Source: an optimization exercise on an open RTL-to-GDS flow (aim: small area). Production flows keep margins and buffers that such runs may drop. Where RTL was checked, it was by simulation tests only, not by an equivalence proof against the original. The series may have gaps, and a smaller design here may also do less where the tests do not look. Only the layout flow was run in runs 1 to 9, 12 to 15 and 18; the RTL was not checked for function there.

==> run_1/placement_by_type.png <==
Drawn at 1 px/um.
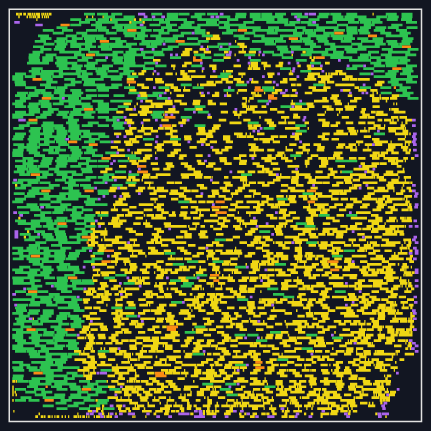
==> run_1/congestion.png <==
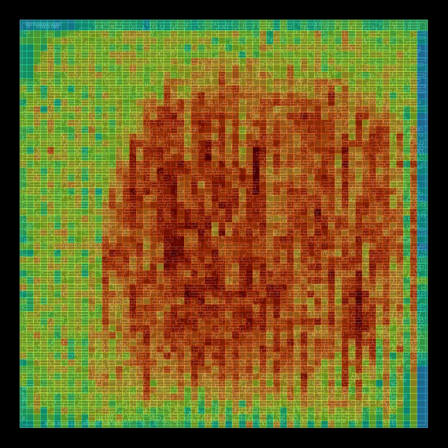
==> run_1/clk_routes.png <==
Drawn at 1 px/um.
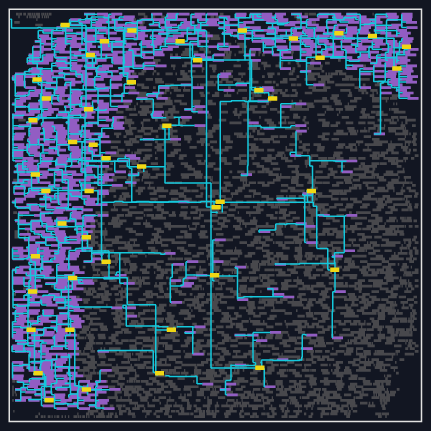
## flow/design.v in outline (module list and top-level ports)
// module convolutional_layer_1: 4707 lines
// module fa_cell: 4 lines
// module ha_cell: 4 lines
module convolutional_layer_1 (
  input signed [7:0] in,
  input clk, en,
  output signed [191:0] out
);
  // ...
==> flow/run.sh <==
#!/bin/bash
# synth_recipe.tcl (not shown) runs the flow's synth.tcl, then flattens the netlist and writes it again
# the make line also repeats each setting of config.mk as NAME=value (left out here)
make -C /OpenROAD-flow-scripts/flow DESIGN_CONFIG=/design/flow/config.mk WORK_HOME=/design/flow/orfs CLKGATE_MAP_FILE= SYNTH_SCRIPT=/design/flow/synth_recipe.tcl finish
==> flow/config.mk <==
export PLATFORM = sky130hd
export DESIGN_NAME = convolutional_layer_1
export DESIGN_NICKNAME = convolutional_layer_1
export VERILOG_FILES = /design/flow/design.v
export SDC_FILE = /design/flow/constraint.sdc
export NUM_CORES = 8
export LEC_CHECK = 0
export CAP_MARGIN = 20
export CORE_MARGIN = 2
export CORE_UTILIZATION = 45
export CTS_BUF_LIST = sky130_fd_sc_hd__clkbuf_16
export CTS_CLUSTER_DIAMETER = 150
export CTS_CLUSTER_SIZE = 30
export SLEW_MARGIN = 20
export SYNTH_HIERARCHICAL = 1
export SYNTH_MINIMUM_KEEP_SIZE = 0
==> flow/constraint.sdc <==
create_clock -name core_clock -period 18.0 [get_ports {clk}]
set_input_delay 3.6000 -clock core_clock [delete_from_list [all_inputs] [get_ports {clk}]]
set_output_delay 3.6000 -clock core_clock [all_outputs]
set_load 0.01 [all_outputs]
==> flow_summary.toml, run 1 <==
[outcome]
outcome = "no timing/DRC/antenna violations"

[placed_design]
dpl.hpwl_um = 243000

[synth]
yosysUniqueCellTypes = 18
ys_seq_area_frac = 0.429
yosys_warnings = 8

[job]
max_cap_viol_count = 0

[timing]
drv_slew = 0
min_period_ns = 17.68
holdWs_ns = 0.374
skew_ns = 0.0592
relSlewSlack = 0.220
clock.fmax_mhz = 56.6

[floorplan]
die_h_um = 411
io_pins = 202
dieArea_sq_mm = 0.169

[min_path]
hold_class = "reg -> reg"

[finish]
area_delta_synth_final_pct = 8.82
drive_above_1_share = 0.0795
final_nets = 6197

[drt]
num_vias = 35907
postRouteAntennaNets = 0

[setup_path]
critPathArrivalTime_ns = 14.08
cp_common_cell = "fa_1"
cp_slowest_cell = "edfxtp_1"
start_kind = "flip-flop"
rr_worst_depth = 0

[global_route]
grt-ovfl-total = 0
grt_max_degree = 179
grt_util_all_layers = 0.339

[cts]
cts_max_level = 2
cts_hold_repair.buffers = 0
cts_tree = "yes"
clk_latency_ns = 0.73
-- placement_by_type.png (at the start) --
color	class	cells
purple	other buffers and delay cells	311
orange	clock drivers and dummy loads	63
yellow	combinational and other logic	2725
green	flops	1064

-- congestion.png (at the start) --
GR Util met1: 0.464
met2 Use GR: 0.503

-- clk_routes.png (at the start) --
[purple] flip-flops | count: 1064
[cyan] clock wires | length: 12600 um
[yellow] clock drivers | count: 47
flops lie	all over the die

==> run 1: Yosys cell counts <==
cell / n / area (sq um)
inv_1: 479 / 1800
ha_1: 232 / 2900
and2_2: 3 / 22.5
edfxtp_1: 1064 / 32000
and2_1: 35 / 219
and2_4: 20 / 175
nor2b_2: 14 / 123
nor2_2: 6 / 37.5
xor2_1: 4 / 35.0
conb_1: 1 / 3.75
xnor2_1: 3 / 26.3
fa_1: 1806 / 36200
buf_6: 5 / 56.3
nor2_1: 8 / 30.0
xor2_2: 2 / 32.5
xnor2_2: 7 / 114
nor2b_1: 16 / 100
buf_4: 90 / 676
==> run 1: timing repair <==
action / CTS / global route
pin swaps: 1 / 9
resized for setup: 4 / 15
buffers inserted: 7 / 24
endpoints found under the setup margin: 21 / 34
==> run 1: cell usage in the layout (no fill, tap or decap) <==
master,netlist,layout
fa_1,1806,1792
edfxtp_1,1064,1064
inv_1,479,480
ha_1,232,230
buf_4,90,197
clkdlybuf4s50_1,0,110
conb_1,1,90
clkbuf_16,0,48
and2_1,35,35
and2_4,20,20
nor2b_1,16,16
nor2b_2,14,14
fa_2,0,14
nor2_1,8,8
xnor2_2,7,6
nor2_2,6,6
clkinv_16,0,6
diode_2,0,4
xnor2_1,3,3
xor2_1,4,3
xor2_2,2,3
and2_2,3,3
buf_12,0,3
inv_16,0,2
inv_12,0,2
xnor2_4,0,1
inv_2,0,1
ha_4,0,1
ha_2,0,1
clkinvlp_4,0,1
clkinv_8,0,1
clkinv_1,0,1
buf_8,0,1
==> run 1: per-layer routing <==
metal / GRT usage / share of wire / routed length (um) / up-vias
li1: - / - / - / 12840
met5: 0 / 0.00024 / 67 / -
met4: 0.161 / 0.059 / 16500 / 10
met2: 0.503 / 0.45 / 125000 / 1991
met1: 0.464 / 0.39 / 110000 / 20477
met3: 0.0979 / 0.10 / 28400 / 589
==> run 1: per-stage QoR <==
stage / setup TNS [ns] / setup WS (ns) / std cells / utilization
floorplan: 0 / 2.14 / 3884 / -
global placement: 0 / 0.580 / 6258 / 0.481
detailed placement: 0 / 0.505 / 6258 / 0.481
CTS: 0 / 0.00399 / 6328 / 0.491
global route: -0.0338 / -0.0123 / 6352 / 0.492
finish: 0 / 0.320 / 6356 / 0.492
==> run 1: critical path: cells and delay by family (launching register included) <==
kind / cells / cell delay (ns)
buffers and inverters: 6 / 1.13
XOR/XNOR: 2 / 0.39
AND/OR/NAND/NOR: 1 / 0.15
flip-flops: 1 / 0.60
adder cells (fa/ha/maj): 25 / 11.09
==> run 1: cell families after synthesis <==
| group | Yosys count | synth area share |
|---|---|---|
| other | 1 | 0.0000504 |
| AND/OR/NAND/NOR | 102 | 0.00949 |
| adder cells (fa/ha/maj) | 2038 | 0.525 |
| XOR/XNOR | 16 | 0.00279 |
| buffers and inverters | 574 | 0.0340 |
| flip-flops | 1064 | 0.429 |
==> run 1: cell type report <==
| type | instances | area, sq um |
|---|---|---|
| Fill cell | 13658 | 83600 |
| Multi-Input combinational cell | 2246 | 40400 |
| Sequential cell | 1064 | 32000 |
| Tap cell | 2189 | 2740 |
| Timing Repair Buffer | 311 | 2660 |
| Inverter | 479 | 1800 |
| Clock buffer | 48 | 1200 |
| Clock inverter | 15 | 288 |
| Antenna cell | 4 | 10.0 |
==> run_1/wires.png <==
Drawn at 1 px/um. Only two layers are drawn.
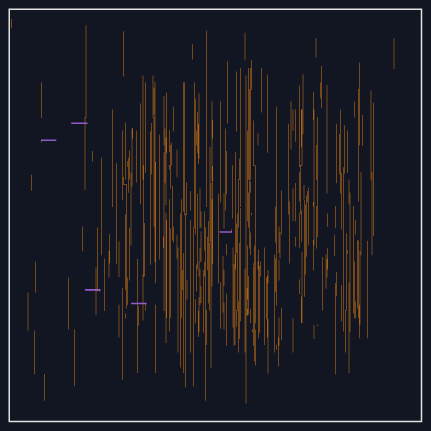

--- run 2 (diff from run 1) ---
--- a/flow/config.mk
+++ b/flow/config.mk
@@ -10,6 +10,6 @@
 export CORE_UTILIZATION = 45
 export CTS_BUF_LIST = sky130_fd_sc_hd__clkbuf_16
-export CTS_CLUSTER_DIAMETER = 150
-export CTS_CLUSTER_SIZE = 30
+export CTS_CLUSTER_DIAMETER = 100
+export CTS_CLUSTER_SIZE = 25
 export SLEW_MARGIN = 20
 export SYNTH_HIERARCHICAL = 1
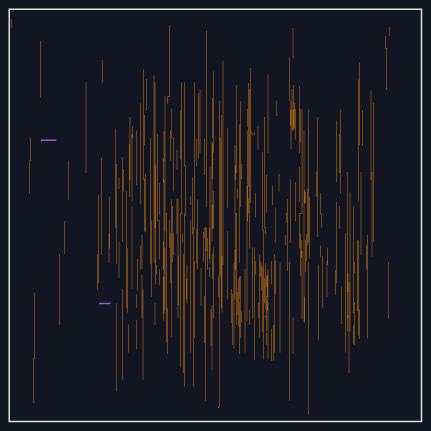
(run_2/wires.png)
Drawn at 1 px/um. Only two layers are drawn.
color	layer	wire length
purple	metal 5	23.9 um
orange	metal 4	16300 um

==> run 2 against run 1 <==
  * Critical path type unchanged
  * Synthesized cell count unchanged
  * Critical path depth up 1
  * Clock skew down 0.016 ns
  * Critical endpoint unchanged
==> flow_summary.toml, run 2 <==
[outcome]
outcome = "no timing/DRC/antenna violations"

[placed_design]
dpl.hpwl_um = 243000
pre_cts_ws_ns = 0.505

[job]
max_cap_viol_count = 0

[drt]
postRouteAntennaNets = 0
num_vias = 35859

[timing]
drv_slew = 0
relSlewSlack = 0.262
min_period_ns = 17.68
setup_tns_ns = 0
post-route-worst-setup-slack_ns = 0.319
holdWs_ns = 0.406
skew_ns = 0.0429
final-hold-violation-count = 0

[floorplan]
io_pins = 202
die_h_um = 411

[finish]
fillers = 13649
final_nets = 6212
drive_above_1_share = 0.0837
area_delta_synth_final_pct = 9.20

[setup_path]
critPathArrivalTime_ns = 14.08
start_kind = "flip-flop"
path_buf_inv = 7
path_delay_family = "adder cells"
cp_common_cell = "fa_1"
cp.depth = 35
rr_worst_depth = 1

[cts]
clk_latency_ns = 0.73
cts_tree = "yes"
cts_max_level = 2

[synth]
synth.area.top_cells = "fa_1 (49%), edfxtp_1 (43%), ha_1 (3.9%)"
yosys_warnings = 8
synth_top_flop_cell = "edfxtp_1"
yosysUniqueCellTypes = 18
yosysMostFrequentCell = "fa_1"
synth_edf_count = 1064
ys_seq_area_frac = 0.429
synth.largest_area_cell = "fa_1"
synth_top_area_share = 0.486

[min_path]
hold_class = "reg -> reg"

[global_route]
antenna_found_initial = 15
grt_max_degree = 179
grt_util_all_layers = 0.339
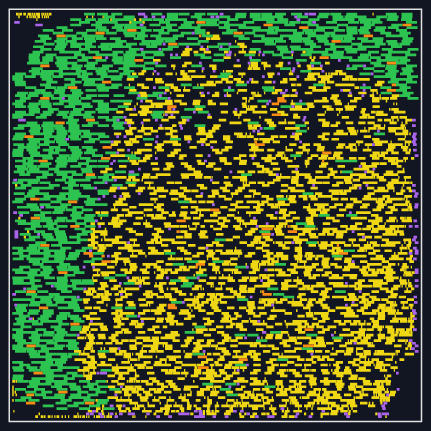
(run_2/placement_by_type.png)
Drawn at 1 px/um.
color	class	cells
green	flops	1064
orange	clock drivers and dummy loads	78
purple	other buffers and delay cells	314
yellow	combinational and other logic	2725

==> run 2: changes by cell type in the layout (fill, tap and decap cells not counted), moves of 2 or more <==
cell	previous run	this run
inv_16	2	4
clkinv_16	6	2
diode_2	4	8
buf_4	197	199
inv_8	0	3
inv_12	2	0
clkbuf_16	48	59
clkinv_1	1	4
fa_2	14	16
fa_1	1792	1790
==> run 2: repair_timing <==
item                       CTS  global route
buffers inserted            10            23
pin swaps                    1             9
resized for setup            5            17
setup endpoints to repair   34            34
==> run 2: kinds of logic (layout without fill, tap and decap cells) <==
logic type | count (synthesis) | in the layout | share of synthesized area
and+or+nand+nor | 102 | 102 | 0.00949
xor gates and xnor gates | 16 | 16 | 0.00279
other | 1 | 98 | 0.0000504
adders and majority gates | 2038 | 2038 | 0.525
buffers and inverters | 574 | 871 | 0.0340
DFF | 1064 | 1064 | 0.429
==> run 2: through the flow <==
stage | std cells | cell area [sq um] | utilization
6_report | 6378 | 81300 | 0.494
5_1_grt | 6370 | 81300 | 0.494
4_1_cts | 6346 | 81000 | 0.492
3_5_place_dp | 6258 | 79200 | 0.481
3_3_place_gp | 6258 | 79200 | 0.481
2_1_floorplan | 3884 | 74800 | -
==> run 2: metal layers <==
metal,routed length (um),up-vias,track usage,part of all wire
li1,-,12887,-,-
met1,110000,20446,0.459,0.39
met2,125000,1956,0.505,0.45
met3,28200,566,0.104,0.10
met4,16300,4,0.159,0.058
met5,23,-,0,0.000082
==> run 2: final cells by class <==
| type | instances | area (sq um) | area share |
|---|---|---|---|
| tap | 2189 | 2740 | 0.0337 |
| inverter | 479 | 1800 | 0.0221 |
| clock buffer | 59 | 1480 | 0.0182 |
| multi-input combinational | 2246 | 40400 | 0.497 |
| timing repair buffer | 314 | 2680 | 0.0330 |
| antenna | 8 | 20.0 | 0.000246 |
| sequential | 1064 | 32000 | 0.393 |
| clock inverter | 19 | 253 | 0.00311 |
==> run_2/clk_routes.png <==
Drawn at 1 px/um.
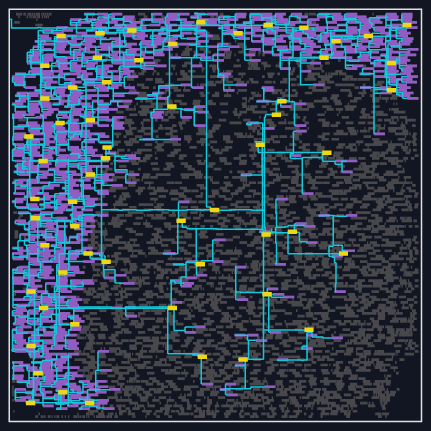

--- run 3 (diff from run 2) ---
--- a/flow/config.mk
+++ b/flow/config.mk
@@ -11,5 +11,5 @@
 export CTS_BUF_LIST = sky130_fd_sc_hd__clkbuf_16
 export CTS_CLUSTER_DIAMETER = 100
-export CTS_CLUSTER_SIZE = 25
+export CTS_CLUSTER_SIZE = 20
 export SLEW_MARGIN = 20
 export SYNTH_HIERARCHICAL = 1
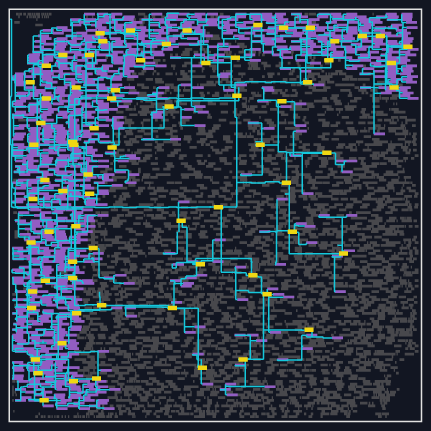
(run_3/clk_routes.png)
Drawn at 1 px/um.
[yellow] clock drivers | count: 72
[cyan] clock wires | length: 12900 um
[purple] flip-flops | count: 1064
flops lie	all over the die

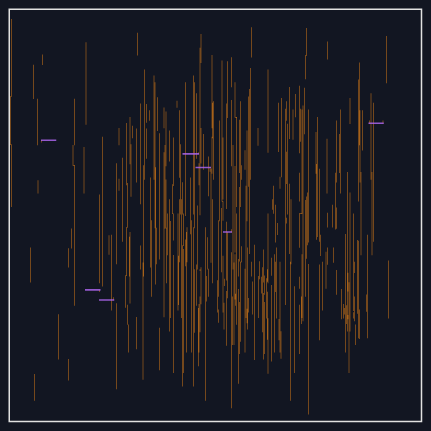
(run_3/wires.png)
Drawn at 1 px/um. Only two layers are drawn.
color	layer	wire length
purple	metal 5	91.1 um
orange	metal 4	16900 um

==> run 3 against run 2 <==
  * Non-clock buffer count is 2 lower
  * Register-to-register slack worse by 0.03 ns
  * Utilization is 0.22 points higher
  * Synthesized cell count stayed put
  * Die area stayed put
  * Via count hardly changed
  * Worst setup slack better by 0.049 ns
  * Clock skew is 0.014 ns higher
  * Critical path type unchanged
==> flow_summary.toml, run 3 <==
[global_route]
grt_max_degree = 179
grt-ovfl-total = 0

[timing]
drv_slew = 0
setup_tns_ns = 0
skew_ns = 0.0574
final-hold-violation-count = 0
holdWs_ns = 0.392
min_period_ns = 17.63
relSlewSlack = 0.249
clock.fmax_mhz = 56.7

[floorplan]
die_h_um = 411
io_pins = 202

[finish]
area_delta_synth_final_pct = 9.68
final_nets = 6223
fillers = 13618
fin_area_sq_mm = 0.0817
layout_common_cells = "fa_1 (1789), edfxtp_1 (1064), inv_1 (480), ha_1 (229), buf_4 (197)"
final_common_cell = "fa_1"

[setup_path]
start_kind = "flip-flop"
cp.depth = 33
cp_common_cell = "fa_1"
path_delay_family = "adder cells"
critPathArrivalTime_ns = 14.03
cp_slowest_cell = "fa_2"
rr_worst_depth = 0

[synth]
yosysUniqueCellTypes = 18
synth.area.top_cells = "fa_1 (49%), edfxtp_1 (43%), ha_1 (3.9%)"
synth-async-reset-ratio = 0
synth_top_area_share = 0.486
synth_top_flop_cell = "edfxtp_1"
yosys-top-cells-count = "fa_1 (1806), edfxtp_1 (1064), inv_1 (479)"
synth_edf_count = 1064
yosys_warnings = 8

[placed_design]
placed_area_sq_mm = 0.0792

[cts]
clk_latency_ns = 0.72
cts_max_level = 3
cts_tree = "yes"
cts_hold_repair.buffers = 0

[drt]
postRouteAntennaNets = 0

[outcome]
outcome = "no timing/DRC/antenna violations"

[job]
max_cap_viol_count = 0

[min_path]
hold_class = "reg -> reg"
==> run 3: what timing repair did <==
| action | in CTS | in global routing |
|---|---|---|
| endpoints found under the hold margin | 0 | 0 |
| pin swaps | 2 | 9 |
| setup buffers | 10 | 21 |
| endpoints found under the setup margin | 34 | 34 |
| gates resized for setup | 5 | 18 |
==> run 3: metrics by stage <==
stage                     std cells   util  setup WS (ns)
after floorplan                3884      -           2.14
after global placement         6258  0.481          0.580
after detailed placement       6258  0.481          0.505
after CTS                      6359  0.495        0.00130
after global routing           6381  0.496        -0.0227
final                          6387  0.496          0.369
==> run 3: cell type report <==
type / instances / area (sq um) / share of cell area
inverter: 479 / 1800 / 0.0220
tap: 2189 / 2740 / 0.0335
clock buffer: 72 / 1800 / 0.0221
clock inverter: 19 / 302 / 0.00369
sequential: 1064 / 32000 / 0.391
timing repair buffer: 312 / 2670 / 0.0327
antenna: 6 / 15.0 / 0.000184
multi-input combinational: 2246 / 40400 / 0.495
==> run 3: kinds of logic (layout without fill, tap and decap cells) <==
| logic type | count (synthesis) | in the layout | share of synthesized area |
|---|---|---|---|
| AND/OR/NAND/NOR | 102 | 102 | 0.00949 |
| buffers and inverters | 574 | 882 | 0.0340 |
| flip-flops | 1064 | 1064 | 0.429 |
| adder cells (fa/ha/maj) | 2038 | 2038 | 0.525 |
| XOR/XNOR | 16 | 16 | 0.00279 |
| other | 1 | 96 | 0.0000504 |
==> run 3: metal layers <==
metal / share of wire / GRT usage / wire length (um) / vias up
li1: - / - / - / 12892
met1: 0.39 / 0.459 / 110000 / 20430
met2: 0.45 / 0.503 / 125000 / 1906
met3: 0.10 / 0.108 / 28200 / 595
met4: 0.060 / 0.168 / 16900 / 14
met5: 0.00033 / 0 / 91 / -
==> run_3/placement_by_type.png <==
Drawn at 1 px/um.
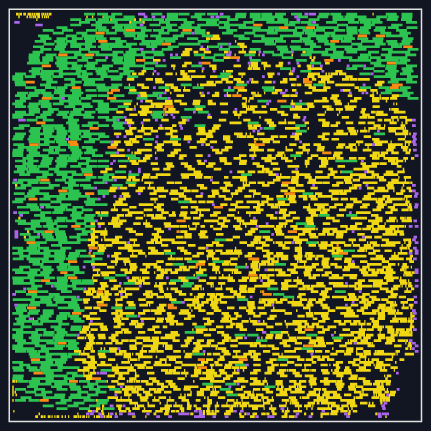

--- run 4 (diff from run 3) ---
--- a/flow/config.mk
+++ b/flow/config.mk
@@ -8,8 +8,8 @@
 export CAP_MARGIN = 20
 export CORE_MARGIN = 2
-export CORE_UTILIZATION = 45
+export CORE_UTILIZATION = 65
 export CTS_BUF_LIST = sky130_fd_sc_hd__clkbuf_16
 export CTS_CLUSTER_DIAMETER = 100
-export CTS_CLUSTER_SIZE = 20
+export CTS_CLUSTER_SIZE = 25
 export SLEW_MARGIN = 20
 export SYNTH_HIERARCHICAL = 1
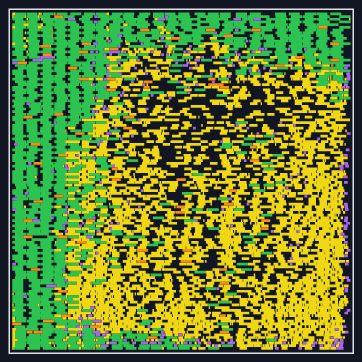
(run_4/placement_by_type.png)
Drawn at 1 px/um.
color	class	cells
orange	clock drivers and dummy loads	72
yellow	combinational and other logic	2725
purple	other buffers and delay cells	275
green	flops	1064

==> run 4 against run 3 <==
  * The layout now fails its checks (setup timing)
  * Utilization grew 21 points
  * Clock skew shrank 0.011 ns
  * First-iteration DRC count grew 34%
  * Synthesized cell count is the same
  * Maximum frequency shrank 2.2%
  * Global-route usage grew 14 points
  * Sequential cell count is the same
  * Hold slack gained 0.0064 ns
  * Count of clock-buffer cells in the layout shrank 16
  * Critical path depth grew 2
==> flow_summary.toml, run 4 <==
[global_route]
grt_util_all_layers = 0.482
antenna_found_initial = 21
grt_max_degree = 218

[setup_path]
path_delay_family = "adder cells"
path_buf_inv = 6
cp_common_cell = "fa_1"
cp.depth = 35
rr_worst_depth = 0
critPathArrivalTime_ns = 14.43

[min_path]
hold_class = "reg -> reg"

[finish]
layout_common_cells = "fa_1 (1775), edfxtp_1 (1064), inv_1 (477), ha_1 (225), buf_4 (154)"
fillers = 6812
final_common_cell = "fa_1"

[outcome]
failed_checks = "setup timing"
outcome = "complete, but fails checks"

[timing]
clock.fmax_mhz = 55.5
min_period_ns = 18.03
final-hold-violation-count = 0
post-route-worst-setup-slack_ns = -0.0287
setup_violations = 2
drv_slew = 0
skew_ns = 0.0468
relSlewSlack = 0.170

[synth]
synth_top_flop_cell = "edfxtp_1"
synth.largest_area_cell = "fa_1"
ys_seq_area_frac = 0.429
synth.area.top_cells = "fa_1 (49%), edfxtp_1 (43%), ha_1 (3.9%)"
synth_top_area_share = 0.486
synth-async-reset-ratio = 0

[floorplan]
io_pins = 202
die_h_um = 342
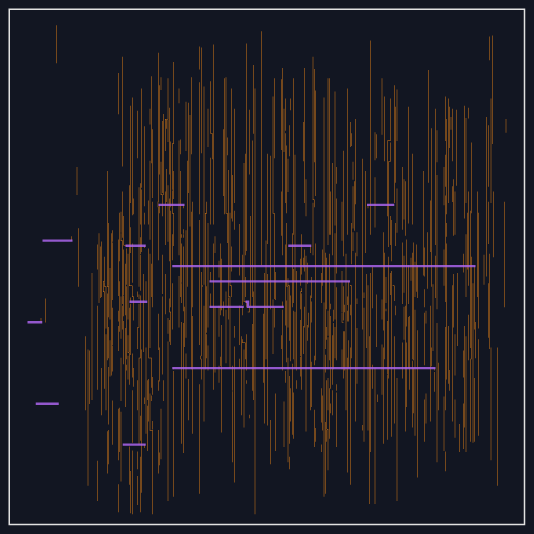
(run_4/wires.png)
Drawn at 1.5 px/um. Only two layers are drawn.
color	layer	wire length
orange	metal 4	23.4 mm
purple	metal 5	637 um

[run 4: logic make-up (layout without fill, tap and decap cells)]
kind of cell	after synthesis	after routing	synth area share
xor gates and xnor gates	16	16	0.00279
adders and majority gates	2038	2038	0.525
buffers and inverters	574	826	0.0340
DFF	1064	1064	0.429
other	1	104	0.0000504
and+or+nand+nor	102	102	0.00949
[run 4: area by class of cell]
class                           count  area [sq um]  share of cell area
Antenna cell                       14          35.0            0.000436
Timing Repair Buffer              275          2500              0.0311
Tap cell                         1512          1890              0.0235
Clock inverter                     16           302             0.00375
Clock buffer                       56          1400              0.0174
Multi-Input combinational cell   2246         40500               0.504
Inverter                          479          1800              0.0224
Sequential cell                  1064         32000               0.398
[run 4: metrics by stage]
stage | util | instance area (sq um) | setup TNS, ns
after floorplan | - | 74800 | 0
after CTS | 0.702 | 80000 | 0
after global placement | 0.685 | 78100 | 0
after global routing | 0.704 | 80300 | -0.937
after detailed placement | 0.685 | 78100 | 0
final | 0.705 | 80300 | -0.0568
[run 4: routing by layer]
metal | global-route usage | up-vias | share of wire | wire length (um)
met5 | 0.0327 | - | 0.0023 | 637
met2 | 0.680 | 3799 | 0.44 | 118000
met1 | 0.583 | 20811 | 0.31 | 85300
li1 | - | 12773 | - | -
met3 | 0.245 | 1184 | 0.16 | 43900
met4 | 0.319 | 28 | 0.086 | 23400
[run 4: timing repair]
action / CTS / global route
resized for setup: 15 / 41
hold buffers: 0 / 0
setup endpoints to repair: 33 / 33
buffers inserted: 11 / 19
pin swaps: 1 / 11
endpoints found under the hold margin: 0 / 0
==> run_4/congestion.png <==
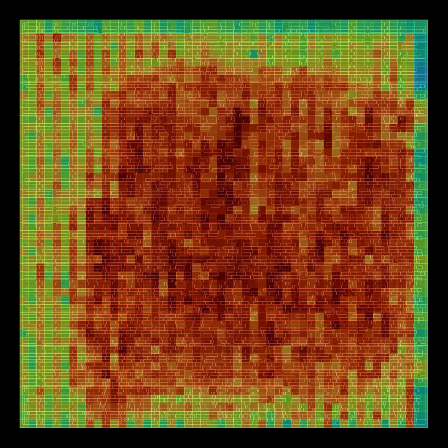

--- run 5 (diff from run 4) ---
==> flow/flow/run.sh (new file) <==
#!/bin/bash
# Standard layout, with the tools' output kept in this folder.
set -e
bash standard.sh > standard.log 2>&1
==> flow/standard.sh (new file) <==
#!/bin/bash
# synth_recipe.tcl (not shown) runs the flow's synth.tcl, then flattens the netlist and writes it again
# the make line also repeats each setting of config.mk as NAME=value (left out here)
make -C /OpenROAD-flow-scripts/flow DESIGN_CONFIG=/design/flow/config.mk WORK_HOME=/design/flow/orfs CLKGATE_MAP_FILE= SYNTH_SCRIPT=/design/flow/synth_recipe.tcl "${@:-finish}"
--- a/flow/config.mk
+++ b/flow/config.mk
@@ -8,5 +8,5 @@
 export CAP_MARGIN = 20
 export CORE_MARGIN = 2
-export CORE_UTILIZATION = 65
+export CORE_UTILIZATION = 45
 export CTS_BUF_LIST = sky130_fd_sc_hd__clkbuf_16
 export CTS_CLUSTER_DIAMETER = 100
removed: flow/run.sh
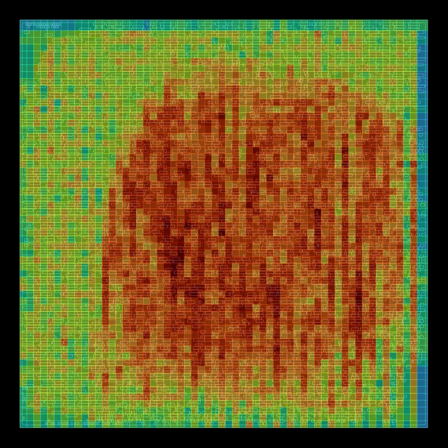
(run_5/congestion.png)
Finished Core Util: 0.494
met2 Use GR: 0.505

==> run 5 against run 4 <==
  * The run now finishes clean
  * Maximum frequency increased by 2.0%
  * Hold slack improved by 0.0075 ns
  * Wire length increased by 2.8%
  * Die area increased by 44%
  * Area after synthesis unchanged
  * Count of clock-buffer cells in the layout increased by 3
  * Synthesized cell count unchanged
  * Utilization decreased by 21 points
  * Non-clock buffer count increased by 39
==> flow_summary.toml, run 5 <==
[outcome]
outcome = "no timing/DRC/antenna violations"

[synth]
yosys-top-cells-count = "fa_1 (1806), edfxtp_1 (1064), inv_1 (479)"
synth_top_flop_cell = "edfxtp_1"
ys_seq_area_frac = 0.429
yosys_warnings = 8
synth-async-reset-ratio = 0
synth_edf_count = 1064
yosysMostFrequentCell = "fa_1"

[timing]
skew_ns = 0.0429
holdWs_ns = 0.406
setup_violations = 0
final-hold-violation-count = 0

[finish]
final_nets = 6212
drive_above_1_share = 0.0837
area_delta_synth_final_pct = 9.20
fin_area_sq_mm = 0.0813
layout_common_cells = "fa_1 (1790), edfxtp_1 (1064), inv_1 (479), ha_1 (229), buf_4 (199)"
instances_no_fill = 6378

[drt]
postRouteAntennaNets = 0
num_vias = 35859

[global_route]
antenna_found_initial = 15
grt_util_all_layers = 0.339
grt-ovfl-total = 0

[floorplan]
io_pins = 202
die_h_um = 411

[job]
max_cap_viol_count = 0

[placed_design]
dpl.hpwl_um = 243000
placed_area_sq_mm = 0.0792
place_inst = 6258

[setup_path]
rr_worst_depth = 1
start_kind = "flip-flop"

[cts]
cts_max_level = 2
cts_hold_repair.buffers = 0
cts_tree = "yes"

[min_path]
hold_class = "reg -> reg"
## run 5: cell counts after synthesis
Identical to the previous run, type by type.
## run 5: area by class of cell
class / instances / area (sq um)
diodes: 8 / 20.0
clock buffers: 59 / 1480
repair buffers: 314 / 2680
inverters: 479 / 1800
multi-input cells: 2246 / 40400
well taps: 2189 / 2740
flip-flops and latches: 1064 / 32000
fillers: 13649 / 83300
clock inverters: 19 / 253
## run 5: cell families after synthesis
logic type	synth area share
xor gates and xnor gates	0.00279
buffers and inverters	0.0340
and+or+nand+nor	0.00949
adders and majority gates	0.525
DFF	0.429
other	0.0000504
## run 5: what timing repair did
action / CTS / global route
setup buffers: 10 / 23
gates resized for setup: 5 / 17
endpoints found under the setup margin: 34 / 34
pin swaps: 1 / 9
## run 5: metrics by stage
stage	setup WS (ns)	setup TNS [ns]
final	0.319	0
after global routing	-0.00609	-0.0151
after CTS	-0.00106	-0.00106
after detailed placement	0.505	0
after global placement	0.580	0
after floorplan	2.14	0
## run 5: worst max-delay path, delay by kind of cell (launching register included)
kind,cells,cell delay [ns]
fa+ha+maj,25,11.41
buf+inv,7,1.05
xor+xnor,2,0.39
flops,1,0.37
simple gates,1,0.15
## run 5: metal layers
layer / share of wire / vias up / wire length, um / track usage
met3: 0.10 / 566 / 28200 / 0.104
li1: - / 12887 / - / -
met2: 0.45 / 1956 / 125000 / 0.505
met5: 0.000082 / - / 23 / 0
met1: 0.39 / 20446 / 110000 / 0.459
met4: 0.058 / 4 / 16300 / 0.159
--- run 6 (diff from run 5) ---
==> flow/flow/run.sh (replaced) <==
#!/bin/bash
# Standard synthesis, then the standard layout with small port buffers.
set -e
bash standard.sh synth > synth.log 2>&1
bash standard.sh BUFFER_PORTS_ARGS="-buffer_cell sky130_fd_sc_hd__buf_2" finish > layout.log 2>&1
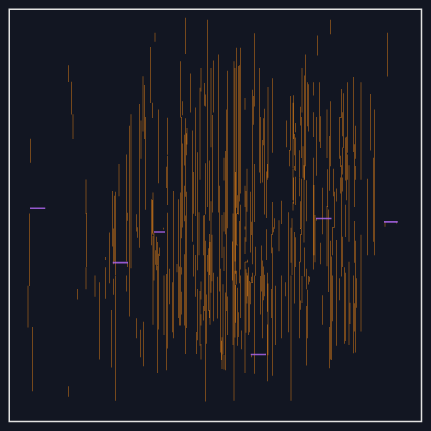
(run_6/wires.png)
Drawn at 1 px/um. Only two layers are drawn.
color	layer	wire length
orange	metal 4	17400 um
purple	metal 5	76.4 um

==> run 6 against run 5 <==
  * Still clean
  * Register-to-register slack got worse by 0.03 ns
  * Worst setup slack got worse by 0.018 ns
  * First-iteration DRC count increased by 6.3%
  * Sequential share of layout area increased by 0.46 points
  * Non-clock buffer count decreased by 58
  * Hold slack got worse by 0.027 ns
  * Global-route usage decreased by 0.51 points
  * Via count about the same
  * Area after synthesis unchanged
  * Critical endpoint unchanged
  * Largest cell class unchanged
  * Highest routed layer unchanged
==> flow_summary.toml, run 6 <==
[placed_design]
dpl.hpwl_um = 238000
pre_cts_ws_ns = 0.766

[floorplan]
die_h_um = 411
dieArea_sq_mm = 0.169

[cts]
cts_hold_repair.buffers = 0

[global_route]
grt-ovfl-total = 0
grt_util_all_layers = 0.334
antenna_found_initial = 13
grt_max_degree = 207

[timing]
drv_slew = 0
final-hold-violation-count = 0
post-route-worst-setup-slack_ns = 0.301
setup_tns_ns = 0
setup_violations = 0

[min_path]
hold_class = "reg -> reg"

[setup_path]
cp_common_cell = "fa_1"
path_delay_family = "adder cells"
cp_slowest_cell = "fa_1"
rr_worst_depth = 0
cp.depth = 37

[synth]
synth.area.top_cells = "fa_1 (49%), edfxtp_1 (43%), ha_1 (3.9%)"
yosysUniqueCellTypes = 18
synth.largest_area_cell = "fa_1"
synth_top_area_share = 0.486
synth_edf_count = 1064

[finish]
drive_above_1_share = 0.0944
area_delta_synth_final_pct = 7.95
layout_common_cells = "fa_1 (1803), edfxtp_1 (1064), inv_1 (479), ha_1 (231), buf_4 (140)"
instances_no_fill = 6316
final_common_cell = "fa_1"
fillers = 13602

[outcome]
outcome = "no timing/DRC/antenna violations"

[job]
max_cap_viol_count = 0

[drt]
postRouteAntennaNets = 0
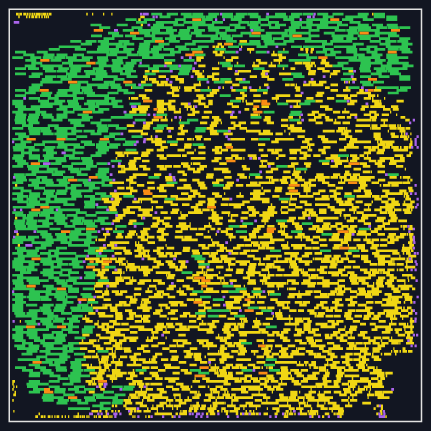
(run_6/placement_by_type.png)
Drawn at 1 px/um.
color	class	cells
purple	other buffers and delay cells	256
yellow	combinational and other logic	2725
orange	clock drivers and dummy loads	77
green	flops	1064

[run 6: repair_timing]
| action | in CTS | in global routing |
|---|---|---|
| setup buffers | 0 | 4 |
| gates resized for setup | 2 | 4 |
| pin swaps | 0 | 1 |
| setup endpoints to repair | 8 | 19 |
[run 6: area by class of cell]
class                      count  area (sq um)  area share
antenna                        5          12.5    0.000156
sequential                  1064         32000       0.398
tap                         2189          2740      0.0341
inverter                     479          1800      0.0224
clock inverter                19           389     0.00484
clock buffer                  58          1450      0.0181
multi-input combinational   2246         40300       0.502
timing repair buffer         256          1690      0.0210
[run 6: metal layers]
metal | GRT usage | part of all wire | vias up
li1 | - | - | 12766
met1 | 0.446 | 0.39 | 20410
met2 | 0.494 | 0.45 | 2012
met3 | 0.109 | 0.10 | 681
met4 | 0.169 | 0.063 | 12
met5 | 0 | 0.00028 | -
[run 6: kinds of logic after synthesis]
group         count (synthesis)  synth area share
buf+inv                     574            0.0340
simple gates                102           0.00949
other cells                   1         0.0000504
xor+xnor                     16           0.00279
fa+ha+maj                  2038             0.525
flops                      1064             0.429
[run 6: through the flow]
stage | utilization | area (sq um)
after detailed placement | 0.477 | 78500
after CTS | 0.488 | 80300
final | 0.488 | 80400
after floorplan | - | 74800
after global placement | 0.477 | 78500
after global routing | 0.488 | 80400
==> run_6/clk_routes.png <==
Drawn at 1 px/um.
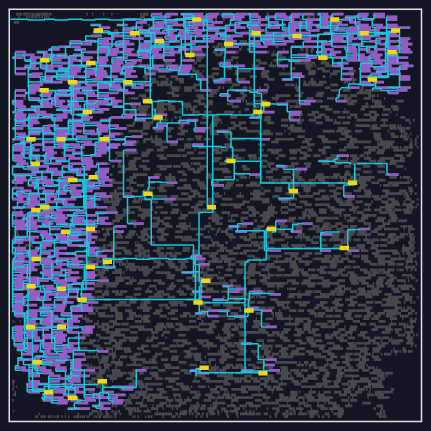

--- run 7 (diff from run 6) ---
--- a/flow/config.mk
+++ b/flow/config.mk
@@ -12,4 +12,5 @@
 export CTS_CLUSTER_DIAMETER = 100
 export CTS_CLUSTER_SIZE = 25
+export GPL_TIMING_DRIVEN = 0
 export SLEW_MARGIN = 20
 export SYNTH_HIERARCHICAL = 1
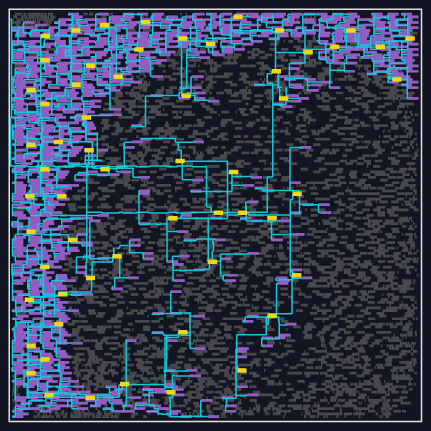
(run_7/clk_routes.png)
Drawn at 1 px/um.
[cyan] clock wires | length: 12300 um
[yellow] clock drivers | count: 59
[purple] flip-flops | count: 1064
flops lie	all over the die
routed clock nets	60

==> run 7 against run 6 <==
  * Still clean on timing, DRC and antenna
  * Sequential share of layout area shrank 0.41 points
  * Hold slack better by 0.024 ns
  * Worst setup slack worse by 0.063 ns
  * Count of clock-buffer cells in the layout rose by 1
  * Sequential cell count stayed put
  * Critical path type unchanged
  * Critical endpoint is now out[101]
==> flow_summary.toml, run 7 <==
[floorplan]
io_pins = 202
dieArea_sq_mm = 0.169
die_h_um = 411

[finish]
area_delta_synth_final_pct = 9.07
layout_common_cells = "fa_1 (1779), edfxtp_1 (1064), inv_1 (478), ha_1 (225), buf_4 (168)"
fin_util = 0.493
instances_no_fill = 6377
final_common_cell = "fa_1"

[synth]
yosysMostFrequentCell = "fa_1"
synth-async-reset-ratio = 0
yosys-top-cells-count = "fa_1 (1806), edfxtp_1 (1064), inv_1 (479)"
ys_seq_area_frac = 0.429

[placed_design]
place_inst = 6207

[timing]
setup_tns_ns = 0
final-hold-violation-count = 0
drv_slew = 0

[drt]
num_vias = 35317

[setup_path]
critPathArrivalTime_ns = 14.16
start_kind = "flip-flop"

[cts]
cts_tree = "yes"
cts_max_level = 2

[global_route]
grt_util_all_layers = 0.342

[outcome]
outcome = "no timing/DRC/antenna violations"
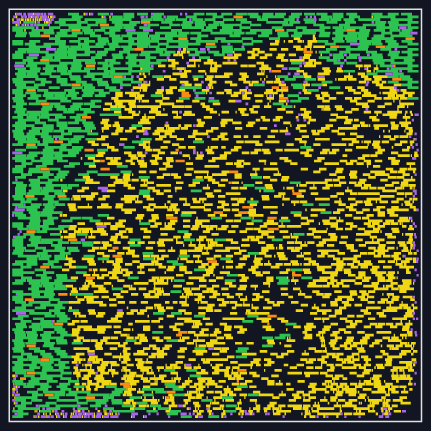
(run_7/placement_by_type.png)
Drawn at 1 px/um.
color	class	cells
yellow	combinational and other logic	2725
purple	other buffers and delay cells	314
green	flops	1064
orange	clock drivers and dummy loads	80

[run 7: cell counts after synthesis]
Identical to the previous run, type by type.
[run 7: kinds of logic after synthesis]
group / Yosys count / share of synthesized area
other: 1 / 0.0000504
buffers and inverters: 574 / 0.0340
xor gates and xnor gates: 16 / 0.00279
DFF: 1064 / 0.429
and+or+nand+nor: 102 / 0.00949
adders and majority gates: 2038 / 0.525
[run 7: what timing repair did]
action | 4_1_cts | 5_1_grt
buffers inserted | 47 | 36
cloned | 0 | 1
resized for setup | 12 | 34
hold buffers | 0 | 0
endpoints found under the setup margin | 34 | 34
pin swaps | 2 | 9
[run 7: per-stage QoR]
| step | worst slack [ns] | hold slack, ns |
|---|---|---|
| after global placement | -3.37 | 0.400 |
| after CTS | -0.0336 | 0.405 |
| final | 0.238 | 0.402 |
| after global routing | -0.000274 | 0.406 |
| after detailed placement | -0.00240 | 0.405 |
| after floorplan | 2.14 | 0.400 |
[run 7: cell type report]
| type | count | area [sq um] | share of cell area |
|---|---|---|---|
| Inverter | 479 | 1810 | 0.0222 |
| Antenna cell | 5 | 12.5 | 0.000154 |
| Clock inverter | 21 | 273 | 0.00336 |
| Multi-Input combinational cell | 2246 | 40500 | 0.498 |
| Sequential cell | 1064 | 32000 | 0.393 |
| Buffer | 95 | 732 | 0.00901 |
| Timing Repair Buffer | 219 | 1770 | 0.0217 |
| Clock buffer | 59 | 1480 | 0.0182 |
| Tap cell | 2189 | 2740 | 0.0337 |
[run 7: metal layers]
layer | global-route usage | share of wire
met1 | 0.470 | 0.40
met5 | 0 | 0.00012
met3 | 0.0963 | 0.090
met4 | 0.132 | 0.047
met2 | 0.522 | 0.46
[run 7: critical path: cells and delay by family, from the launching register on]
kind                       cells  cell delay (ns)
DFF                            1             0.73
xor gates and xnor gates       2             0.45
adders and majority gates     24            11.41
buffers and inverters          6             0.62
and+or+nand+nor                1             0.20
==> run_7/wires.png <==
Drawn at 1 px/um. Only two layers are drawn.
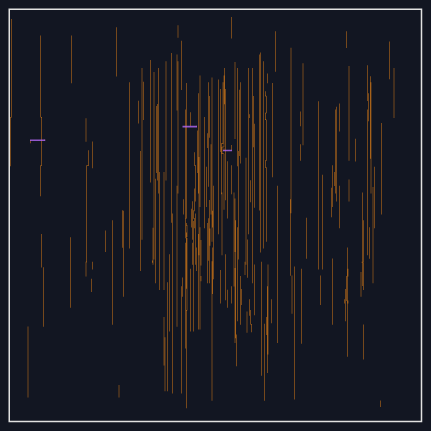

--- run 8 (diff from run 7) ---
==> flow/flow/run.sh (replaced) <==
#!/bin/bash
# Standard synthesis, then the standard layout with small port buffers.
set -e
bash standard.sh synth > synth.log 2>&1
bash standard.sh BUFFER_PORTS_ARGS="-buffer_cell sky130_fd_sc_hd__buf_1" finish > layout.log 2>&1
--- a/flow/config.mk
+++ b/flow/config.mk
@@ -11,6 +11,5 @@
 export CTS_BUF_LIST = sky130_fd_sc_hd__clkbuf_16
 export CTS_CLUSTER_DIAMETER = 100
-export CTS_CLUSTER_SIZE = 25
-export GPL_TIMING_DRIVEN = 0
+export CTS_CLUSTER_SIZE = 30
 export SLEW_MARGIN = 20
 export SYNTH_HIERARCHICAL = 1
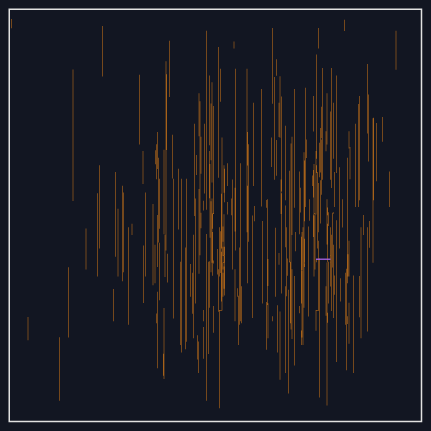
(run_8/wires.png)
Drawn at 1 px/um. Only two layers are drawn.
color	layer	wire length
purple	metal 5	12.9 um
orange	metal 4	14800 um

==> run 8 against run 7 <==
  * Die area unchanged
  * Maximum frequency increased by 0.40%
  * First-iteration DRC count increased by 18%
  * Via count increased by 1.5%
  * Design area decreased by 1.4%
  * Area after synthesis unchanged
  * Hold slack improved by 0.0090 ns
  * Count of clock-buffer cells in the layout decreased by 7
  * Sequential share of layout area increased by 0.57 points
  * Critical endpoint is now out[97]
  * Largest cell class unchanged
==> flow_summary.toml, run 8 <==
[cts]
cts_hold_repair.buffers = 0
clk_latency_ns = 0.70
cts_tree = "yes"
cts_max_level = 2

[global_route]
grt_util_all_layers = 0.341
grt-ovfl-total = 0
antenna_found_initial = 12
grt_max_degree = 211

[timing]
setup_violations = 0
setup_tns_ns = 0
clock.fmax_mhz = 56.5
final-hold-violation-count = 0
skew_ns = 0.0362
relSlewSlack = 0.279
min_period_over_period = 0.983
min_period_ns = 17.69
holdWs_ns = 0.411
drv_slew = 0

[job]
max_cap_viol_count = 0

[synth]
ys_seq_area_frac = 0.429
yosys-top-cells-count = "fa_1 (1806), edfxtp_1 (1064), inv_1 (479)"
yosysMostFrequentCell = "fa_1"
synth-async-reset-ratio = 0
synth_top_area_share = 0.486
synth.area.top_cells = "fa_1 (49%), edfxtp_1 (43%), ha_1 (3.9%)"
synth.largest_area_cell = "fa_1"
yosysUniqueCellTypes = 18

[finish]
area_delta_synth_final_pct = 7.52
final_nets = 6156
drive_above_1_share = 0.0679
layout_common_cells = "fa_1 (1805), edfxtp_1 (1064), inv_1 (479), ha_1 (230), buf_4 (152)"
fillers = 13767
fin_util = 0.486
final_common_cell = "fa_1"

[setup_path]
cp_common_cell = "fa_1"
critPathArrivalTime_ns = 14.09
start_kind = "flip-flop"

[drt]
postRouteAntennaNets = 0

[outcome]
outcome = "no timing/DRC/antenna violations"

[placed_design]
dpl.hpwl_um = 245000

[floorplan]
core_sq_mm = 0.165
die_h_um = 411
dieArea_sq_mm = 0.169

[min_path]
hold_class = "reg -> reg"
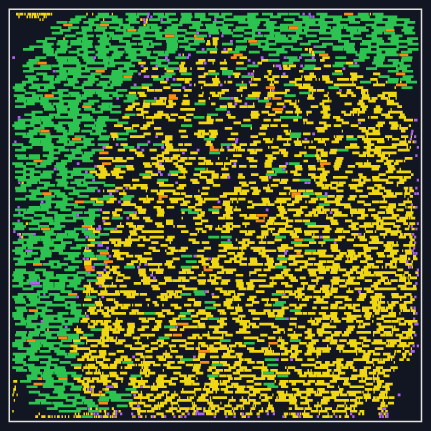
(run_8/placement_by_type.png)
Drawn at 1 px/um.
color	class	cells
yellow	combinational and other logic	2725
green	flops	1064
orange	clock drivers and dummy loads	71
purple	other buffers and delay cells	266

-- run 8: worst max-delay path: cells and delay by family (launching register included) --
kind / cells / cell delay, ns
buffers and inverters: 7 / 0.74
adders and majority gates: 27 / 11.55
xor gates and xnor gates: 2 / 0.42
and+or+nand+nor: 1 / 0.14
DFF: 1 / 0.51
-- run 8: final cells by class --
type	count	area, sq um	area share
multi-input combinational	2246	40300	0.504
sequential	1064	32000	0.399
tap	2189	2740	0.0342
inverter	479	1800	0.0225
timing repair buffer	266	1630	0.0203
clock buffer	52	1300	0.0163
clock inverter	19	304	0.00380
antenna	3	7.51	0.0000938
-- run 8: cell families after synthesis --
family | after synthesis | synth area share
other cells | 1 | 0.0000504
buf+inv | 574 | 0.0340
fa+ha+maj | 2038 | 0.525
flops | 1064 | 0.429
simple gates | 102 | 0.00949
xor+xnor | 16 | 0.00279
-- run 8: routing by layer --
layer,GRT usage,part of all wire
met3,0.0906,0.099
met2,0.516,0.45
met4,0.144,0.053
met5,0,0.000043
met1,0.473,0.39
-- run 8: metrics by stage --
| stage | instances | instance area, sq um | setup WS [ns] |
|---|---|---|---|
| after floorplan | 3884 | 74800 | 2.14 |
| after global placement | 6242 | 78400 | 0.908 |
| after detailed placement | 6242 | 78400 | 0.799 |
| after CTS | 6313 | 80000 | 0.0172 |
| after global routing | 6315 | 80100 | 0.00962 |
| final | 6318 | 80100 | 0.309 |
-- run 8: repair_timing --
action / 4_1_cts / 5_1_grt
endpoints found under the hold margin: 0 / 0
resized for setup: 0 / 3
buffers inserted: 0 / 1
endpoints found under the setup margin: 0 / 17
==> run_8/congestion.png <==
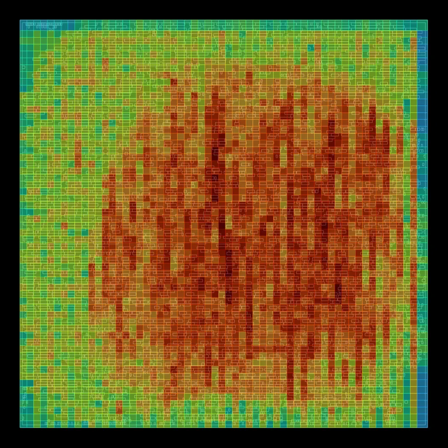

## Run 9: large edit since run 8, in outline
flow/design.v: 4715 -> 5139 lines; modules unchanged: 2
  convolutional_layer_1: edited, 4707 -> 5131 lines
==> flow/run.sh (new file) <==
#!/bin/bash
# synth_recipe.tcl (not shown) runs the flow's synth.tcl, then flattens the netlist and writes it again
# the make line also repeats each setting of config.mk as NAME=value (left out here)
make -C /OpenROAD-flow-scripts/flow DESIGN_CONFIG=/design/flow/config.mk WORK_HOME=/design/flow/orfs CLKGATE_MAP_FILE= SYNTH_SCRIPT=/design/flow/synth_recipe.tcl finish
--- a/flow/config.mk
+++ b/flow/config.mk
@@ -9,7 +9,4 @@
 export CORE_MARGIN = 2
 export CORE_UTILIZATION = 45
-export CTS_BUF_LIST = sky130_fd_sc_hd__clkbuf_16
-export CTS_CLUSTER_DIAMETER = 100
-export CTS_CLUSTER_SIZE = 30
 export SLEW_MARGIN = 20
 export SYNTH_HIERARCHICAL = 1
removed: flow/flow/run.sh
removed: flow/standard.sh
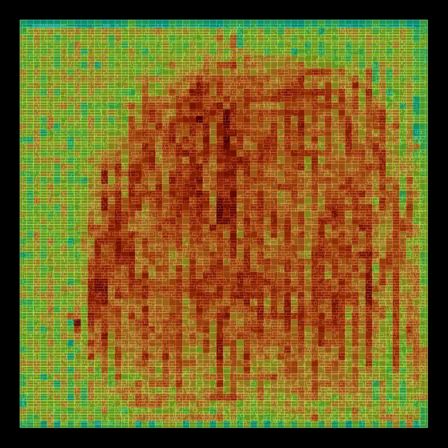
(run_9/congestion.png)
Finished Core Util: 0.502
grt peak-use layer: met2
GR Util met1: 0.503
Total GRT Usage: 0.358

==> run 9 against run 8 <==
  * Via count is 4.9% higher
  * Non-clock buffer count is 25 lower
  * Highest routed layer unchanged
  * Critical path depth is 4 lower
  * Design area is 5.0% higher
  * Sequential cell count stayed put
==> flow_summary.toml, run 9 <==
[global_route]
use_met2 = 0.530
grt-ovfl-total = 0

[job]
max_cap_viol_count = 0

[cts]
post-cts-setup-buffer-count = 0
ctsResizeCount = 0
cts_tree = "yes"

[synth]
synth-async-reset-ratio = 0
yosys_warnings = 8
ys_seq_area_frac = 0.420
yosysUniqueCellTypes = 18
synth.area.top_cells = "fa_1 (48%), edfxtp_1 (42%), inv_1 (4.5%)"
yosys-top-cells-count = "fa_1 (1806), edfxtp_1 (1064), inv_1 (903)"

[outcome]
outcome = "no timing/DRC/antenna violations"

[timing]
clock.fmax_mhz = 56.8
setup_tns_ns = 0
drv_slew = 0
relSlewSlack = 0.165
min_period_over_period = 0.978

[setup_path]
cp_slowest_cell = "edfxtp_1"

[finish]
drive_above_1_share = 0.0729
register_area_sq_mm = 0.0320
layout_common_cells = "fa_1 (1806), edfxtp_1 (1064), inv_1 (903), ha_1 (232), buf_4 (125)"
fillers = 13797

[min_path]
hold_class = "reg -> reg"

[placed_design]
dpl.hpwl_um = 264000
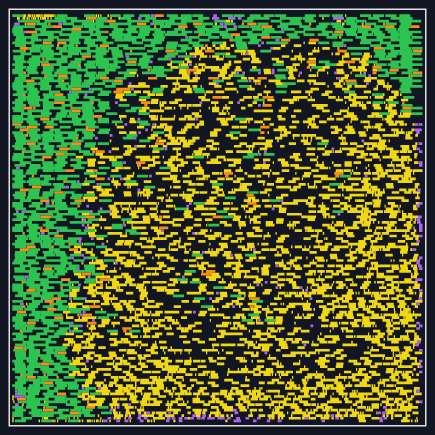
(run_9/placement_by_type.png)
Drawn at 1 px/um.
color	class	cells
purple	other buffers and delay cells	241
yellow	combinational and other logic	3149
orange	clock drivers and dummy loads	197
green	flops	1064

run 9: per-layer routing:
metal / routed length, um / share of wire / vias to the layer above
li1: - / - / 13754
met1: 126000 / 0.42 / 21478
met2: 135000 / 0.45 / 1897
met3: 28300 / 0.094 / 484
met4: 13700 / 0.045 / 8
met5: 61 / 0.00020 / -
run 9: per-stage QoR:
step	utilization	cells
2_1_floorplan	-	4308
3_5_place_dp	0.481	6657
4_1_cts	0.502	6854
6_report	0.502	6857
3_3_place_gp	0.481	6657
5_1_grt	0.502	6855
run 9: cells by family after synthesis:
kind of cell,Yosys count,share of synthesized area
XOR/XNOR,16,0.00273
adder cells (fa/ha/maj),2038,0.514
buffers and inverters,998,0.0542
flip-flops,1064,0.420
other,1,0.0000493
AND/OR/NAND/NOR,102,0.00910
run 9: worst max-delay path, delay by kind of cell, from the launching register on:
family	cells	cell delay, ns
adders and majority gates	25	10.56
buffers and inverters	5	0.90
DFF	1	0.80
xor gates and xnor gates	2	0.78
and+or+nand+nor	1	0.24
run 9: layout make-up:
type                       count  area share
tap                         2204      0.0328
timing repair buffer         241      0.0253
clock inverter                72     0.00875
multi-input combinational   2246       0.480
clock buffer                 125      0.0332
inverter                     903      0.0403
antenna                        2   0.0000595
sequential                  1064       0.380
==> run_9/clk_routes.png <==
Drawn at 1 px/um.
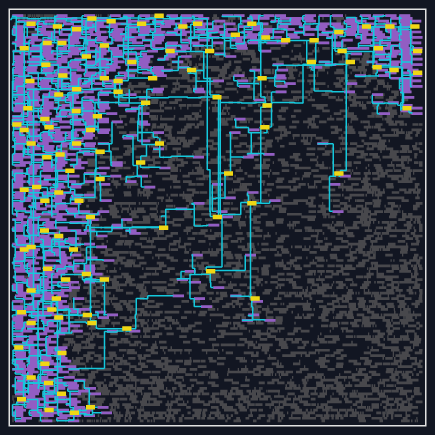

--- run 10: outline of the changes from run 9 ---
flow/design.v: 5139 -> 4204 lines; modules unchanged: 2
  convolutional_layer_1: edited, 5131 -> 4190 lines
  hold_mux: new, 3 lines
  inv_cell: new, 3 lines
==> module hold_mux as of run 10 <==
module hold_mux (input d, q, e, e_n, output y);
  assign y = (d & e) | (q & e_n);
endmodule
==> module inv_cell as of run 10 <==
module inv_cell (input a, output y);
  assign y = ~a;
endmodule
==> flow/flow/run.sh (new file) <==
#!/bin/bash
# Standard synthesis and layout with small port buffers; after placement the constant
# output ports of each map share one tie cell.
set -e
bash standard.sh synth > synth.log 2>&1
bash standard.sh BUFFER_PORTS_ARGS="-buffer_cell sky130_fd_sc_hd__buf_1" GPL_KEEP_OVERFLOW=0 place > place.log 2>&1
ODB=orfs/results/sky130hd/convolutional_layer_1/base/3_place.odb openroad -no_init -exit flow/merge_ties.tcl > merge_ties.log 2>&1
bash standard.sh BUFFER_PORTS_ARGS="-buffer_cell sky130_fd_sc_hd__buf_1" GPL_KEEP_OVERFLOW=0 finish > layout.log 2>&1
==> flow/flow/merge_ties.tcl (new file) <==
# Let one tie cell drive all the constant output ports of a map instead of one tie cell each.
read_db $::env(ODB)
set block [[[ord::get_db] getChip] getBlock]
array set keep {}
set removed 0
foreach inst [$block getInsts] {
  if {[[$inst getMaster] getName] ne "sky130_fd_sc_hd__conb_1"} { continue }
  set net "NULL"
  set pin ""
  foreach it [$inst getITerms] {
    set n [$it getNet]
    if {$n ne "NULL" && [[$it getMTerm] getName] in {LO HI}} { set net $n; set pin [[$it getMTerm] getName] }
  }
  if {$net eq "NULL"} { continue }
  set bts [$net getBTerms]
  if {[llength $bts] != 1 || [llength [$net getITerms]] != 1} { continue }
  set name [[lindex $bts 0] getName]
  if {![regexp {^out\[(\d+)\]$} $name -> idx]} { continue }
  set key "$pin[expr {$idx / 32}]"
  if {![info exists keep($key)]} { set keep($key) $net; continue }
  set bt [lindex $bts 0]
  $bt disconnect
  $bt connect $keep($key)
  odb::dbInst_destroy $inst
  odb::dbNet_destroy $net
  incr removed
}
puts "merge_ties: removed $removed tie cells"
write_db $::env(ODB)
==> flow/standard.sh (new file) <==
#!/bin/bash
# synth_recipe.tcl (not shown) runs the flow's synth.tcl, then flattens the netlist and writes it again
# the make line also repeats each setting of config.mk as NAME=value (left out here)
make -C /OpenROAD-flow-scripts/flow DESIGN_CONFIG=/design/flow/config.mk WORK_HOME=/design/flow/orfs CLKGATE_MAP_FILE= SYNTH_SCRIPT=/design/flow/synth_recipe.tcl "${@:-finish}"
--- a/flow/config.mk
+++ b/flow/config.mk
@@ -8,5 +8,8 @@
 export CAP_MARGIN = 20
 export CORE_MARGIN = 2
-export CORE_UTILIZATION = 45
+export CORE_UTILIZATION = 55
+export CTS_BUF_LIST = sky130_fd_sc_hd__clkbuf_16
+export CTS_CLUSTER_DIAMETER = 100
+export CTS_CLUSTER_SIZE = 25
 export SLEW_MARGIN = 20
 export SYNTH_HIERARCHICAL = 1
removed: flow/run.sh
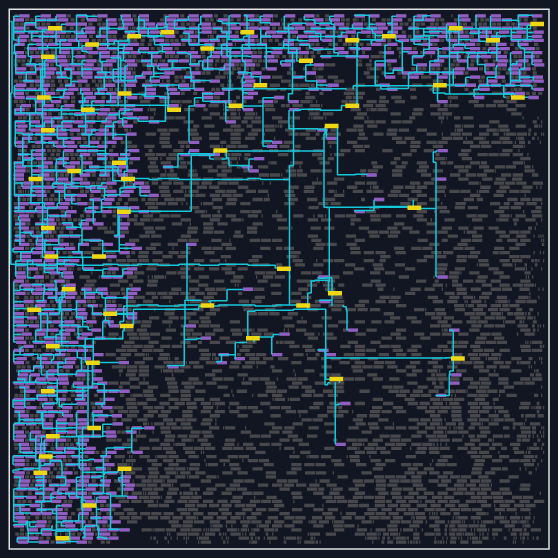
(run_10/clk_routes.png)
Drawn at 1.5 px/um.
[purple] flip-flops | count: 1064
[cyan] clock wires | length: 10700 um
[yellow] clock drivers | count: 55
flops lie	all over the die
routed clock nets	56

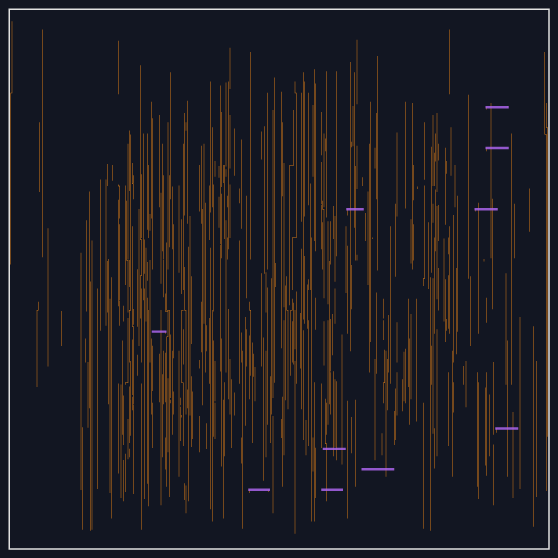
(run_10/wires.png)
Drawn at 1.5 px/um. Only two layers are drawn.
color	layer	wire length
orange	metal 4	22.9 mm
purple	metal 5	133 um

==> run 10 against run 9 <==
  * Critical path depth decreased by 1
  * Wire length decreased by 1.0%
  * Still clean on timing, DRC and antenna
  * First-iteration DRC count increased by 11%
  * Cell count decreased by 7.6%
  * Utilization increased by 8.0 points
  * Count of clock-buffer cells in the layout decreased by 70
  * Via count increased by 15%
  * Synthesized cell count increased by 8.6%
  * Area after synthesis decreased by 8.9%
  * Sequential cell count unchanged
==> flow_summary.toml, run 10 <==
[outcome]
outcome = "no timing/DRC/antenna violations"

[global_route]
grt_max_degree = 34
antenna_found_initial = 11
grt-ovfl-total = 0

[drt]
num_vias = 43285

[cts]
cts_max_level = 2
post-cts-setup-buffer-count = 0
cts_tree = "yes"

[timing]
min_period_ns = 17.78
drv_slew = 0
clock.fmax_mhz = 56.2
holdWs_ns = 0.476
relSlewSlack = 0.132
skew_ns = 0.0385
min_period_over_period = 0.988

[synth]
synth_top_flop_cell = "dfxtp_1"
yosys_warnings = 9
synth-async-reset-ratio = 0
yosysUniqueCellTypes = 18
yosysMostFrequentCell = "fa_1"
synth_top_area_share = 0.490
synth_edf_count = 0

[setup_path]
cp_common_cell = "fa_1"
cp_slowest_cell = "fa_1"
path_delay_family = "adder cells"
rr_worst_depth = 1
start_kind = "flip-flop"
cp.depth = 32
critPathArrivalTime_ns = 14.18

[job]
max_cap_viol_count = 0

[floorplan]
io_pins = 202
die_h_um = 359
dieArea_sq_mm = 0.129
core_sq_mm = 0.125

[placed_design]
dpl.hpwl_um = 254000

[finish]
layout_common_cells = "fa_1 (1693), a22o_1 (1064), dfxtp_1 (1051), inv_1 (402), ha_1 (143)"
final_common_cell = "fa_1"
final_nets = 6514

[min_path]
hold_class = "reg -> reg"
-- run 10: changes by cell type after synthesis, moves of 6 or more --
| cell | delta |
|---|---|
| ha_1 | -89 |
| fa_1 | -112 |
| dfxtp_1 | +1064 |
| a22o_1 | +1064 |
| nor2_1 | +16 |
| nor2b_2 | -6 |
| and2_1 | -19 |
| edfxtp_1 | -1064 |
| nor2b_1 | +27 |
| inv_1 | -491 |
| and2_4 | -10 |
-- run 10: cell families (layout without fill, tap and decap cells) --
logic type | count (synthesis) | in the layout | synth area share
compound gates | 1064 | 1064 | 0.135
xor+xnor | 7 | 7 | 0.00132
fa+ha+maj | 1837 | 1837 | 0.515
buf+inv | 507 | 600 | 0.0325
flops | 1064 | 1064 | 0.307
other cells | 1 | 9 | 0.0000541
simple gates | 102 | 102 | 0.00876
-- run 10: area by class of cell --
cell class	instances	area (sq um)
fill	9754	52300
multi-input combinational	3016	45800
sequential	1064	21300
tap	1650	2060
inverter	412	1550
clock buffer	55	1380
timing repair buffer	118	572
clock inverter	15	293
antenna	3	7.51
-- run 10: per-stage QoR --
| step | instances | worst slack (ns) |
|---|---|---|
| CTS | 6330 | 0.299 |
| detailed placement | 6344 | 1.08 |
| floorplan | 4671 | 2.82 |
| global route | 6330 | 0.0558 |
| finish | 6333 | 0.218 |
| global placement | 6337 | 0.162 |
-- run 10: timing repair --
| item | in CTS | in global routing |
|---|---|---|
| hold buffers | 0 | 0 |
| setup endpoints to repair | 0 | 2 |
| resized for setup | 0 | 1 |
-- run 10: layer usage --
metal	track usage	vias up	part of all wire	routed length (um)
met5	0	-	0.00044	133
met4	0.280	20	0.076	22900
met1	0.601	23620	0.37	110000
met3	0.224	817	0.14	43000
li1	-	15823	-	-
met2	0.647	3005	0.41	123000
==> run_10/congestion.png <==
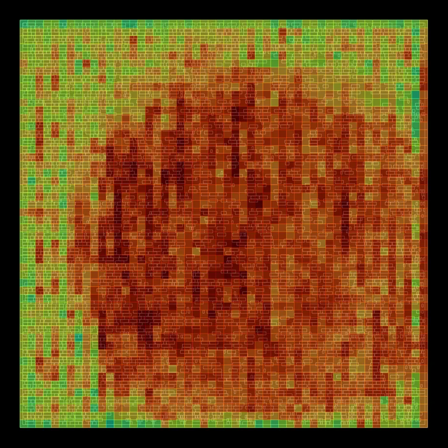

--- run 11 (diff from run 10) ---
--- a/flow/config.mk
+++ b/flow/config.mk
@@ -11,5 +11,5 @@
 export CTS_BUF_LIST = sky130_fd_sc_hd__clkbuf_16
 export CTS_CLUSTER_DIAMETER = 100
-export CTS_CLUSTER_SIZE = 25
+export CTS_CLUSTER_SIZE = 30
 export SLEW_MARGIN = 20
 export SYNTH_HIERARCHICAL = 1
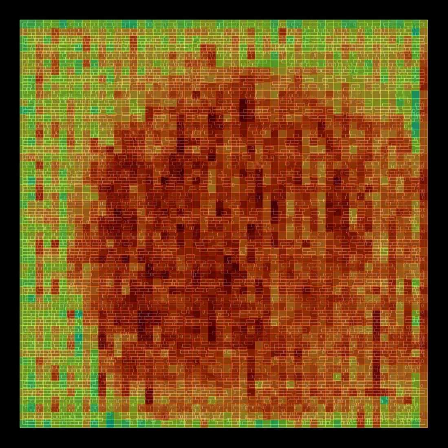
(run_11/congestion.png)
GR Util met1: 0.598
met2 Use GR: 0.642
GR Util met3: 0.223
Total GRT Usage: 0.468
Finished Core Util: 0.582

==> run 11 against run 10 <==
  * Highest routed layer unchanged
  * Sequential cell count is the same
  * Global-route usage shrank 0.16 points
  * Critical path depth is 3 lower
  * Synthesized cell count is the same
  * Largest cell class unchanged
  * Maximum frequency about the same
  * Wire length fell by 0.26%
  * Die area unchanged
  * Cell count about the same
==> flow_summary.toml, run 11 <==
[cts]
cts_max_level = 2
cts_hold_repair.buffers = 0
cts.sinks = 1064
clk_latency_ns = 0.71
ctsResizeCount = 0
cts_tree = "yes"
post-cts-setup-buffer-count = 0

[timing]
clock.fmax_mhz = 56.2
relSlewSlack = 0.124
min_period_over_period = 0.988
setup_tns_ns = 0
skew_ns = 0.0390
setup_violations = 0
min_period_ns = 17.79
final-hold-violation-count = 0
drv_slew = 0

[finish]
layout_common_cells = "fa_1 (1693), a22o_1 (1064), dfxtp_1 (1053), inv_1 (401), ha_1 (143)"
final_nets = 6509
register_area_sq_mm = 0.0213
drive_above_1_share = 0.0242
multi_input_area_sq_mm = 0.0458
final_common_cell = "fa_1"
area_delta_synth_final_pct = 5.15
fillers = 9770

[synth]
synth-async-reset-ratio = 0
ys_seq_area_frac = 0.307
yosys_warnings = 9
synth_top_area_share = 0.490
synth.area.top_cells = "fa_1 (49%), dfxtp_1 (31%), a22o_1 (13%)"
synth.largest_area_cell = "fa_1"
synth_edf_count = 0
yosysUniqueCellTypes = 18
yosysMostFrequentCell = "fa_1"
synth_top_flop_cell = "dfxtp_1"
yosys-top-cells-count = "fa_1 (1694), a22o_1 (1064), dfxtp_1 (1064)"

[placed_design]
dpl.hpwl_um = 254000

[global_route]
antenna_found_initial = 10
grt-ovfl-total = 0
grt_max_degree = 34

[floorplan]
die_h_um = 359
dieArea_sq_mm = 0.129
start_util = 0.553
io_pins = 202
core_sq_mm = 0.125

[setup_path]
path_delay_family = "adder cells"
path_buf_inv = 3
cp.depth = 29
cp_slowest_cell = "fa_1"
cp_common_cell = "fa_1"
rr_worst_depth = 1

[outcome]
outcome = "no timing/DRC/antenna violations"

[drt]
postRouteAntennaNets = 0
num_vias = 43124
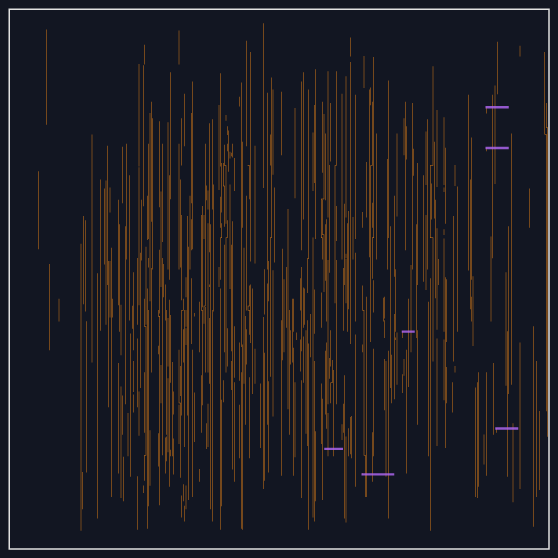
(run_11/wires.png)
Drawn at 1.5 px/um. Only two layers are drawn.
color	layer	wire length
purple	metal 5	79.8 um
orange	metal 4	23.2 mm

==> run 11: cell types whose count changed in the layout (fill, tap and decap cells not counted), sizes merged <==
cell    before  now
buf        118  119
diode        3    4
inv        419  415
clkinv       8   12
clkbuf      55   49
==> run 11: stage by stage <==
stage	instances	cell area [sq um]	utilization	setup slack [ns]
after floorplan	4671	69600	-	2.82
after global placement	6337	71400	0.570	0.162
after detailed placement	6344	71600	0.571	1.08
after CTS	6323	72800	0.581	0.295
after global routing	6325	72800	0.581	0.0409
final	6329	72800	0.582	0.214
==> run 11: kinds of logic (layout without fill, tap and decap cells) <==
logic type,count (synthesis),after routing,share of synthesized area
adder cells (fa/ha/maj),1837,1837,0.515
AO/OA/AOI/OAI,1064,1064,0.135
flip-flops,1064,1064,0.307
buffers and inverters,507,595,0.0325
AND/OR/NAND/NOR,102,102,0.00876
XOR/XNOR,7,7,0.00132
other,1,10,0.0000541
==> run 11: cell type report <==
type	instances	area share
multi-input combinational	3016	0.628
timing repair buffer	120	0.00857
inverter	412	0.0212
clock buffer	48	0.0165
clock inverter	15	0.00445
antenna	4	0.000137
sequential	1064	0.293
tap	1650	0.0283
==> run 11: routing by layer <==
metal / wire (um) / vias up / track usage
li1: - / 15838 / -
met1: 110000 / 23499 / 0.598
met2: 123000 / 2962 / 0.642
met3: 42800 / 813 / 0.223
met4: 23200 / 12 / 0.287
met5: 79 / - / 0
==> run_11/placement_by_type.png <==
Drawn at 1 px/um.
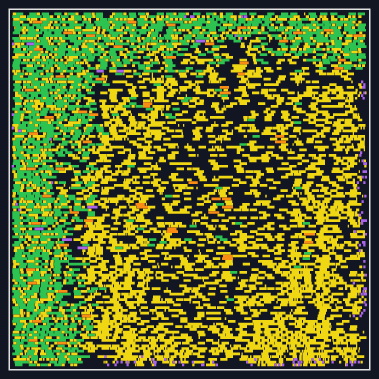

--- run 12 (diff from run 11) ---
--- a/flow/design.v
+++ b/flow/design.v
@@ -7,7 +7,7 @@
   integer i;
   genvar g, b;
-  wire [33:0] en_n, en_p;
+  wire [22:0] en_n, en_p;
   generate
-    for (g = 0; g < 34; g = g + 1) begin : sel
+    for (g = 0; g < 23; g = g + 1) begin : sel
       inv_cell in0 (.a(en), .y(en_n[g]));
       inv_cell in1 (.a(en_n[g]), .y(en_p[g]));
@@ -24,5 +24,5 @@
       for (b = 0; b < 8; b = b + 1) begin : bt
         wire y;
-        hold_mux h (.d(prv[g][b]), .q(u[g][b]), .e(en_p[g / 4]), .e_n(en_n[g / 4]), .y(y));
+        hold_mux h (.d(prv[g][b]), .q(u[g][b]), .e(en_p[g / 6]), .e_n(en_n[g / 6]), .y(y));
         assign nxt[g][b] = y;
       end
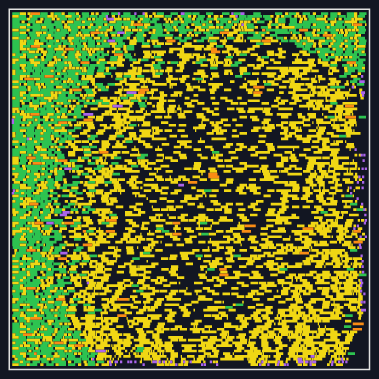
(run_12/placement_by_type.png)
Drawn at 1 px/um.
color	class	cells
purple	other buffers and delay cells	125
green	flops	1064
yellow	combinational and other logic	3406
orange	clock drivers and dummy loads	66

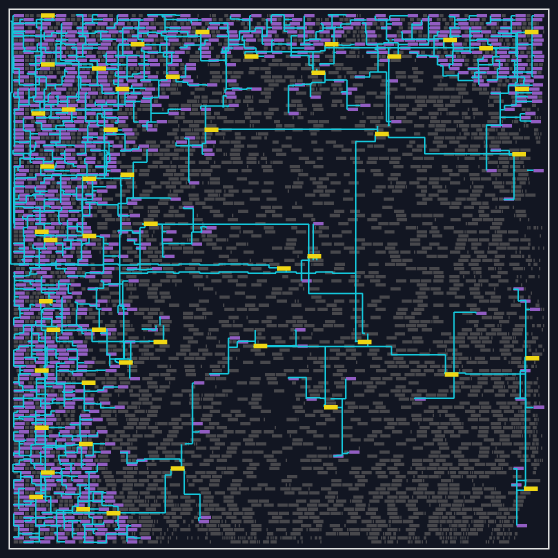
(run_12/clk_routes.png)
Drawn at 1.5 px/um.
[yellow] clock drivers | count: 50
[cyan] clock wires | length: 10900 um
[purple] flip-flops | count: 1064
routed clock nets	51
flops lie	all over the die

==> run 12 against run 11 <==
  * Worst setup slack worse by 0.0093 ns
  * Cell count about the same
  * Synthesized cell count down 0.48%
  * Via count up 2.3%
  * Register-to-register slack worse by 0.02 ns
  * Sequential cell count unchanged
  * Utilization up 0.11 points
  * First-iteration DRC count up 12%
  * Clock skew up 0.021 ns
  * Design area up 0.19%
==> flow_summary.toml, run 12 <==
[outcome]
outcome = "no timing/DRC/antenna violations"

[setup_path]
start_kind = "flip-flop"
path_buf_inv = 5
rr_worst_depth = 1
path_delay_family = "adder cells"
cp_common_cell = "fa_1"

[global_route]
grt-ovfl-total = 0
antenna_found_initial = 15
grt_util_all_layers = 0.489

[synth]
yosys-top-cells-count = "fa_1 (1694), a22o_1 (1064), dfxtp_1 (1064)"
synth.area.top_cells = "fa_1 (49%), dfxtp_1 (31%), a22o_1 (13%)"
synth-async-reset-ratio = 0
yosysMostFrequentCell = "fa_1"

[timing]
setup_violations = 0
relSlewSlack = 0.102
setup_tns_ns = 0
holdWs_ns = 0.484

[finish]
multi_input_area_sq_mm = 0.0458
register_area_sq_mm = 0.0213
area_delta_synth_final_pct = 5.48

[floorplan]
die_h_um = 359
core_sq_mm = 0.125
io_pins = 202

[drt]
postRouteAntennaNets = 0
num_vias = 44131

[cts]
clk_latency_ns = 0.73
ctsResizeCount = 0
-- run 12: changes by cell type after synthesis, sizes merged --
cell	before	now
inv	412	390
-- run 12: area by class of cell --
cell class | count | area share
Antenna cell | 15 | 0.000514
Clock buffer | 50 | 0.0171
Clock inverter | 16 | 0.00495
Inverter | 390 | 0.0202
Multi-Input combinational cell | 3016 | 0.627
Sequential cell | 1064 | 0.292
Tap cell | 1650 | 0.0283
Timing Repair Buffer | 125 | 0.00979
-- run 12: kinds of logic after synthesis --
group,Yosys count,share of synthesized area
fa+ha+maj,1837,0.516
compound gates,1064,0.135
flops,1064,0.308
buf+inv,485,0.0313
simple gates,102,0.00877
xor+xnor,7,0.00132
other cells,1,0.0000542
-- run 12: metrics by stage --
step / cells / utilization
CTS: 6311 / 0.582
global route: 6311 / 0.582
finish: 6326 / 0.583
floorplan: 4649 / -
detailed placement: 6329 / 0.572
global placement: 6315 / 0.569
-- run 12: per-layer routing --
layer | global-route usage | vias to the layer above | wire (um)
met5 | 0 | - | 67
met4 | 0.299 | 10 | 24100
met3 | 0.207 | 916 | 40600
met2 | 0.694 | 3383 | 132000
met1 | 0.624 | 23996 | 114000
li1 | - | 15826 | -
==> run_12/wires.png <==
Drawn at 1.5 px/um. Only two layers are drawn.
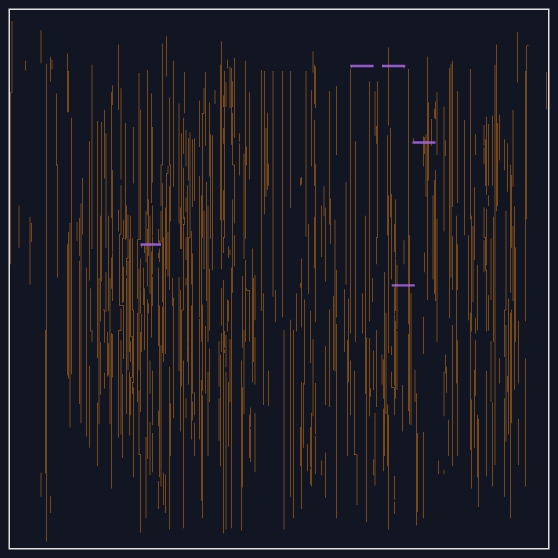

==> run 13: too many edits to list; what changed since run 12 <==
flow/design.v: 4204 -> 4206 lines; modules unchanged: 4
  convolutional_layer_1: edited, 4190 -> 4186 lines
  xor_cell: new, 3 lines
  xnor_cell: new, 3 lines
==> module xor_cell as of run 13 <==
module xor_cell (input a, b, output y);
  assign y = a ^ b;
endmodule
==> module xnor_cell as of run 13 <==
module xnor_cell (input a, b, output y);
  assign y = ~(a ^ b);
endmodule
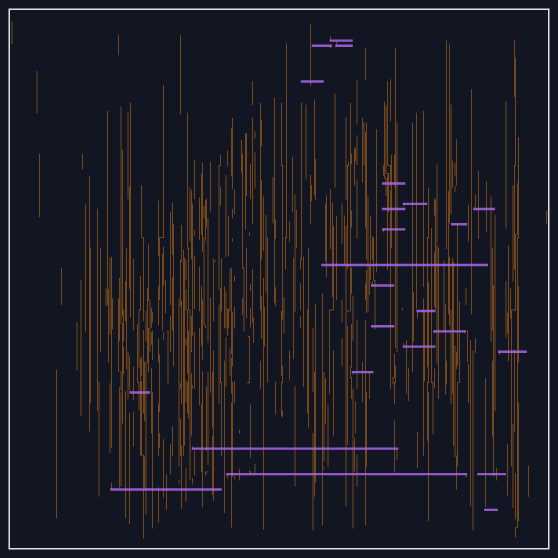
(run_13/wires.png)
Drawn at 1.5 px/um. Only two layers are drawn.
color	layer	wire length
orange	metal 4	19900 um
purple	metal 5	752 um

==> run 13 against run 12 <==
  * Still clean on timing, DRC and antenna
  * Register-to-register slack about the same
  * Clock skew decreased by 0.0020 ns
  * Synthesized cell count increased by 0.22%
  * Non-clock buffer count decreased by 8
  * Hold slack got worse by 0.0010 ns
  * First-iteration DRC count decreased by 1.5%
  * Sequential cell count unchanged
  * Critical endpoint is now out[173]
==> flow_summary.toml, run 13 <==
[outcome]
outcome = "no timing/DRC/antenna violations"

[finish]
drive_above_1_share = 0.0238
multi_input_area_sq_mm = 0.0458
area_delta_synth_final_pct = 5.23
final_common_cell = "fa_1"
fillers = 9693
layout_common_cells = "fa_1 (1691), a22o_1 (1064), dfxtp_1 (1050), inv_1 (386), ha_1 (143)"
final_nets = 6499
register_area_sq_mm = 0.0213

[global_route]
grt-ovfl-total = 0
grt_util_all_layers = 0.477
grt_pass1_vias = 45532
antenna_found_initial = 25
grt_max_degree = 34

[synth]
synth_top_area_share = 0.490
yosysUniqueCellTypes = 14
yosys-top-cells-count = "fa_1 (1694), a22o_1 (1064), dfxtp_1 (1064)"
synth_edf_count = 0
synth-async-reset-ratio = 0
synth.area.top_cells = "fa_1 (49%), dfxtp_1 (31%), a22o_1 (13%)"
synth_top_flop_cell = "dfxtp_1"
synth.largest_area_cell = "fa_1"
postSynthCellCount = 4570
ys_seq_area_frac = 0.308
yosysMostFrequentCell = "fa_1"
syn-cell-area_sq_mm = 0.0692
yosys_warnings = 9

[setup_path]
cp_common_cell = "fa_1"
critPathArrivalTime_ns = 14.26
rr_worst_depth = 1
start_kind = "flip-flop"
cp_slowest_cell = "fa_1"

[min_path]
hold_class = "reg -> reg"

[timing]
final-hold-violation-count = 0
drv_slew = 0
min_period_over_period = 0.992
holdWs_ns = 0.483
min_period_ns = 17.86
setup_tns_ns = 0
clock.fmax_mhz = 56.0
relSlewSlack = 0.127
setup_violations = 0
skew_ns = 0.0582

[cts]
cts_tree = "yes"
cts.sinks = 1064
cts_max_level = 2
clk_latency_ns = 0.73
clk_pin_slew_worst_paths_ns = 0.11

[floorplan]
core_sq_mm = 0.125
start_util = 0.553
io_pins = 202
die_h_um = 359
dieArea_sq_mm = 0.129

[drt]
drt_iter0_drc = 5842
postRouteAntennaNets = 0
num_vias = 43476

[placed_design]
dpl.hpwl_um = 254000

[job]
max_cap_viol_count = 0
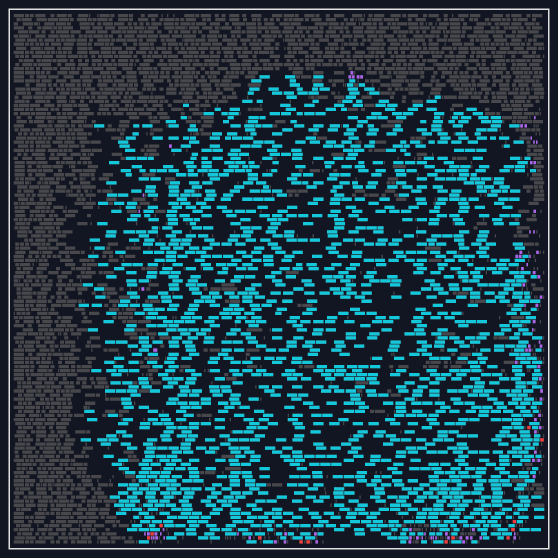
(run_13/logic_types.png)
Drawn at 1.5 px/um.
color	family	cells
purple	NOR gates	89
red	AND and OR gates	13
cyan	adder and majority cells	1837

==> run 13: kinds of logic (layout without fill, tap and decap cells) <==
| kind of cell | Yosys count | in the layout | share of synthesized area |
|---|---|---|---|
| other | 1 | 11 | 0.0000542 |
| buffers and inverters | 494 | 588 | 0.0319 |
| AO/OA/AOI/OAI | 1064 | 1064 | 0.135 |
| adder cells (fa/ha/maj) | 1837 | 1837 | 0.516 |
| AND/OR/NAND/NOR | 102 | 102 | 0.00852 |
| flip-flops | 1064 | 1064 | 0.308 |
| XOR/XNOR | 8 | 8 | 0.00123 |
==> run 13: area by class of cell <==
type / count / area share
inverters: 400 / 0.0207
repair buffers: 117 / 0.00737
flip-flops and latches: 1064 / 0.293
clock inverters: 18 / 0.00421
multi-input cells: 3017 / 0.628
well taps: 1650 / 0.0284
clock buffers: 53 / 0.0182
diodes: 5 / 0.000172
==> run 13: metal layers <==
metal,GRT usage,share of wire,wire [um]
met1,0.591,0.36,110000
met2,0.657,0.41,124000
met3,0.278,0.16,47600
met4,0.245,0.066,19900
met5,0.0219,0.0025,751
==> run 13: worst max-delay path, delay by kind of cell, from the launching register on <==
family                     cells  cell delay, ns
DFF                            1            0.77
adders and majority gates     23           11.21
buffers and inverters          4            0.40
xor gates and xnor gates       2            0.89
and+or+nand+nor                1            0.27
==> run 13: per-stage QoR <==
step / instances / util / worst slack (ns) / cell area [sq um]
floorplan: 4659 / - / 2.76 / 69500
global placement: 6326 / 0.569 / 0.666 / 71300
detailed placement: 6332 / 0.571 / 0.772 / 71500
CTS: 6319 / 0.581 / 0.0115 / 72800
global route: 6319 / 0.581 / 0.00455 / 72800
finish: 6324 / 0.581 / 0.140 / 72800
==> run 13: what timing repair did <==
item,CTS,global route
endpoints found under the setup margin,0,11
buffers inserted,0,0
hold buffers,0,0
gates resized for setup,0,4
==> run_13/congestion.png <==
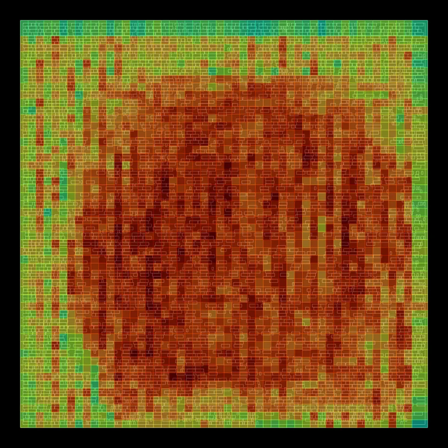

==> run 14: too many edits to list; what changed since run 13 <==
flow/design.v: 4206 -> 4209 lines; modules unchanged: 6
  convolutional_layer_1: edited, 4186 -> 4189 lines
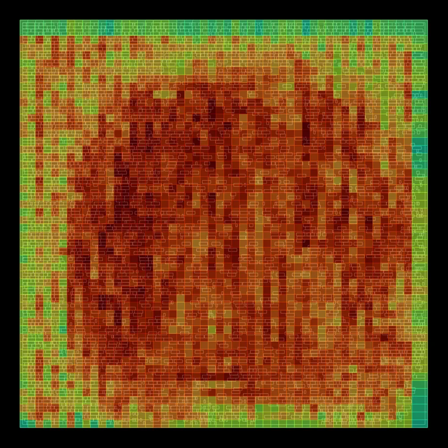
(run_14/congestion.png)
GR Util met3: 0.254
Total GRT Usage: 0.500
WL/cell: 50.2 um
met2 Use GR: 0.691

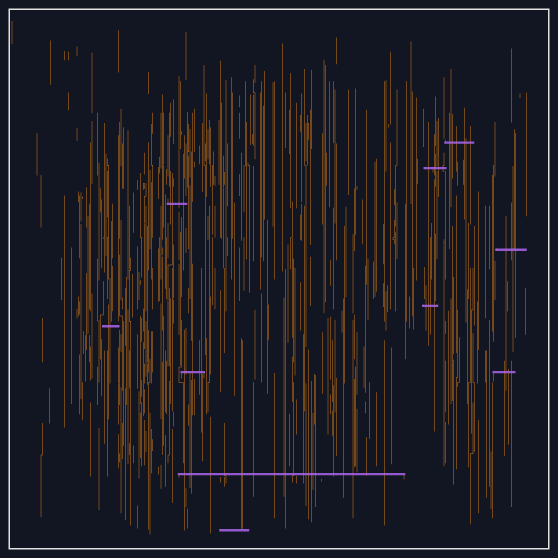
(run_14/wires.png)
Drawn at 1.5 px/um. Only two layers are drawn.
color	layer	wire length
purple	metal 5	280 um
orange	metal 4	24.7 mm

==> run 14 against run 13 <==
  * Clock skew increased by 0.0061 ns
  * Global-route usage is 2.3 points higher
  * Utilization grew 0.073 points
  * Area after synthesis is essentially flat
  * Largest cell class unchanged
  * Design area increased by 0.13%
  * Maximum frequency about the same
  * Sequential share of layout area hardly changed
  * Still clean
  * Critical path depth is the same
  * Highest routed layer unchanged
==> flow_summary.toml, run 14 <==
[outcome]
outcome = "no timing/DRC/antenna violations"

[floorplan]
start_util = 0.553
dieArea_sq_mm = 0.129

[synth]
ys_seq_area_frac = 0.308
synth_top_area_share = 0.490
yosys_warnings = 9
syn-cell-area_sq_mm = 0.0692
yosysMostFrequentCell = "fa_1"
synth_edf_count = 0

[setup_path]
cp.depth = 30
rr_worst_depth = 1
cp_common_cell = "fa_1"

[timing]
skew_ns = 0.0643
holdWs_ns = 0.455
drv_slew = 0
relSlewSlack = 0.117
min_period_ns = 17.86
clock.fmax_mhz = 56.0

[cts]
cts_max_level = 2
cts_tree = "yes"
clk_pin_slew_worst_paths_ns = 0.11
cts_hold_repair.buffers = 0

[global_route]
grt-ovfl-total = 0
grt_pass1_vias = 46152
antenna_found_initial = 15

[finish]
fin_util = 0.582
layout_common_cells = "fa_1 (1692), a22o_1 (1064), dfxtp_1 (1044), inv_1 (390), ha_1 (143)"
final_nets = 6507
area_delta_synth_final_pct = 5.34
fillers = 9506

[job]
max_cap_viol_count = 0
-- run 14: cell type report --
| class | count | area (sq um) | area share |
|---|---|---|---|
| well taps | 1650 | 2060 | 0.0283 |
| diodes | 6 | 15.0 | 0.000206 |
| inverters | 403 | 1510 | 0.0207 |
| multi-input cells | 3017 | 45700 | 0.627 |
| clock buffers | 52 | 1300 | 0.0178 |
| repair buffers | 122 | 652 | 0.00894 |
| flip-flops and latches | 1064 | 21300 | 0.292 |
| clock inverters | 18 | 297 | 0.00407 |
-- run 14: cells by family (layout without fill, tap and decap cells) --
kind of cell | Yosys count | count (layout) | share of synthesized area
buffers and inverters | 497 | 595 | 0.0320
xor gates and xnor gates | 8 | 8 | 0.00123
other | 1 | 12 | 0.0000542
AOI/OAI and AO/OA | 1064 | 1064 | 0.135
DFF | 1064 | 1064 | 0.308
adders and majority gates | 1837 | 1837 | 0.516
and+or+nand+nor | 102 | 102 | 0.00851
-- run 14: stage by stage --
| step | cell area (sq um) | setup WS [ns] | instances |
|---|---|---|---|
| floorplan | 69500 | 2.88 | 4662 |
| global placement | 71300 | 0.711 | 6329 |
| detailed placement | 71600 | 0.840 | 6340 |
| CTS | 72900 | 0.0259 | 6326 |
| global route | 72900 | 0.0255 | 6326 |
| finish | 72900 | 0.141 | 6332 |
-- run 14: layer usage --
layer / GRT usage / wire, um / vias to the layer above / part of all wire
li1: - / - / 15833 / -
met1: 0.625 / 115000 / 23876 / 0.36
met2: 0.691 / 132000 / 3499 / 0.41
met3: 0.254 / 46300 / 995 / 0.15
met4: 0.304 / 24700 / 20 / 0.078
met5: 0.00889 / 279 / - / 0.00088
==> run_14/clk_routes.png <==
Drawn at 1.5 px/um.
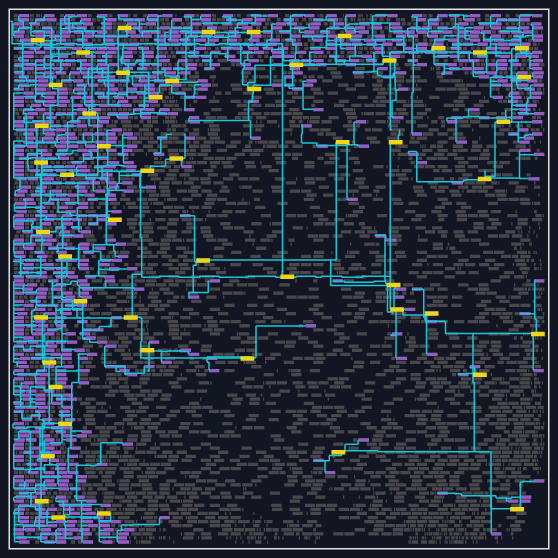

## Run 15: large edit since run 14, in outline
flow/design.v: 4209 -> 4231 lines; modules unchanged: 4
  convolutional_layer_1: edited, 4189 -> 4217 lines
  removed: xor_cell, xnor_cell
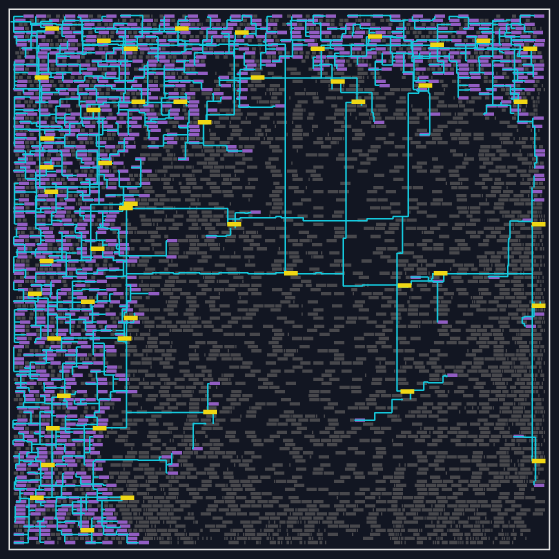
(run_15/clk_routes.png)
Drawn at 1.5 px/um.
[purple] flip-flops | count: 1064
[yellow] clock drivers | count: 49
[cyan] clock wires | length: 10600 um
flops lie	all over the die

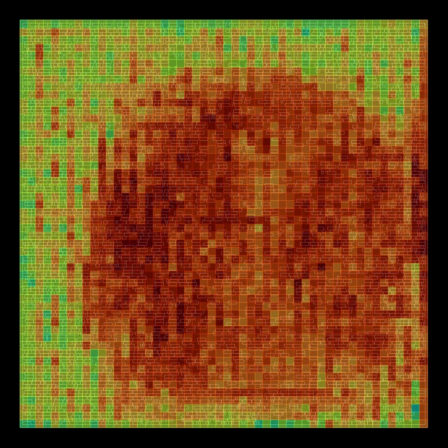
(run_15/congestion.png)
Total GRT Usage: 0.467
GR Util met3: 0.221
Finished Core Util: 0.582
GR Util met1: 0.595

==> run 15 against run 14 <==
  * Critical path depth increased by 1
  * Global-route usage fell by 3.3 points
  * Design area about the same
  * Hold slack worse by 0.018 ns
  * Sequential share of layout area about the same
  * Still clean on timing, DRC and antenna
  * Area after synthesis is 0.19% higher
  * Largest cell class unchanged
  * Wire length is 6.4% lower
  * Count of clock-buffer cells in the layout decreased by 3
  * Critical endpoint is now out[73]
  * Via count is 2.5% lower
==> flow_summary.toml, run 15 <==
[floorplan]
dieArea_sq_mm = 0.129

[finish]
layout_common_cells = "fa_1 (1690), a22o_1 (1064), dfxtp_1 (1049), inv_1 (428), ha_1 (143)"
final_common_cell = "fa_1"
final_nets = 6533
register_area_sq_mm = 0.0213

[synth]
synth_edf_count = 0
synth_top_flop_cell = "dfxtp_1"
synth-async-reset-ratio = 0
ys_seq_area_frac = 0.307
yosysMostFrequentCell = "fa_1"
synth.largest_area_cell = "fa_1"
yosysUniqueCellTypes = 18
syn-cell-area_sq_mm = 0.0693
postSynthCellCount = 4609
yosys-top-cells-count = "fa_1 (1694), a22o_1 (1064), dfxtp_1 (1064)"
yosys_warnings = 9

[setup_path]
rr_worst_depth = 1
path_delay_family = "adder cells"
cp_common_cell = "fa_1"
cp.depth = 31
start_kind = "flip-flop"

[global_route]
use_met2 = 0.642
grt_pass1_vias = 45522
grt-busiest-layer = "met2"
grt_max_degree = 34
antenna_found_initial = 18
grt-ovfl-total = 0

[cts]
cts_tree = "yes"
cts.sinks = 1064
clk_latency_ns = 0.75
cts_hold_repair.buffers = 0

[drt]
drt_iter0_drc = 5596
wl_per_cell_um = 46.8

[timing]
post-route-worst-setup-slack_ns = 0.195
setup_tns_ns = 0
drv_slew = 0
min_period_ns = 17.81
min_period_over_period = 0.989

[outcome]
outcome = "no timing/DRC/antenna violations"

[job]
max_cap_viol_count = 0
## run 15: changes by cell type after synthesis, moves of 4 or more
| cell | delta |
|---|---|
| nor2b_1 | -17 |
| and2_4 | +10 |
| clkbuf_1 | +4 |
| inv_1 | +36 |
| and2b_1 | -13 |
| and2_1 | +17 |
## run 15: final cells by class
type	instances	share of cell area
multi-input cells	3015	0.627
repair buffers	117	0.00762
inverters	439	0.0227
clock inverters	17	0.00492
diodes	5	0.000172
clock buffers	49	0.0168
well taps	1650	0.0283
flip-flops and latches	1064	0.292
## run 15: logic make-up after synthesis
family                   Yosys count  share of synthesized area
adder cells (fa/ha/maj)         1837                      0.515
AO/OA/AOI/OAI                   1064                      0.134
flip-flops                      1064                      0.307
buffers and inverters            535                     0.0340
AND/OR/NAND/NOR                  102                    0.00868
XOR/XNOR                           6                   0.000974
other                              1                  0.0000541
## run 15: metal layers
metal / vias up / wire length (um)
li1: 15868 / -
met5: - / 90
met2: 2991 / 122000
met4: 14 / 24200
met3: 879 / 42100
met1: 23368 / 110000
## run 15: timing repair
| item | 4_1_cts | 5_1_grt |
|---|---|---|
| endpoints found under the setup margin | 0 | 17 |
| buffers inserted | 0 | 0 |
| gates resized for setup | 0 | 2 |
## run 15: per-stage QoR
stage | utilization | hold slack (ns) | cells | cell area (sq um)
6_report | 0.582 | 0.436 | 6356 | 72900
5_1_grt | 0.581 | 0.491 | 6351 | 72900
4_1_cts | 0.581 | 0.450 | 6350 | 72900
3_5_place_dp | 0.571 | 0.455 | 6368 | 71600
3_3_place_gp | 0.570 | 0.456 | 6363 | 71500
2_1_floorplan | - | 0.443 | 4698 | 69700
==> run_15/placement_by_type.png <==
Drawn at 1 px/um.
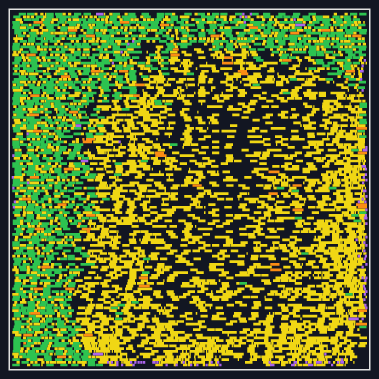

## Run 16: large edit since run 15, in outline
flow/design.v: 4231 -> 4218 lines; modules unchanged: 4
  convolutional_layer_1: edited, 4217 -> 4198 lines
  xor_cell: new, 3 lines
  xnor_cell: new, 3 lines
==> module xor_cell as of run 16 <==
module xor_cell (input a, b, output y);
  assign y = a ^ b;
endmodule
==> module xnor_cell as of run 16 <==
module xnor_cell (input a, b, output y);
  assign y = ~(a ^ b);
endmodule
--- a/flow/config.mk
+++ b/flow/config.mk
@@ -12,4 +12,5 @@
 export CTS_CLUSTER_DIAMETER = 100
 export CTS_CLUSTER_SIZE = 30
+export GPL_ROUTABILITY_DRIVEN = 0
 export SLEW_MARGIN = 20
 export SYNTH_HIERARCHICAL = 1
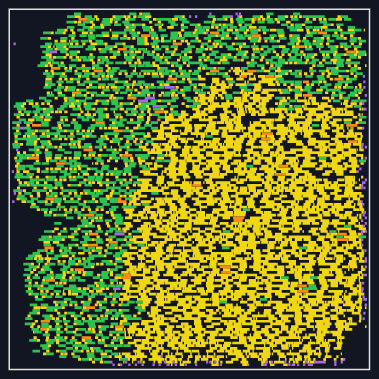
(run_16/placement_by_type.png)
Drawn at 1 px/um.
color	class	cells
yellow	combinational and other logic	3429
green	flops	1064
purple	other buffers and delay cells	118
orange	clock drivers and dummy loads	63

==> run 16 against run 15 <==
  * Global-route usage decreased by 6.6 points
  * Clock skew up 0.010 ns
  * Worst setup slack improved by 0.040 ns
  * Register-to-register slack lost 0.08 ns
  * Sequential cell count stayed put
  * Utilization hardly changed
  * Die area fell by 0.14%
  * Critical path type unchanged
  * Cell count shrank 0.31%
==> flow_summary.toml, run 16 <==
[finish]
fillers = 10010
fin_util = 0.581
instances_no_fill = 6336
final_nets = 6508
layout_common_cells = "fa_1 (1693), a22o_1 (1064), dfxtp_1 (1060), inv_1 (400), ha_1 (143)"

[drt]
dr_wl_met2_um = 98800
postRouteAntennaNets = 0
met3_length_um = 42600

[placed_design]
place_inst = 6343
dpl.hpwl_um = 204000
placed_area_sq_mm = 0.0715

[floorplan]
core_sq_mm = 0.125
dieArea_sq_mm = 0.129

[global_route]
antenna_found_initial = 10
grt_pass1_vias = 44981
grt-ovfl-total = 0

[synth]
synth-async-reset-ratio = 0
ys_seq_area_frac = 0.308
postSynthCellCount = 4582
synth.largest_area_cell = "fa_1"

[outcome]
outcome = "no timing/DRC/antenna violations"

[setup_path]
cp_common_cell = "fa_1"
cp_slowest_cell = "dfxtp_1"

[timing]
skew_ns = 0.0811
post-route-worst-setup-slack_ns = 0.235
holdWs_ns = 0.423
setup_violations = 0

[cts]
post-cts-setup-buffer-count = 0
cts_tree = "yes"
cts.sinks = 1064

[min_path]
hold_class = "reg -> reg"
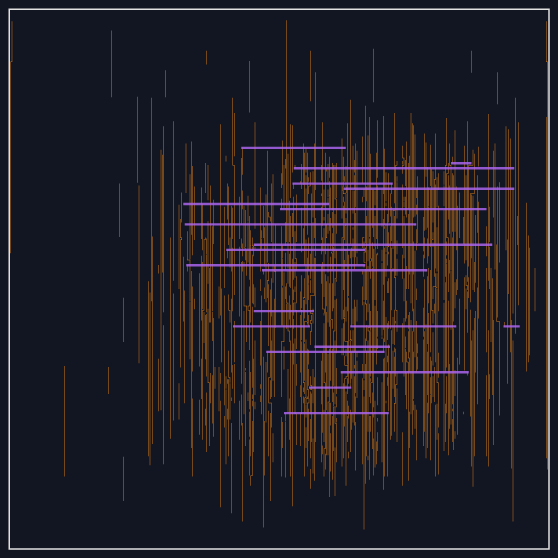
(run_16/wires.png)
Drawn at 1.5 px/um. Only two layers are drawn.
color	layer	wire length
orange	metal 4	27.3 mm
purple	metal 5	1730 um

[run 16: final cells by class]
cell class	instances	area [sq um]	share of cell area
antenna	12	30.0	0.000412
clock buffer	49	1230	0.0168
clock inverter	14	308	0.00423
inverter	412	1550	0.0212
multi-input combinational	3017	45700	0.628
sequential	1064	21300	0.293
tap	1650	2060	0.0284
timing repair buffer	118	588	0.00808
[run 16: logic make-up after synthesis]
kind of cell / Yosys count / share of synthesized area
fa+ha+maj: 1837 / 0.516
compound gates: 1064 / 0.135
other cells: 1 / 0.0000541
flops: 1064 / 0.308
xor+xnor: 8 / 0.00123
buf+inv: 506 / 0.0325
simple gates: 102 / 0.00858
[run 16: routing by layer]
layer,track usage,vias up
met2,0.525,3745
met4,0.303,42
met5,0.0910,-
met1,0.458,22214
li1,-,15866
met3,0.256,1551
[run 16: critical path, delay by kind of cell, from the launching register on]
kind / cells / cell delay, ns
simple gates: 1 / 0.79
fa+ha+maj: 25 / 11.21
flops: 1 / 0.99
buf+inv: 5 / 0.47
==> run_16/logic_types.png <==
Drawn at 1.5 px/um.
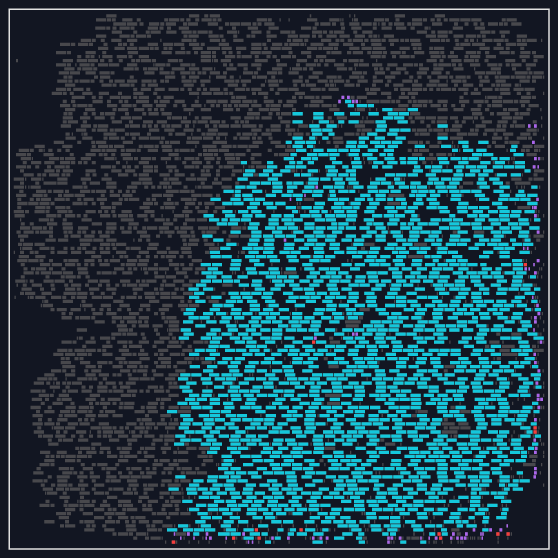

--- run 17 (diff from run 16) ---
--- a/flow/config.mk
+++ b/flow/config.mk
@@ -12,5 +12,4 @@
 export CTS_CLUSTER_DIAMETER = 100
 export CTS_CLUSTER_SIZE = 30
-export GPL_ROUTABILITY_DRIVEN = 0
 export SLEW_MARGIN = 20
 export SYNTH_HIERARCHICAL = 1
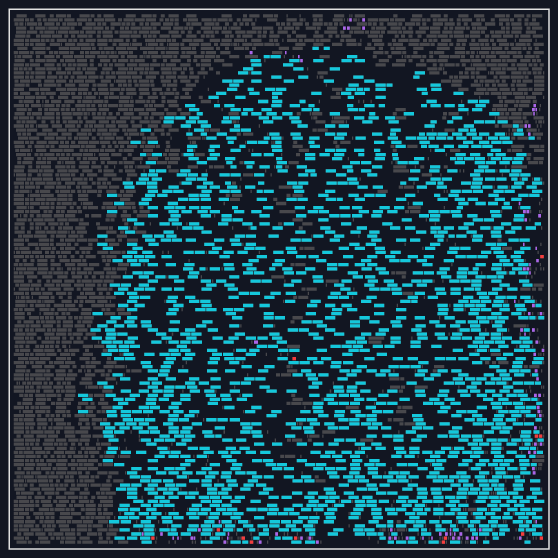
(run_17/logic_types.png)
Drawn at 1.5 px/um.
color	family	cells
purple	NOR gates	89
cyan	adder and majority cells	1837
red	AND and OR gates	13

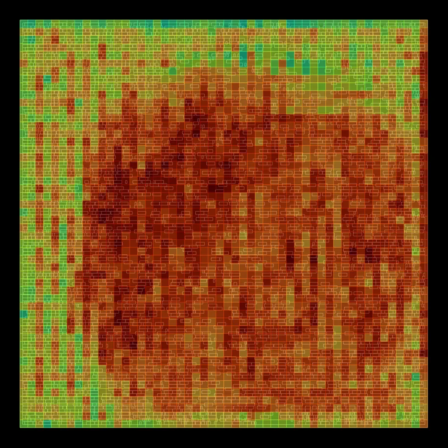
(run_17/congestion.png)
Finished Core Util: 0.582
met2 Use GR: 0.651
WL/cell: 46.9 um
GR Util met1: 0.607

==> run 17 against run 16 <==
  * Global-route usage rose by 6.5 points
  * Count of clock-buffer cells in the layout rose by 3
  * Sequential share of layout area barely moved
  * Cell count barely moved
  * Wire length rose by 16%
  * Critical endpoint is now out[66]
  * Largest cell class unchanged
==> flow_summary.toml, run 17 <==
[outcome]
outcome = "no timing/DRC/antenna violations"

[finish]
instances_no_fill = 6341
fillers = 9574
layout_common_cells = "fa_1 (1693), a22o_1 (1064), dfxtp_1 (1052), inv_1 (404), ha_1 (143)"
register_area_sq_mm = 0.0213
final_nets = 6513
drive_above_1_share = 0.0216

[global_route]
grt_util_all_layers = 0.466
grt-ovfl-total = 0
use_met3 = 0.202

[placed_design]
place_inst = 6345
dpl.hpwl_um = 253000
placed_area_sq_mm = 0.0715

[floorplan]
io_pins = 202
die_h_um = 359
dieArea_sq_mm = 0.129

[timing]
final-hold-violation-count = 0
setup_tns_ns = 0
post-route-worst-setup-slack_ns = 0.331
skew_ns = 0.0703
clock.fmax_mhz = 56.6
min_period_over_period = 0.982

[synth]
synth_edf_count = 0
postSynthCellCount = 4582
synth.area.top_cells = "fa_1 (49%), dfxtp_1 (31%), a22o_1 (13%)"
syn-cell-area_sq_mm = 0.0693
synth_top_area_share = 0.490
synth-async-reset-ratio = 0

[cts]
cts.sinks = 1064
post-cts-setup-buffer-count = 0

[drt]
postRouteAntennaNets = 0

[setup_path]
cp_slowest_cell = "fa_1"
critPathArrivalTime_ns = 14.07
start_kind = "flip-flop"
run 17: cell counts after synthesis:
No cell type changed its count.
run 17: area by class of cell:
cell class              instances  share of cell area
clock buffers                  52              0.0179
inverters                     412              0.0212
flip-flops and latches       1064               0.292
well taps                    1650              0.0283
repair buffers                119             0.00790
multi-input cells            3017               0.628
clock inverters                18             0.00412
diodes                          9            0.000309
run 17: metal layers:
| layer | routed length, um | up-vias |
|---|---|---|
| met5 | 132 | - |
| met4 | 21900 | 18 |
| met3 | 40100 | 844 |
| met2 | 124000 | 3024 |
| met1 | 112000 | 23489 |
| li1 | - | 15844 |
run 17: critical path: cells and delay by family (launching register included):
family	cells	cell delay, ns
adder cells (fa/ha/maj)	25	11.37
XOR/XNOR	1	0.74
flip-flops	1	0.70
buffers and inverters	4	0.36
AND/OR/NAND/NOR	1	0.12
run 17: logic make-up after synthesis:
family | synth area share
AO/OA/AOI/OAI | 0.135
flip-flops | 0.308
buffers and inverters | 0.0325
AND/OR/NAND/NOR | 0.00858
other | 0.0000541
XOR/XNOR | 0.00123
adder cells (fa/ha/maj) | 0.516
run 17: timing repair:
item | CTS | global route
hold buffers | 0 | 0
resized for setup | 0 | 1
setup endpoints to repair | 0 | 1
endpoints found under the hold margin | 0 | 0
==> run_17/wires.png <==
Drawn at 1.5 px/um. Only two layers are drawn.
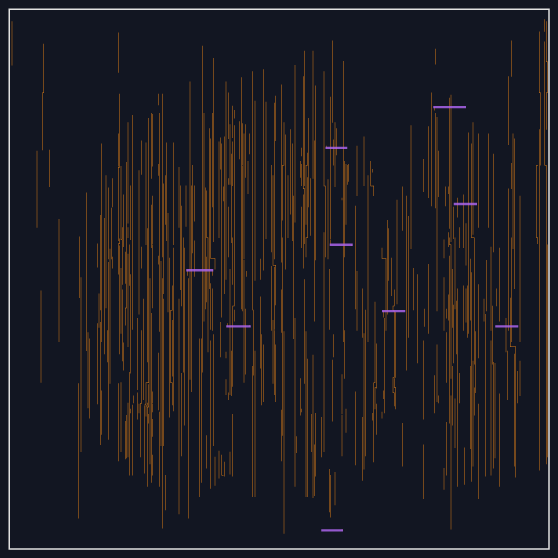

==> run 18: too many edits to list; what changed since run 17 <==
flow/design.v: 4218 -> 4178 lines; modules unchanged: 2
  convolutional_layer_1: edited, 4198 -> 4166 lines
  fa1_cell: new, 4 lines
  removed: hold_mux, xor_cell, xnor_cell, inv_cell
==> module fa1_cell as of run 18 <==
module fa1_cell (input a, b, output s, co);
  assign s = ~(a ^ b);
  assign co = a | b;
endmodule
==> flow/run.sh (new file) <==
#!/bin/bash
# synth_recipe.tcl (not shown) runs the flow's synth.tcl, then flattens the netlist and writes it again
# the make line also repeats each setting of config.mk as NAME=value (left out here)
make -C /OpenROAD-flow-scripts/flow DESIGN_CONFIG=/design/flow/config.mk WORK_HOME=/design/flow/orfs CLKGATE_MAP_FILE= SYNTH_SCRIPT=/design/flow/synth_recipe.tcl finish
--- a/flow/config.mk
+++ b/flow/config.mk
@@ -8,8 +8,5 @@
 export CAP_MARGIN = 20
 export CORE_MARGIN = 2
-export CORE_UTILIZATION = 55
-export CTS_BUF_LIST = sky130_fd_sc_hd__clkbuf_16
-export CTS_CLUSTER_DIAMETER = 100
-export CTS_CLUSTER_SIZE = 30
+export CORE_UTILIZATION = 45
 export SLEW_MARGIN = 20
 export SYNTH_HIERARCHICAL = 1
removed: flow/flow/run.sh
removed: flow/flow/merge_ties.tcl
removed: flow/standard.sh
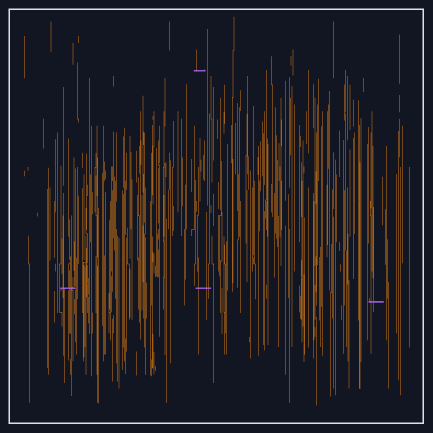
(run_18/wires.png)
Drawn at 1 px/um. Only two layers are drawn.
color	layer	wire length
orange	metal 4	30.3 mm
purple	metal 5	51.5 um

==> run 18 against run 17 <==
  * Still clean on timing, DRC and antenna
  * Area after synthesis is 8.5% higher
  * Sequential cell count did not move
  * Hold slack lost 0.12 ns
  * Count of clock-buffer cells in the layout up 73
  * Via count decreased by 12%
  * Utilization fell by 7.6 points
  * Die area increased by 32%
  * Sequential share of layout area is 8.9 points higher
  * Worst setup slack lost 0.19 ns
  * Critical path depth decreased by 1
  * Critical path type unchanged
==> flow_summary.toml, run 18 <==
[outcome]
outcome = "no timing/DRC/antenna violations"

[finish]
fin_area_sq_mm = 0.0837
area_delta_synth_final_pct = 11.4
layout_common_cells = "fa_1 (1820), edfxtp_1 (1064), inv_1 (778), buf_4 (175), ha_1 (170)"
drive_above_1_share = 0.0833
fillers = 13466
final_common_cell = "fa_1"

[synth]
synth_edf_count = 1064
yosys-top-cells-count = "fa_1 (1833), edfxtp_1 (1064), inv_1 (780)"
yosysMostFrequentCell = "fa_1"
synth_top_flop_cell = "edfxtp_1"
synth.largest_area_cell = "fa_1"
syn-cell-area_sq_mm = 0.0751

[global_route]
grt_max_degree = 208
grt_util_all_layers = 0.402
grt-ovfl-total = 0
antenna_found_initial = 21
use_met3 = 0.117
grt_pass1_vias = 40773

[floorplan]
die_h_um = 413
dieArea_sq_mm = 0.170

[setup_path]
critPathArrivalTime_ns = 14.26
rr_worst_depth = 0
cp_slowest_cell = "fa_2"
start_kind = "flip-flop"
cp_common_cell = "fa_1"

[cts]
clk_pin_slew_worst_paths_ns = 0.06
cts_hold_repair.buffers = 0

[timing]
setup_violations = 0
skew_ns = 0.0795
min_period_over_period = 0.992
final-hold-violation-count = 0

[job]
max_cap_viol_count = 0

[drt]
drt_iter0_drc = 5089

[placed_design]
dpl.hpwl_um = 292000
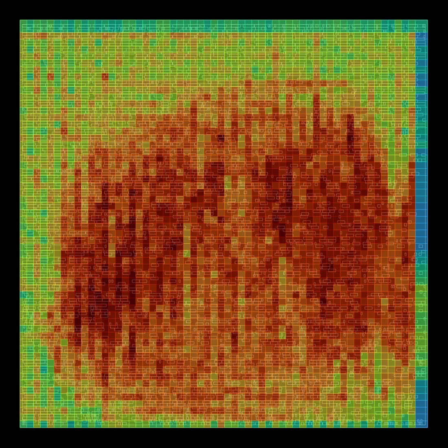
(run_18/congestion.png)
met2 Use GR: 0.567
WL/cell: 49.0 um
Finished Core Util: 0.506

## run 18: what timing repair did
action                                  in CTS  in global routing
setup buffers                                2                  7
pin swaps                                    0                  1
hold endpoints to repair                     0                  0
gates resized for setup                      5                 13
endpoints found under the setup margin      34                 35
## run 18: final cells by class
cell class / count / area, sq um / share of cell area
diodes: 11 / 27.5 / 0.000329
clock buffers: 125 / 2770 / 0.0330
clock inverters: 72 / 778 / 0.00930
inverters: 780 / 2930 / 0.0350
multi-input cells: 2204 / 40000 / 0.477
flip-flops and latches: 1064 / 32000 / 0.382
well taps: 2189 / 2740 / 0.0327
repair buffers: 293 / 2560 / 0.0306
## run 18: cell families (layout without fill, tap and decap cells)
| family | after synthesis | after routing | synth area share |
|---|---|---|---|
| adders and majority gates | 2005 | 2005 | 0.517 |
| DFF | 1064 | 1064 | 0.425 |
| buffers and inverters | 875 | 1270 | 0.0483 |
| and+or+nand+nor | 100 | 100 | 0.00773 |
| xor gates and xnor gates | 9 | 9 | 0.00163 |
| other | 1 | 101 | 0.0000499 |
## run 18: critical path: cells and delay by family, from the launching register on
kind	cells	cell delay (ns)
xor gates and xnor gates	1	0.27
adders and majority gates	22	11.08
buffers and inverters	6	1.27
DFF	1	0.67
and+or+nand+nor	1	0.18
## run 18: routing by layer
layer	vias up	share of wire	routed length, um
met5	-	0.00015	51
met4	8	0.092	30300
met3	762	0.098	32400
met2	2487	0.43	142000
met1	21390	0.38	125000
li1	13415	-	-
## run 18: through the flow
step	TNS, ns	instances	hold WS [ns]	utilization	setup WS (ns)
after floorplan	0	4143	0.400	-	2.82
after global placement	0	6519	0.400	0.484	0.397
after detailed placement	0	6520	0.405	0.484	0.428
after CTS	0	6719	0.350	0.505	0.0141
after global routing	-0.0172	6727	0.362	0.506	-0.0172
final	0	6738	0.361	0.506	0.145

## Gallery

Placed cells, one color a class.
Drawn at 1 px/um.
image #1
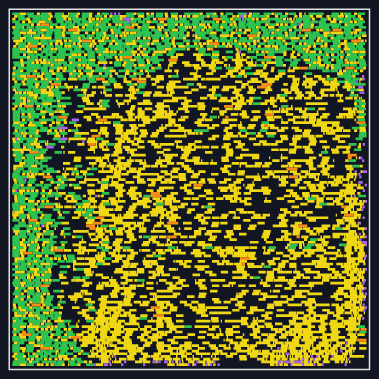
image #2
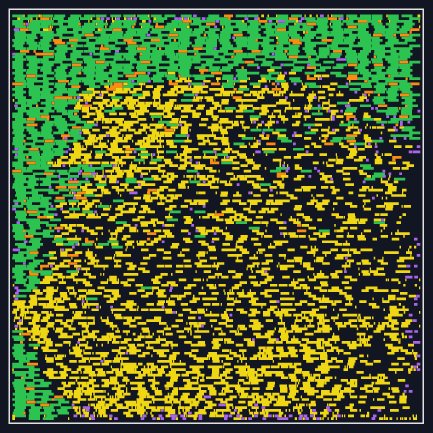
image #3
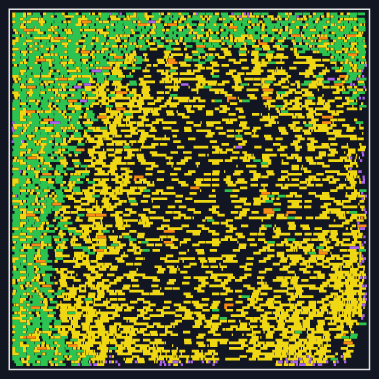
image #4
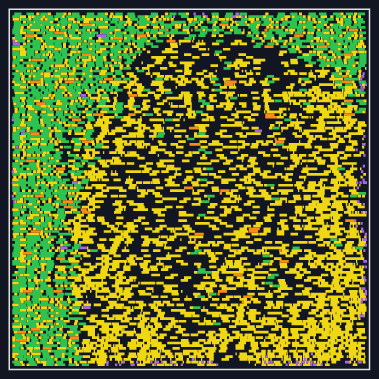
The one with the largest die is image #2.
Image #1 is run 13.
Image #3 is run 14.
Image #2 is run 18.
Image #4 is run 17.

Key to image #1:
color	class	cells
orange	clock drivers and dummy loads	71
green	flops	1064
purple	other buffers and delay cells	117
yellow	combinational and other logic	3417


==> screenshots <==
Clock network drawn from the DEF.
panel A
Drawn at 1 px/um.
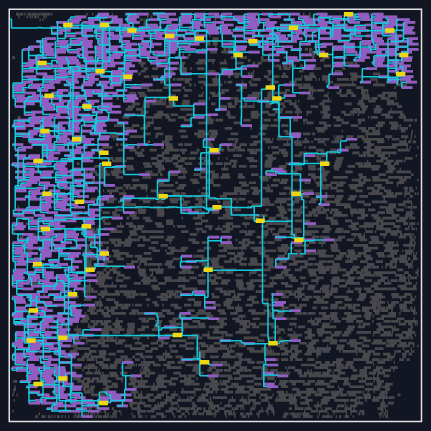
panel B
Drawn at 1.5 px/um.
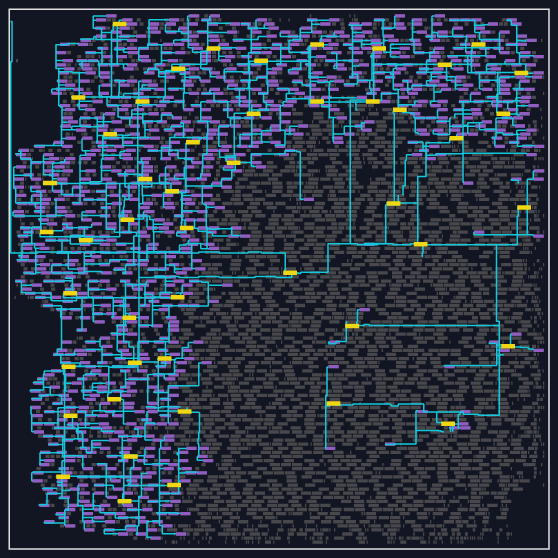
panel C
Drawn at 1 px/um.
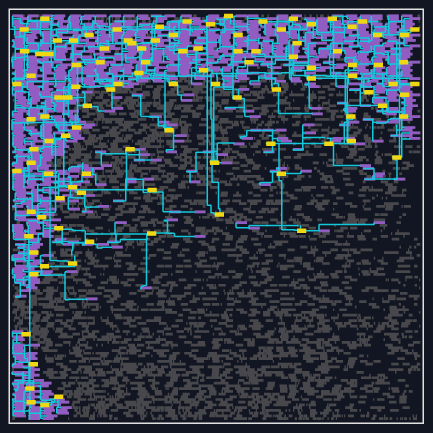
Panel C comes from run 18.
Panel B comes from run 16.
Panel A comes from run 8.

==> afterwards: timing with drivers on the ports <==
Ports are ideal in the flow. The routed layouts listed here were re-timed in OpenROAD. Step 1, drivers: a clkbuf_16 drives clk and a buf_2 each remaining input, both assumed. Step 2 times the ports against the registers' clock, not the clock port: input delays grow and output delays shrink by t, the midpoint of the rising clock arrivals with the driver on. Slacks: ideal / step 1 / step 2; pairs: ideal / step 1.
| run | shift t [ns] | slack for setup (ns) | worst hold slack (ns) | worst setup path at the end | cell pins on the clock port's net |
|---|---|---|---|---|---|
| run 1 | 0.778 | 0.320 / 0.234 / 1.013 | 0.374 / 0.374 / 0.374 | register to output | 1 |
| run 2 | 0.789 | 0.319 / 0.233 / 1.022 | 0.406 / 0.406 / 0.406 | register to output | 1 |
| run 3 | 0.772 | 0.369 / 0.290 / 1.062 | 0.392 / 0.392 / 0.392 | register to output | 1 |
| run 4 | 0.791 | -0.029 / -0.112 / 0.680 | 0.398 / 0.398 / 0.398 | register to output | 1 |
| run 5 | 0.789 | 0.319 / 0.233 / 1.022 | 0.406 / 0.406 / 0.406 | register to output | 1 |
| run 6 | 0.800 | 0.301 / 0.216 / 1.017 | 0.378 / 0.378 / 0.378 | register to output | 1 |
| run 7 | 0.787 | 0.238 / 0.155 / 0.943 | 0.402 / 0.402 / 0.402 | register to output | 1 |
| run 8 | 0.780 | 0.309 / 0.220 / 1.000 | 0.411 / 0.411 / 0.411 | register to output | 1 |
| run 9 | 0.832 | 0.393 / 0.306 / 1.138 | 0.388 / 0.388 / 0.388 | register to output | 1 |
| run 10 | 0.784 | 0.218 / 0.141 / 0.925 | 0.476 / 0.476 / 0.476 | register to output | 1 |
| run 11 | 0.775 | 0.214 / 0.128 / 0.903 | 0.481 / 0.481 / 0.481 | register to output | 1 |
| run 12 | 0.788 | 0.205 / 0.122 / 0.911 | 0.484 / 0.484 / 0.484 | register to output | 1 |
| run 13 | 0.789 | 0.140 / 0.055 / 0.845 | 0.483 / 0.483 / 0.483 | register to output | 1 |
| run 14 | 0.797 | 0.141 / 0.052 / 0.849 | 0.455 / 0.455 / 0.455 | register to output | 1 |
| run 15 | 0.794 | 0.195 / 0.107 / 0.901 | 0.436 / 0.436 / 0.436 | register to output | 1 |
| run 16 | 0.784 | 0.235 / 0.157 / 0.942 | 0.423 / 0.423 / 0.423 | register to output | 1 |
| run 17 | 0.768 | 0.331 / 0.247 / 1.015 | 0.484 / 0.484 / 0.484 | register to output | 1 |
| run 18 | 0.812 | 0.145 / 0.056 / 0.868 | 0.361 / 0.361 / 0.361 | register to output | 1 |
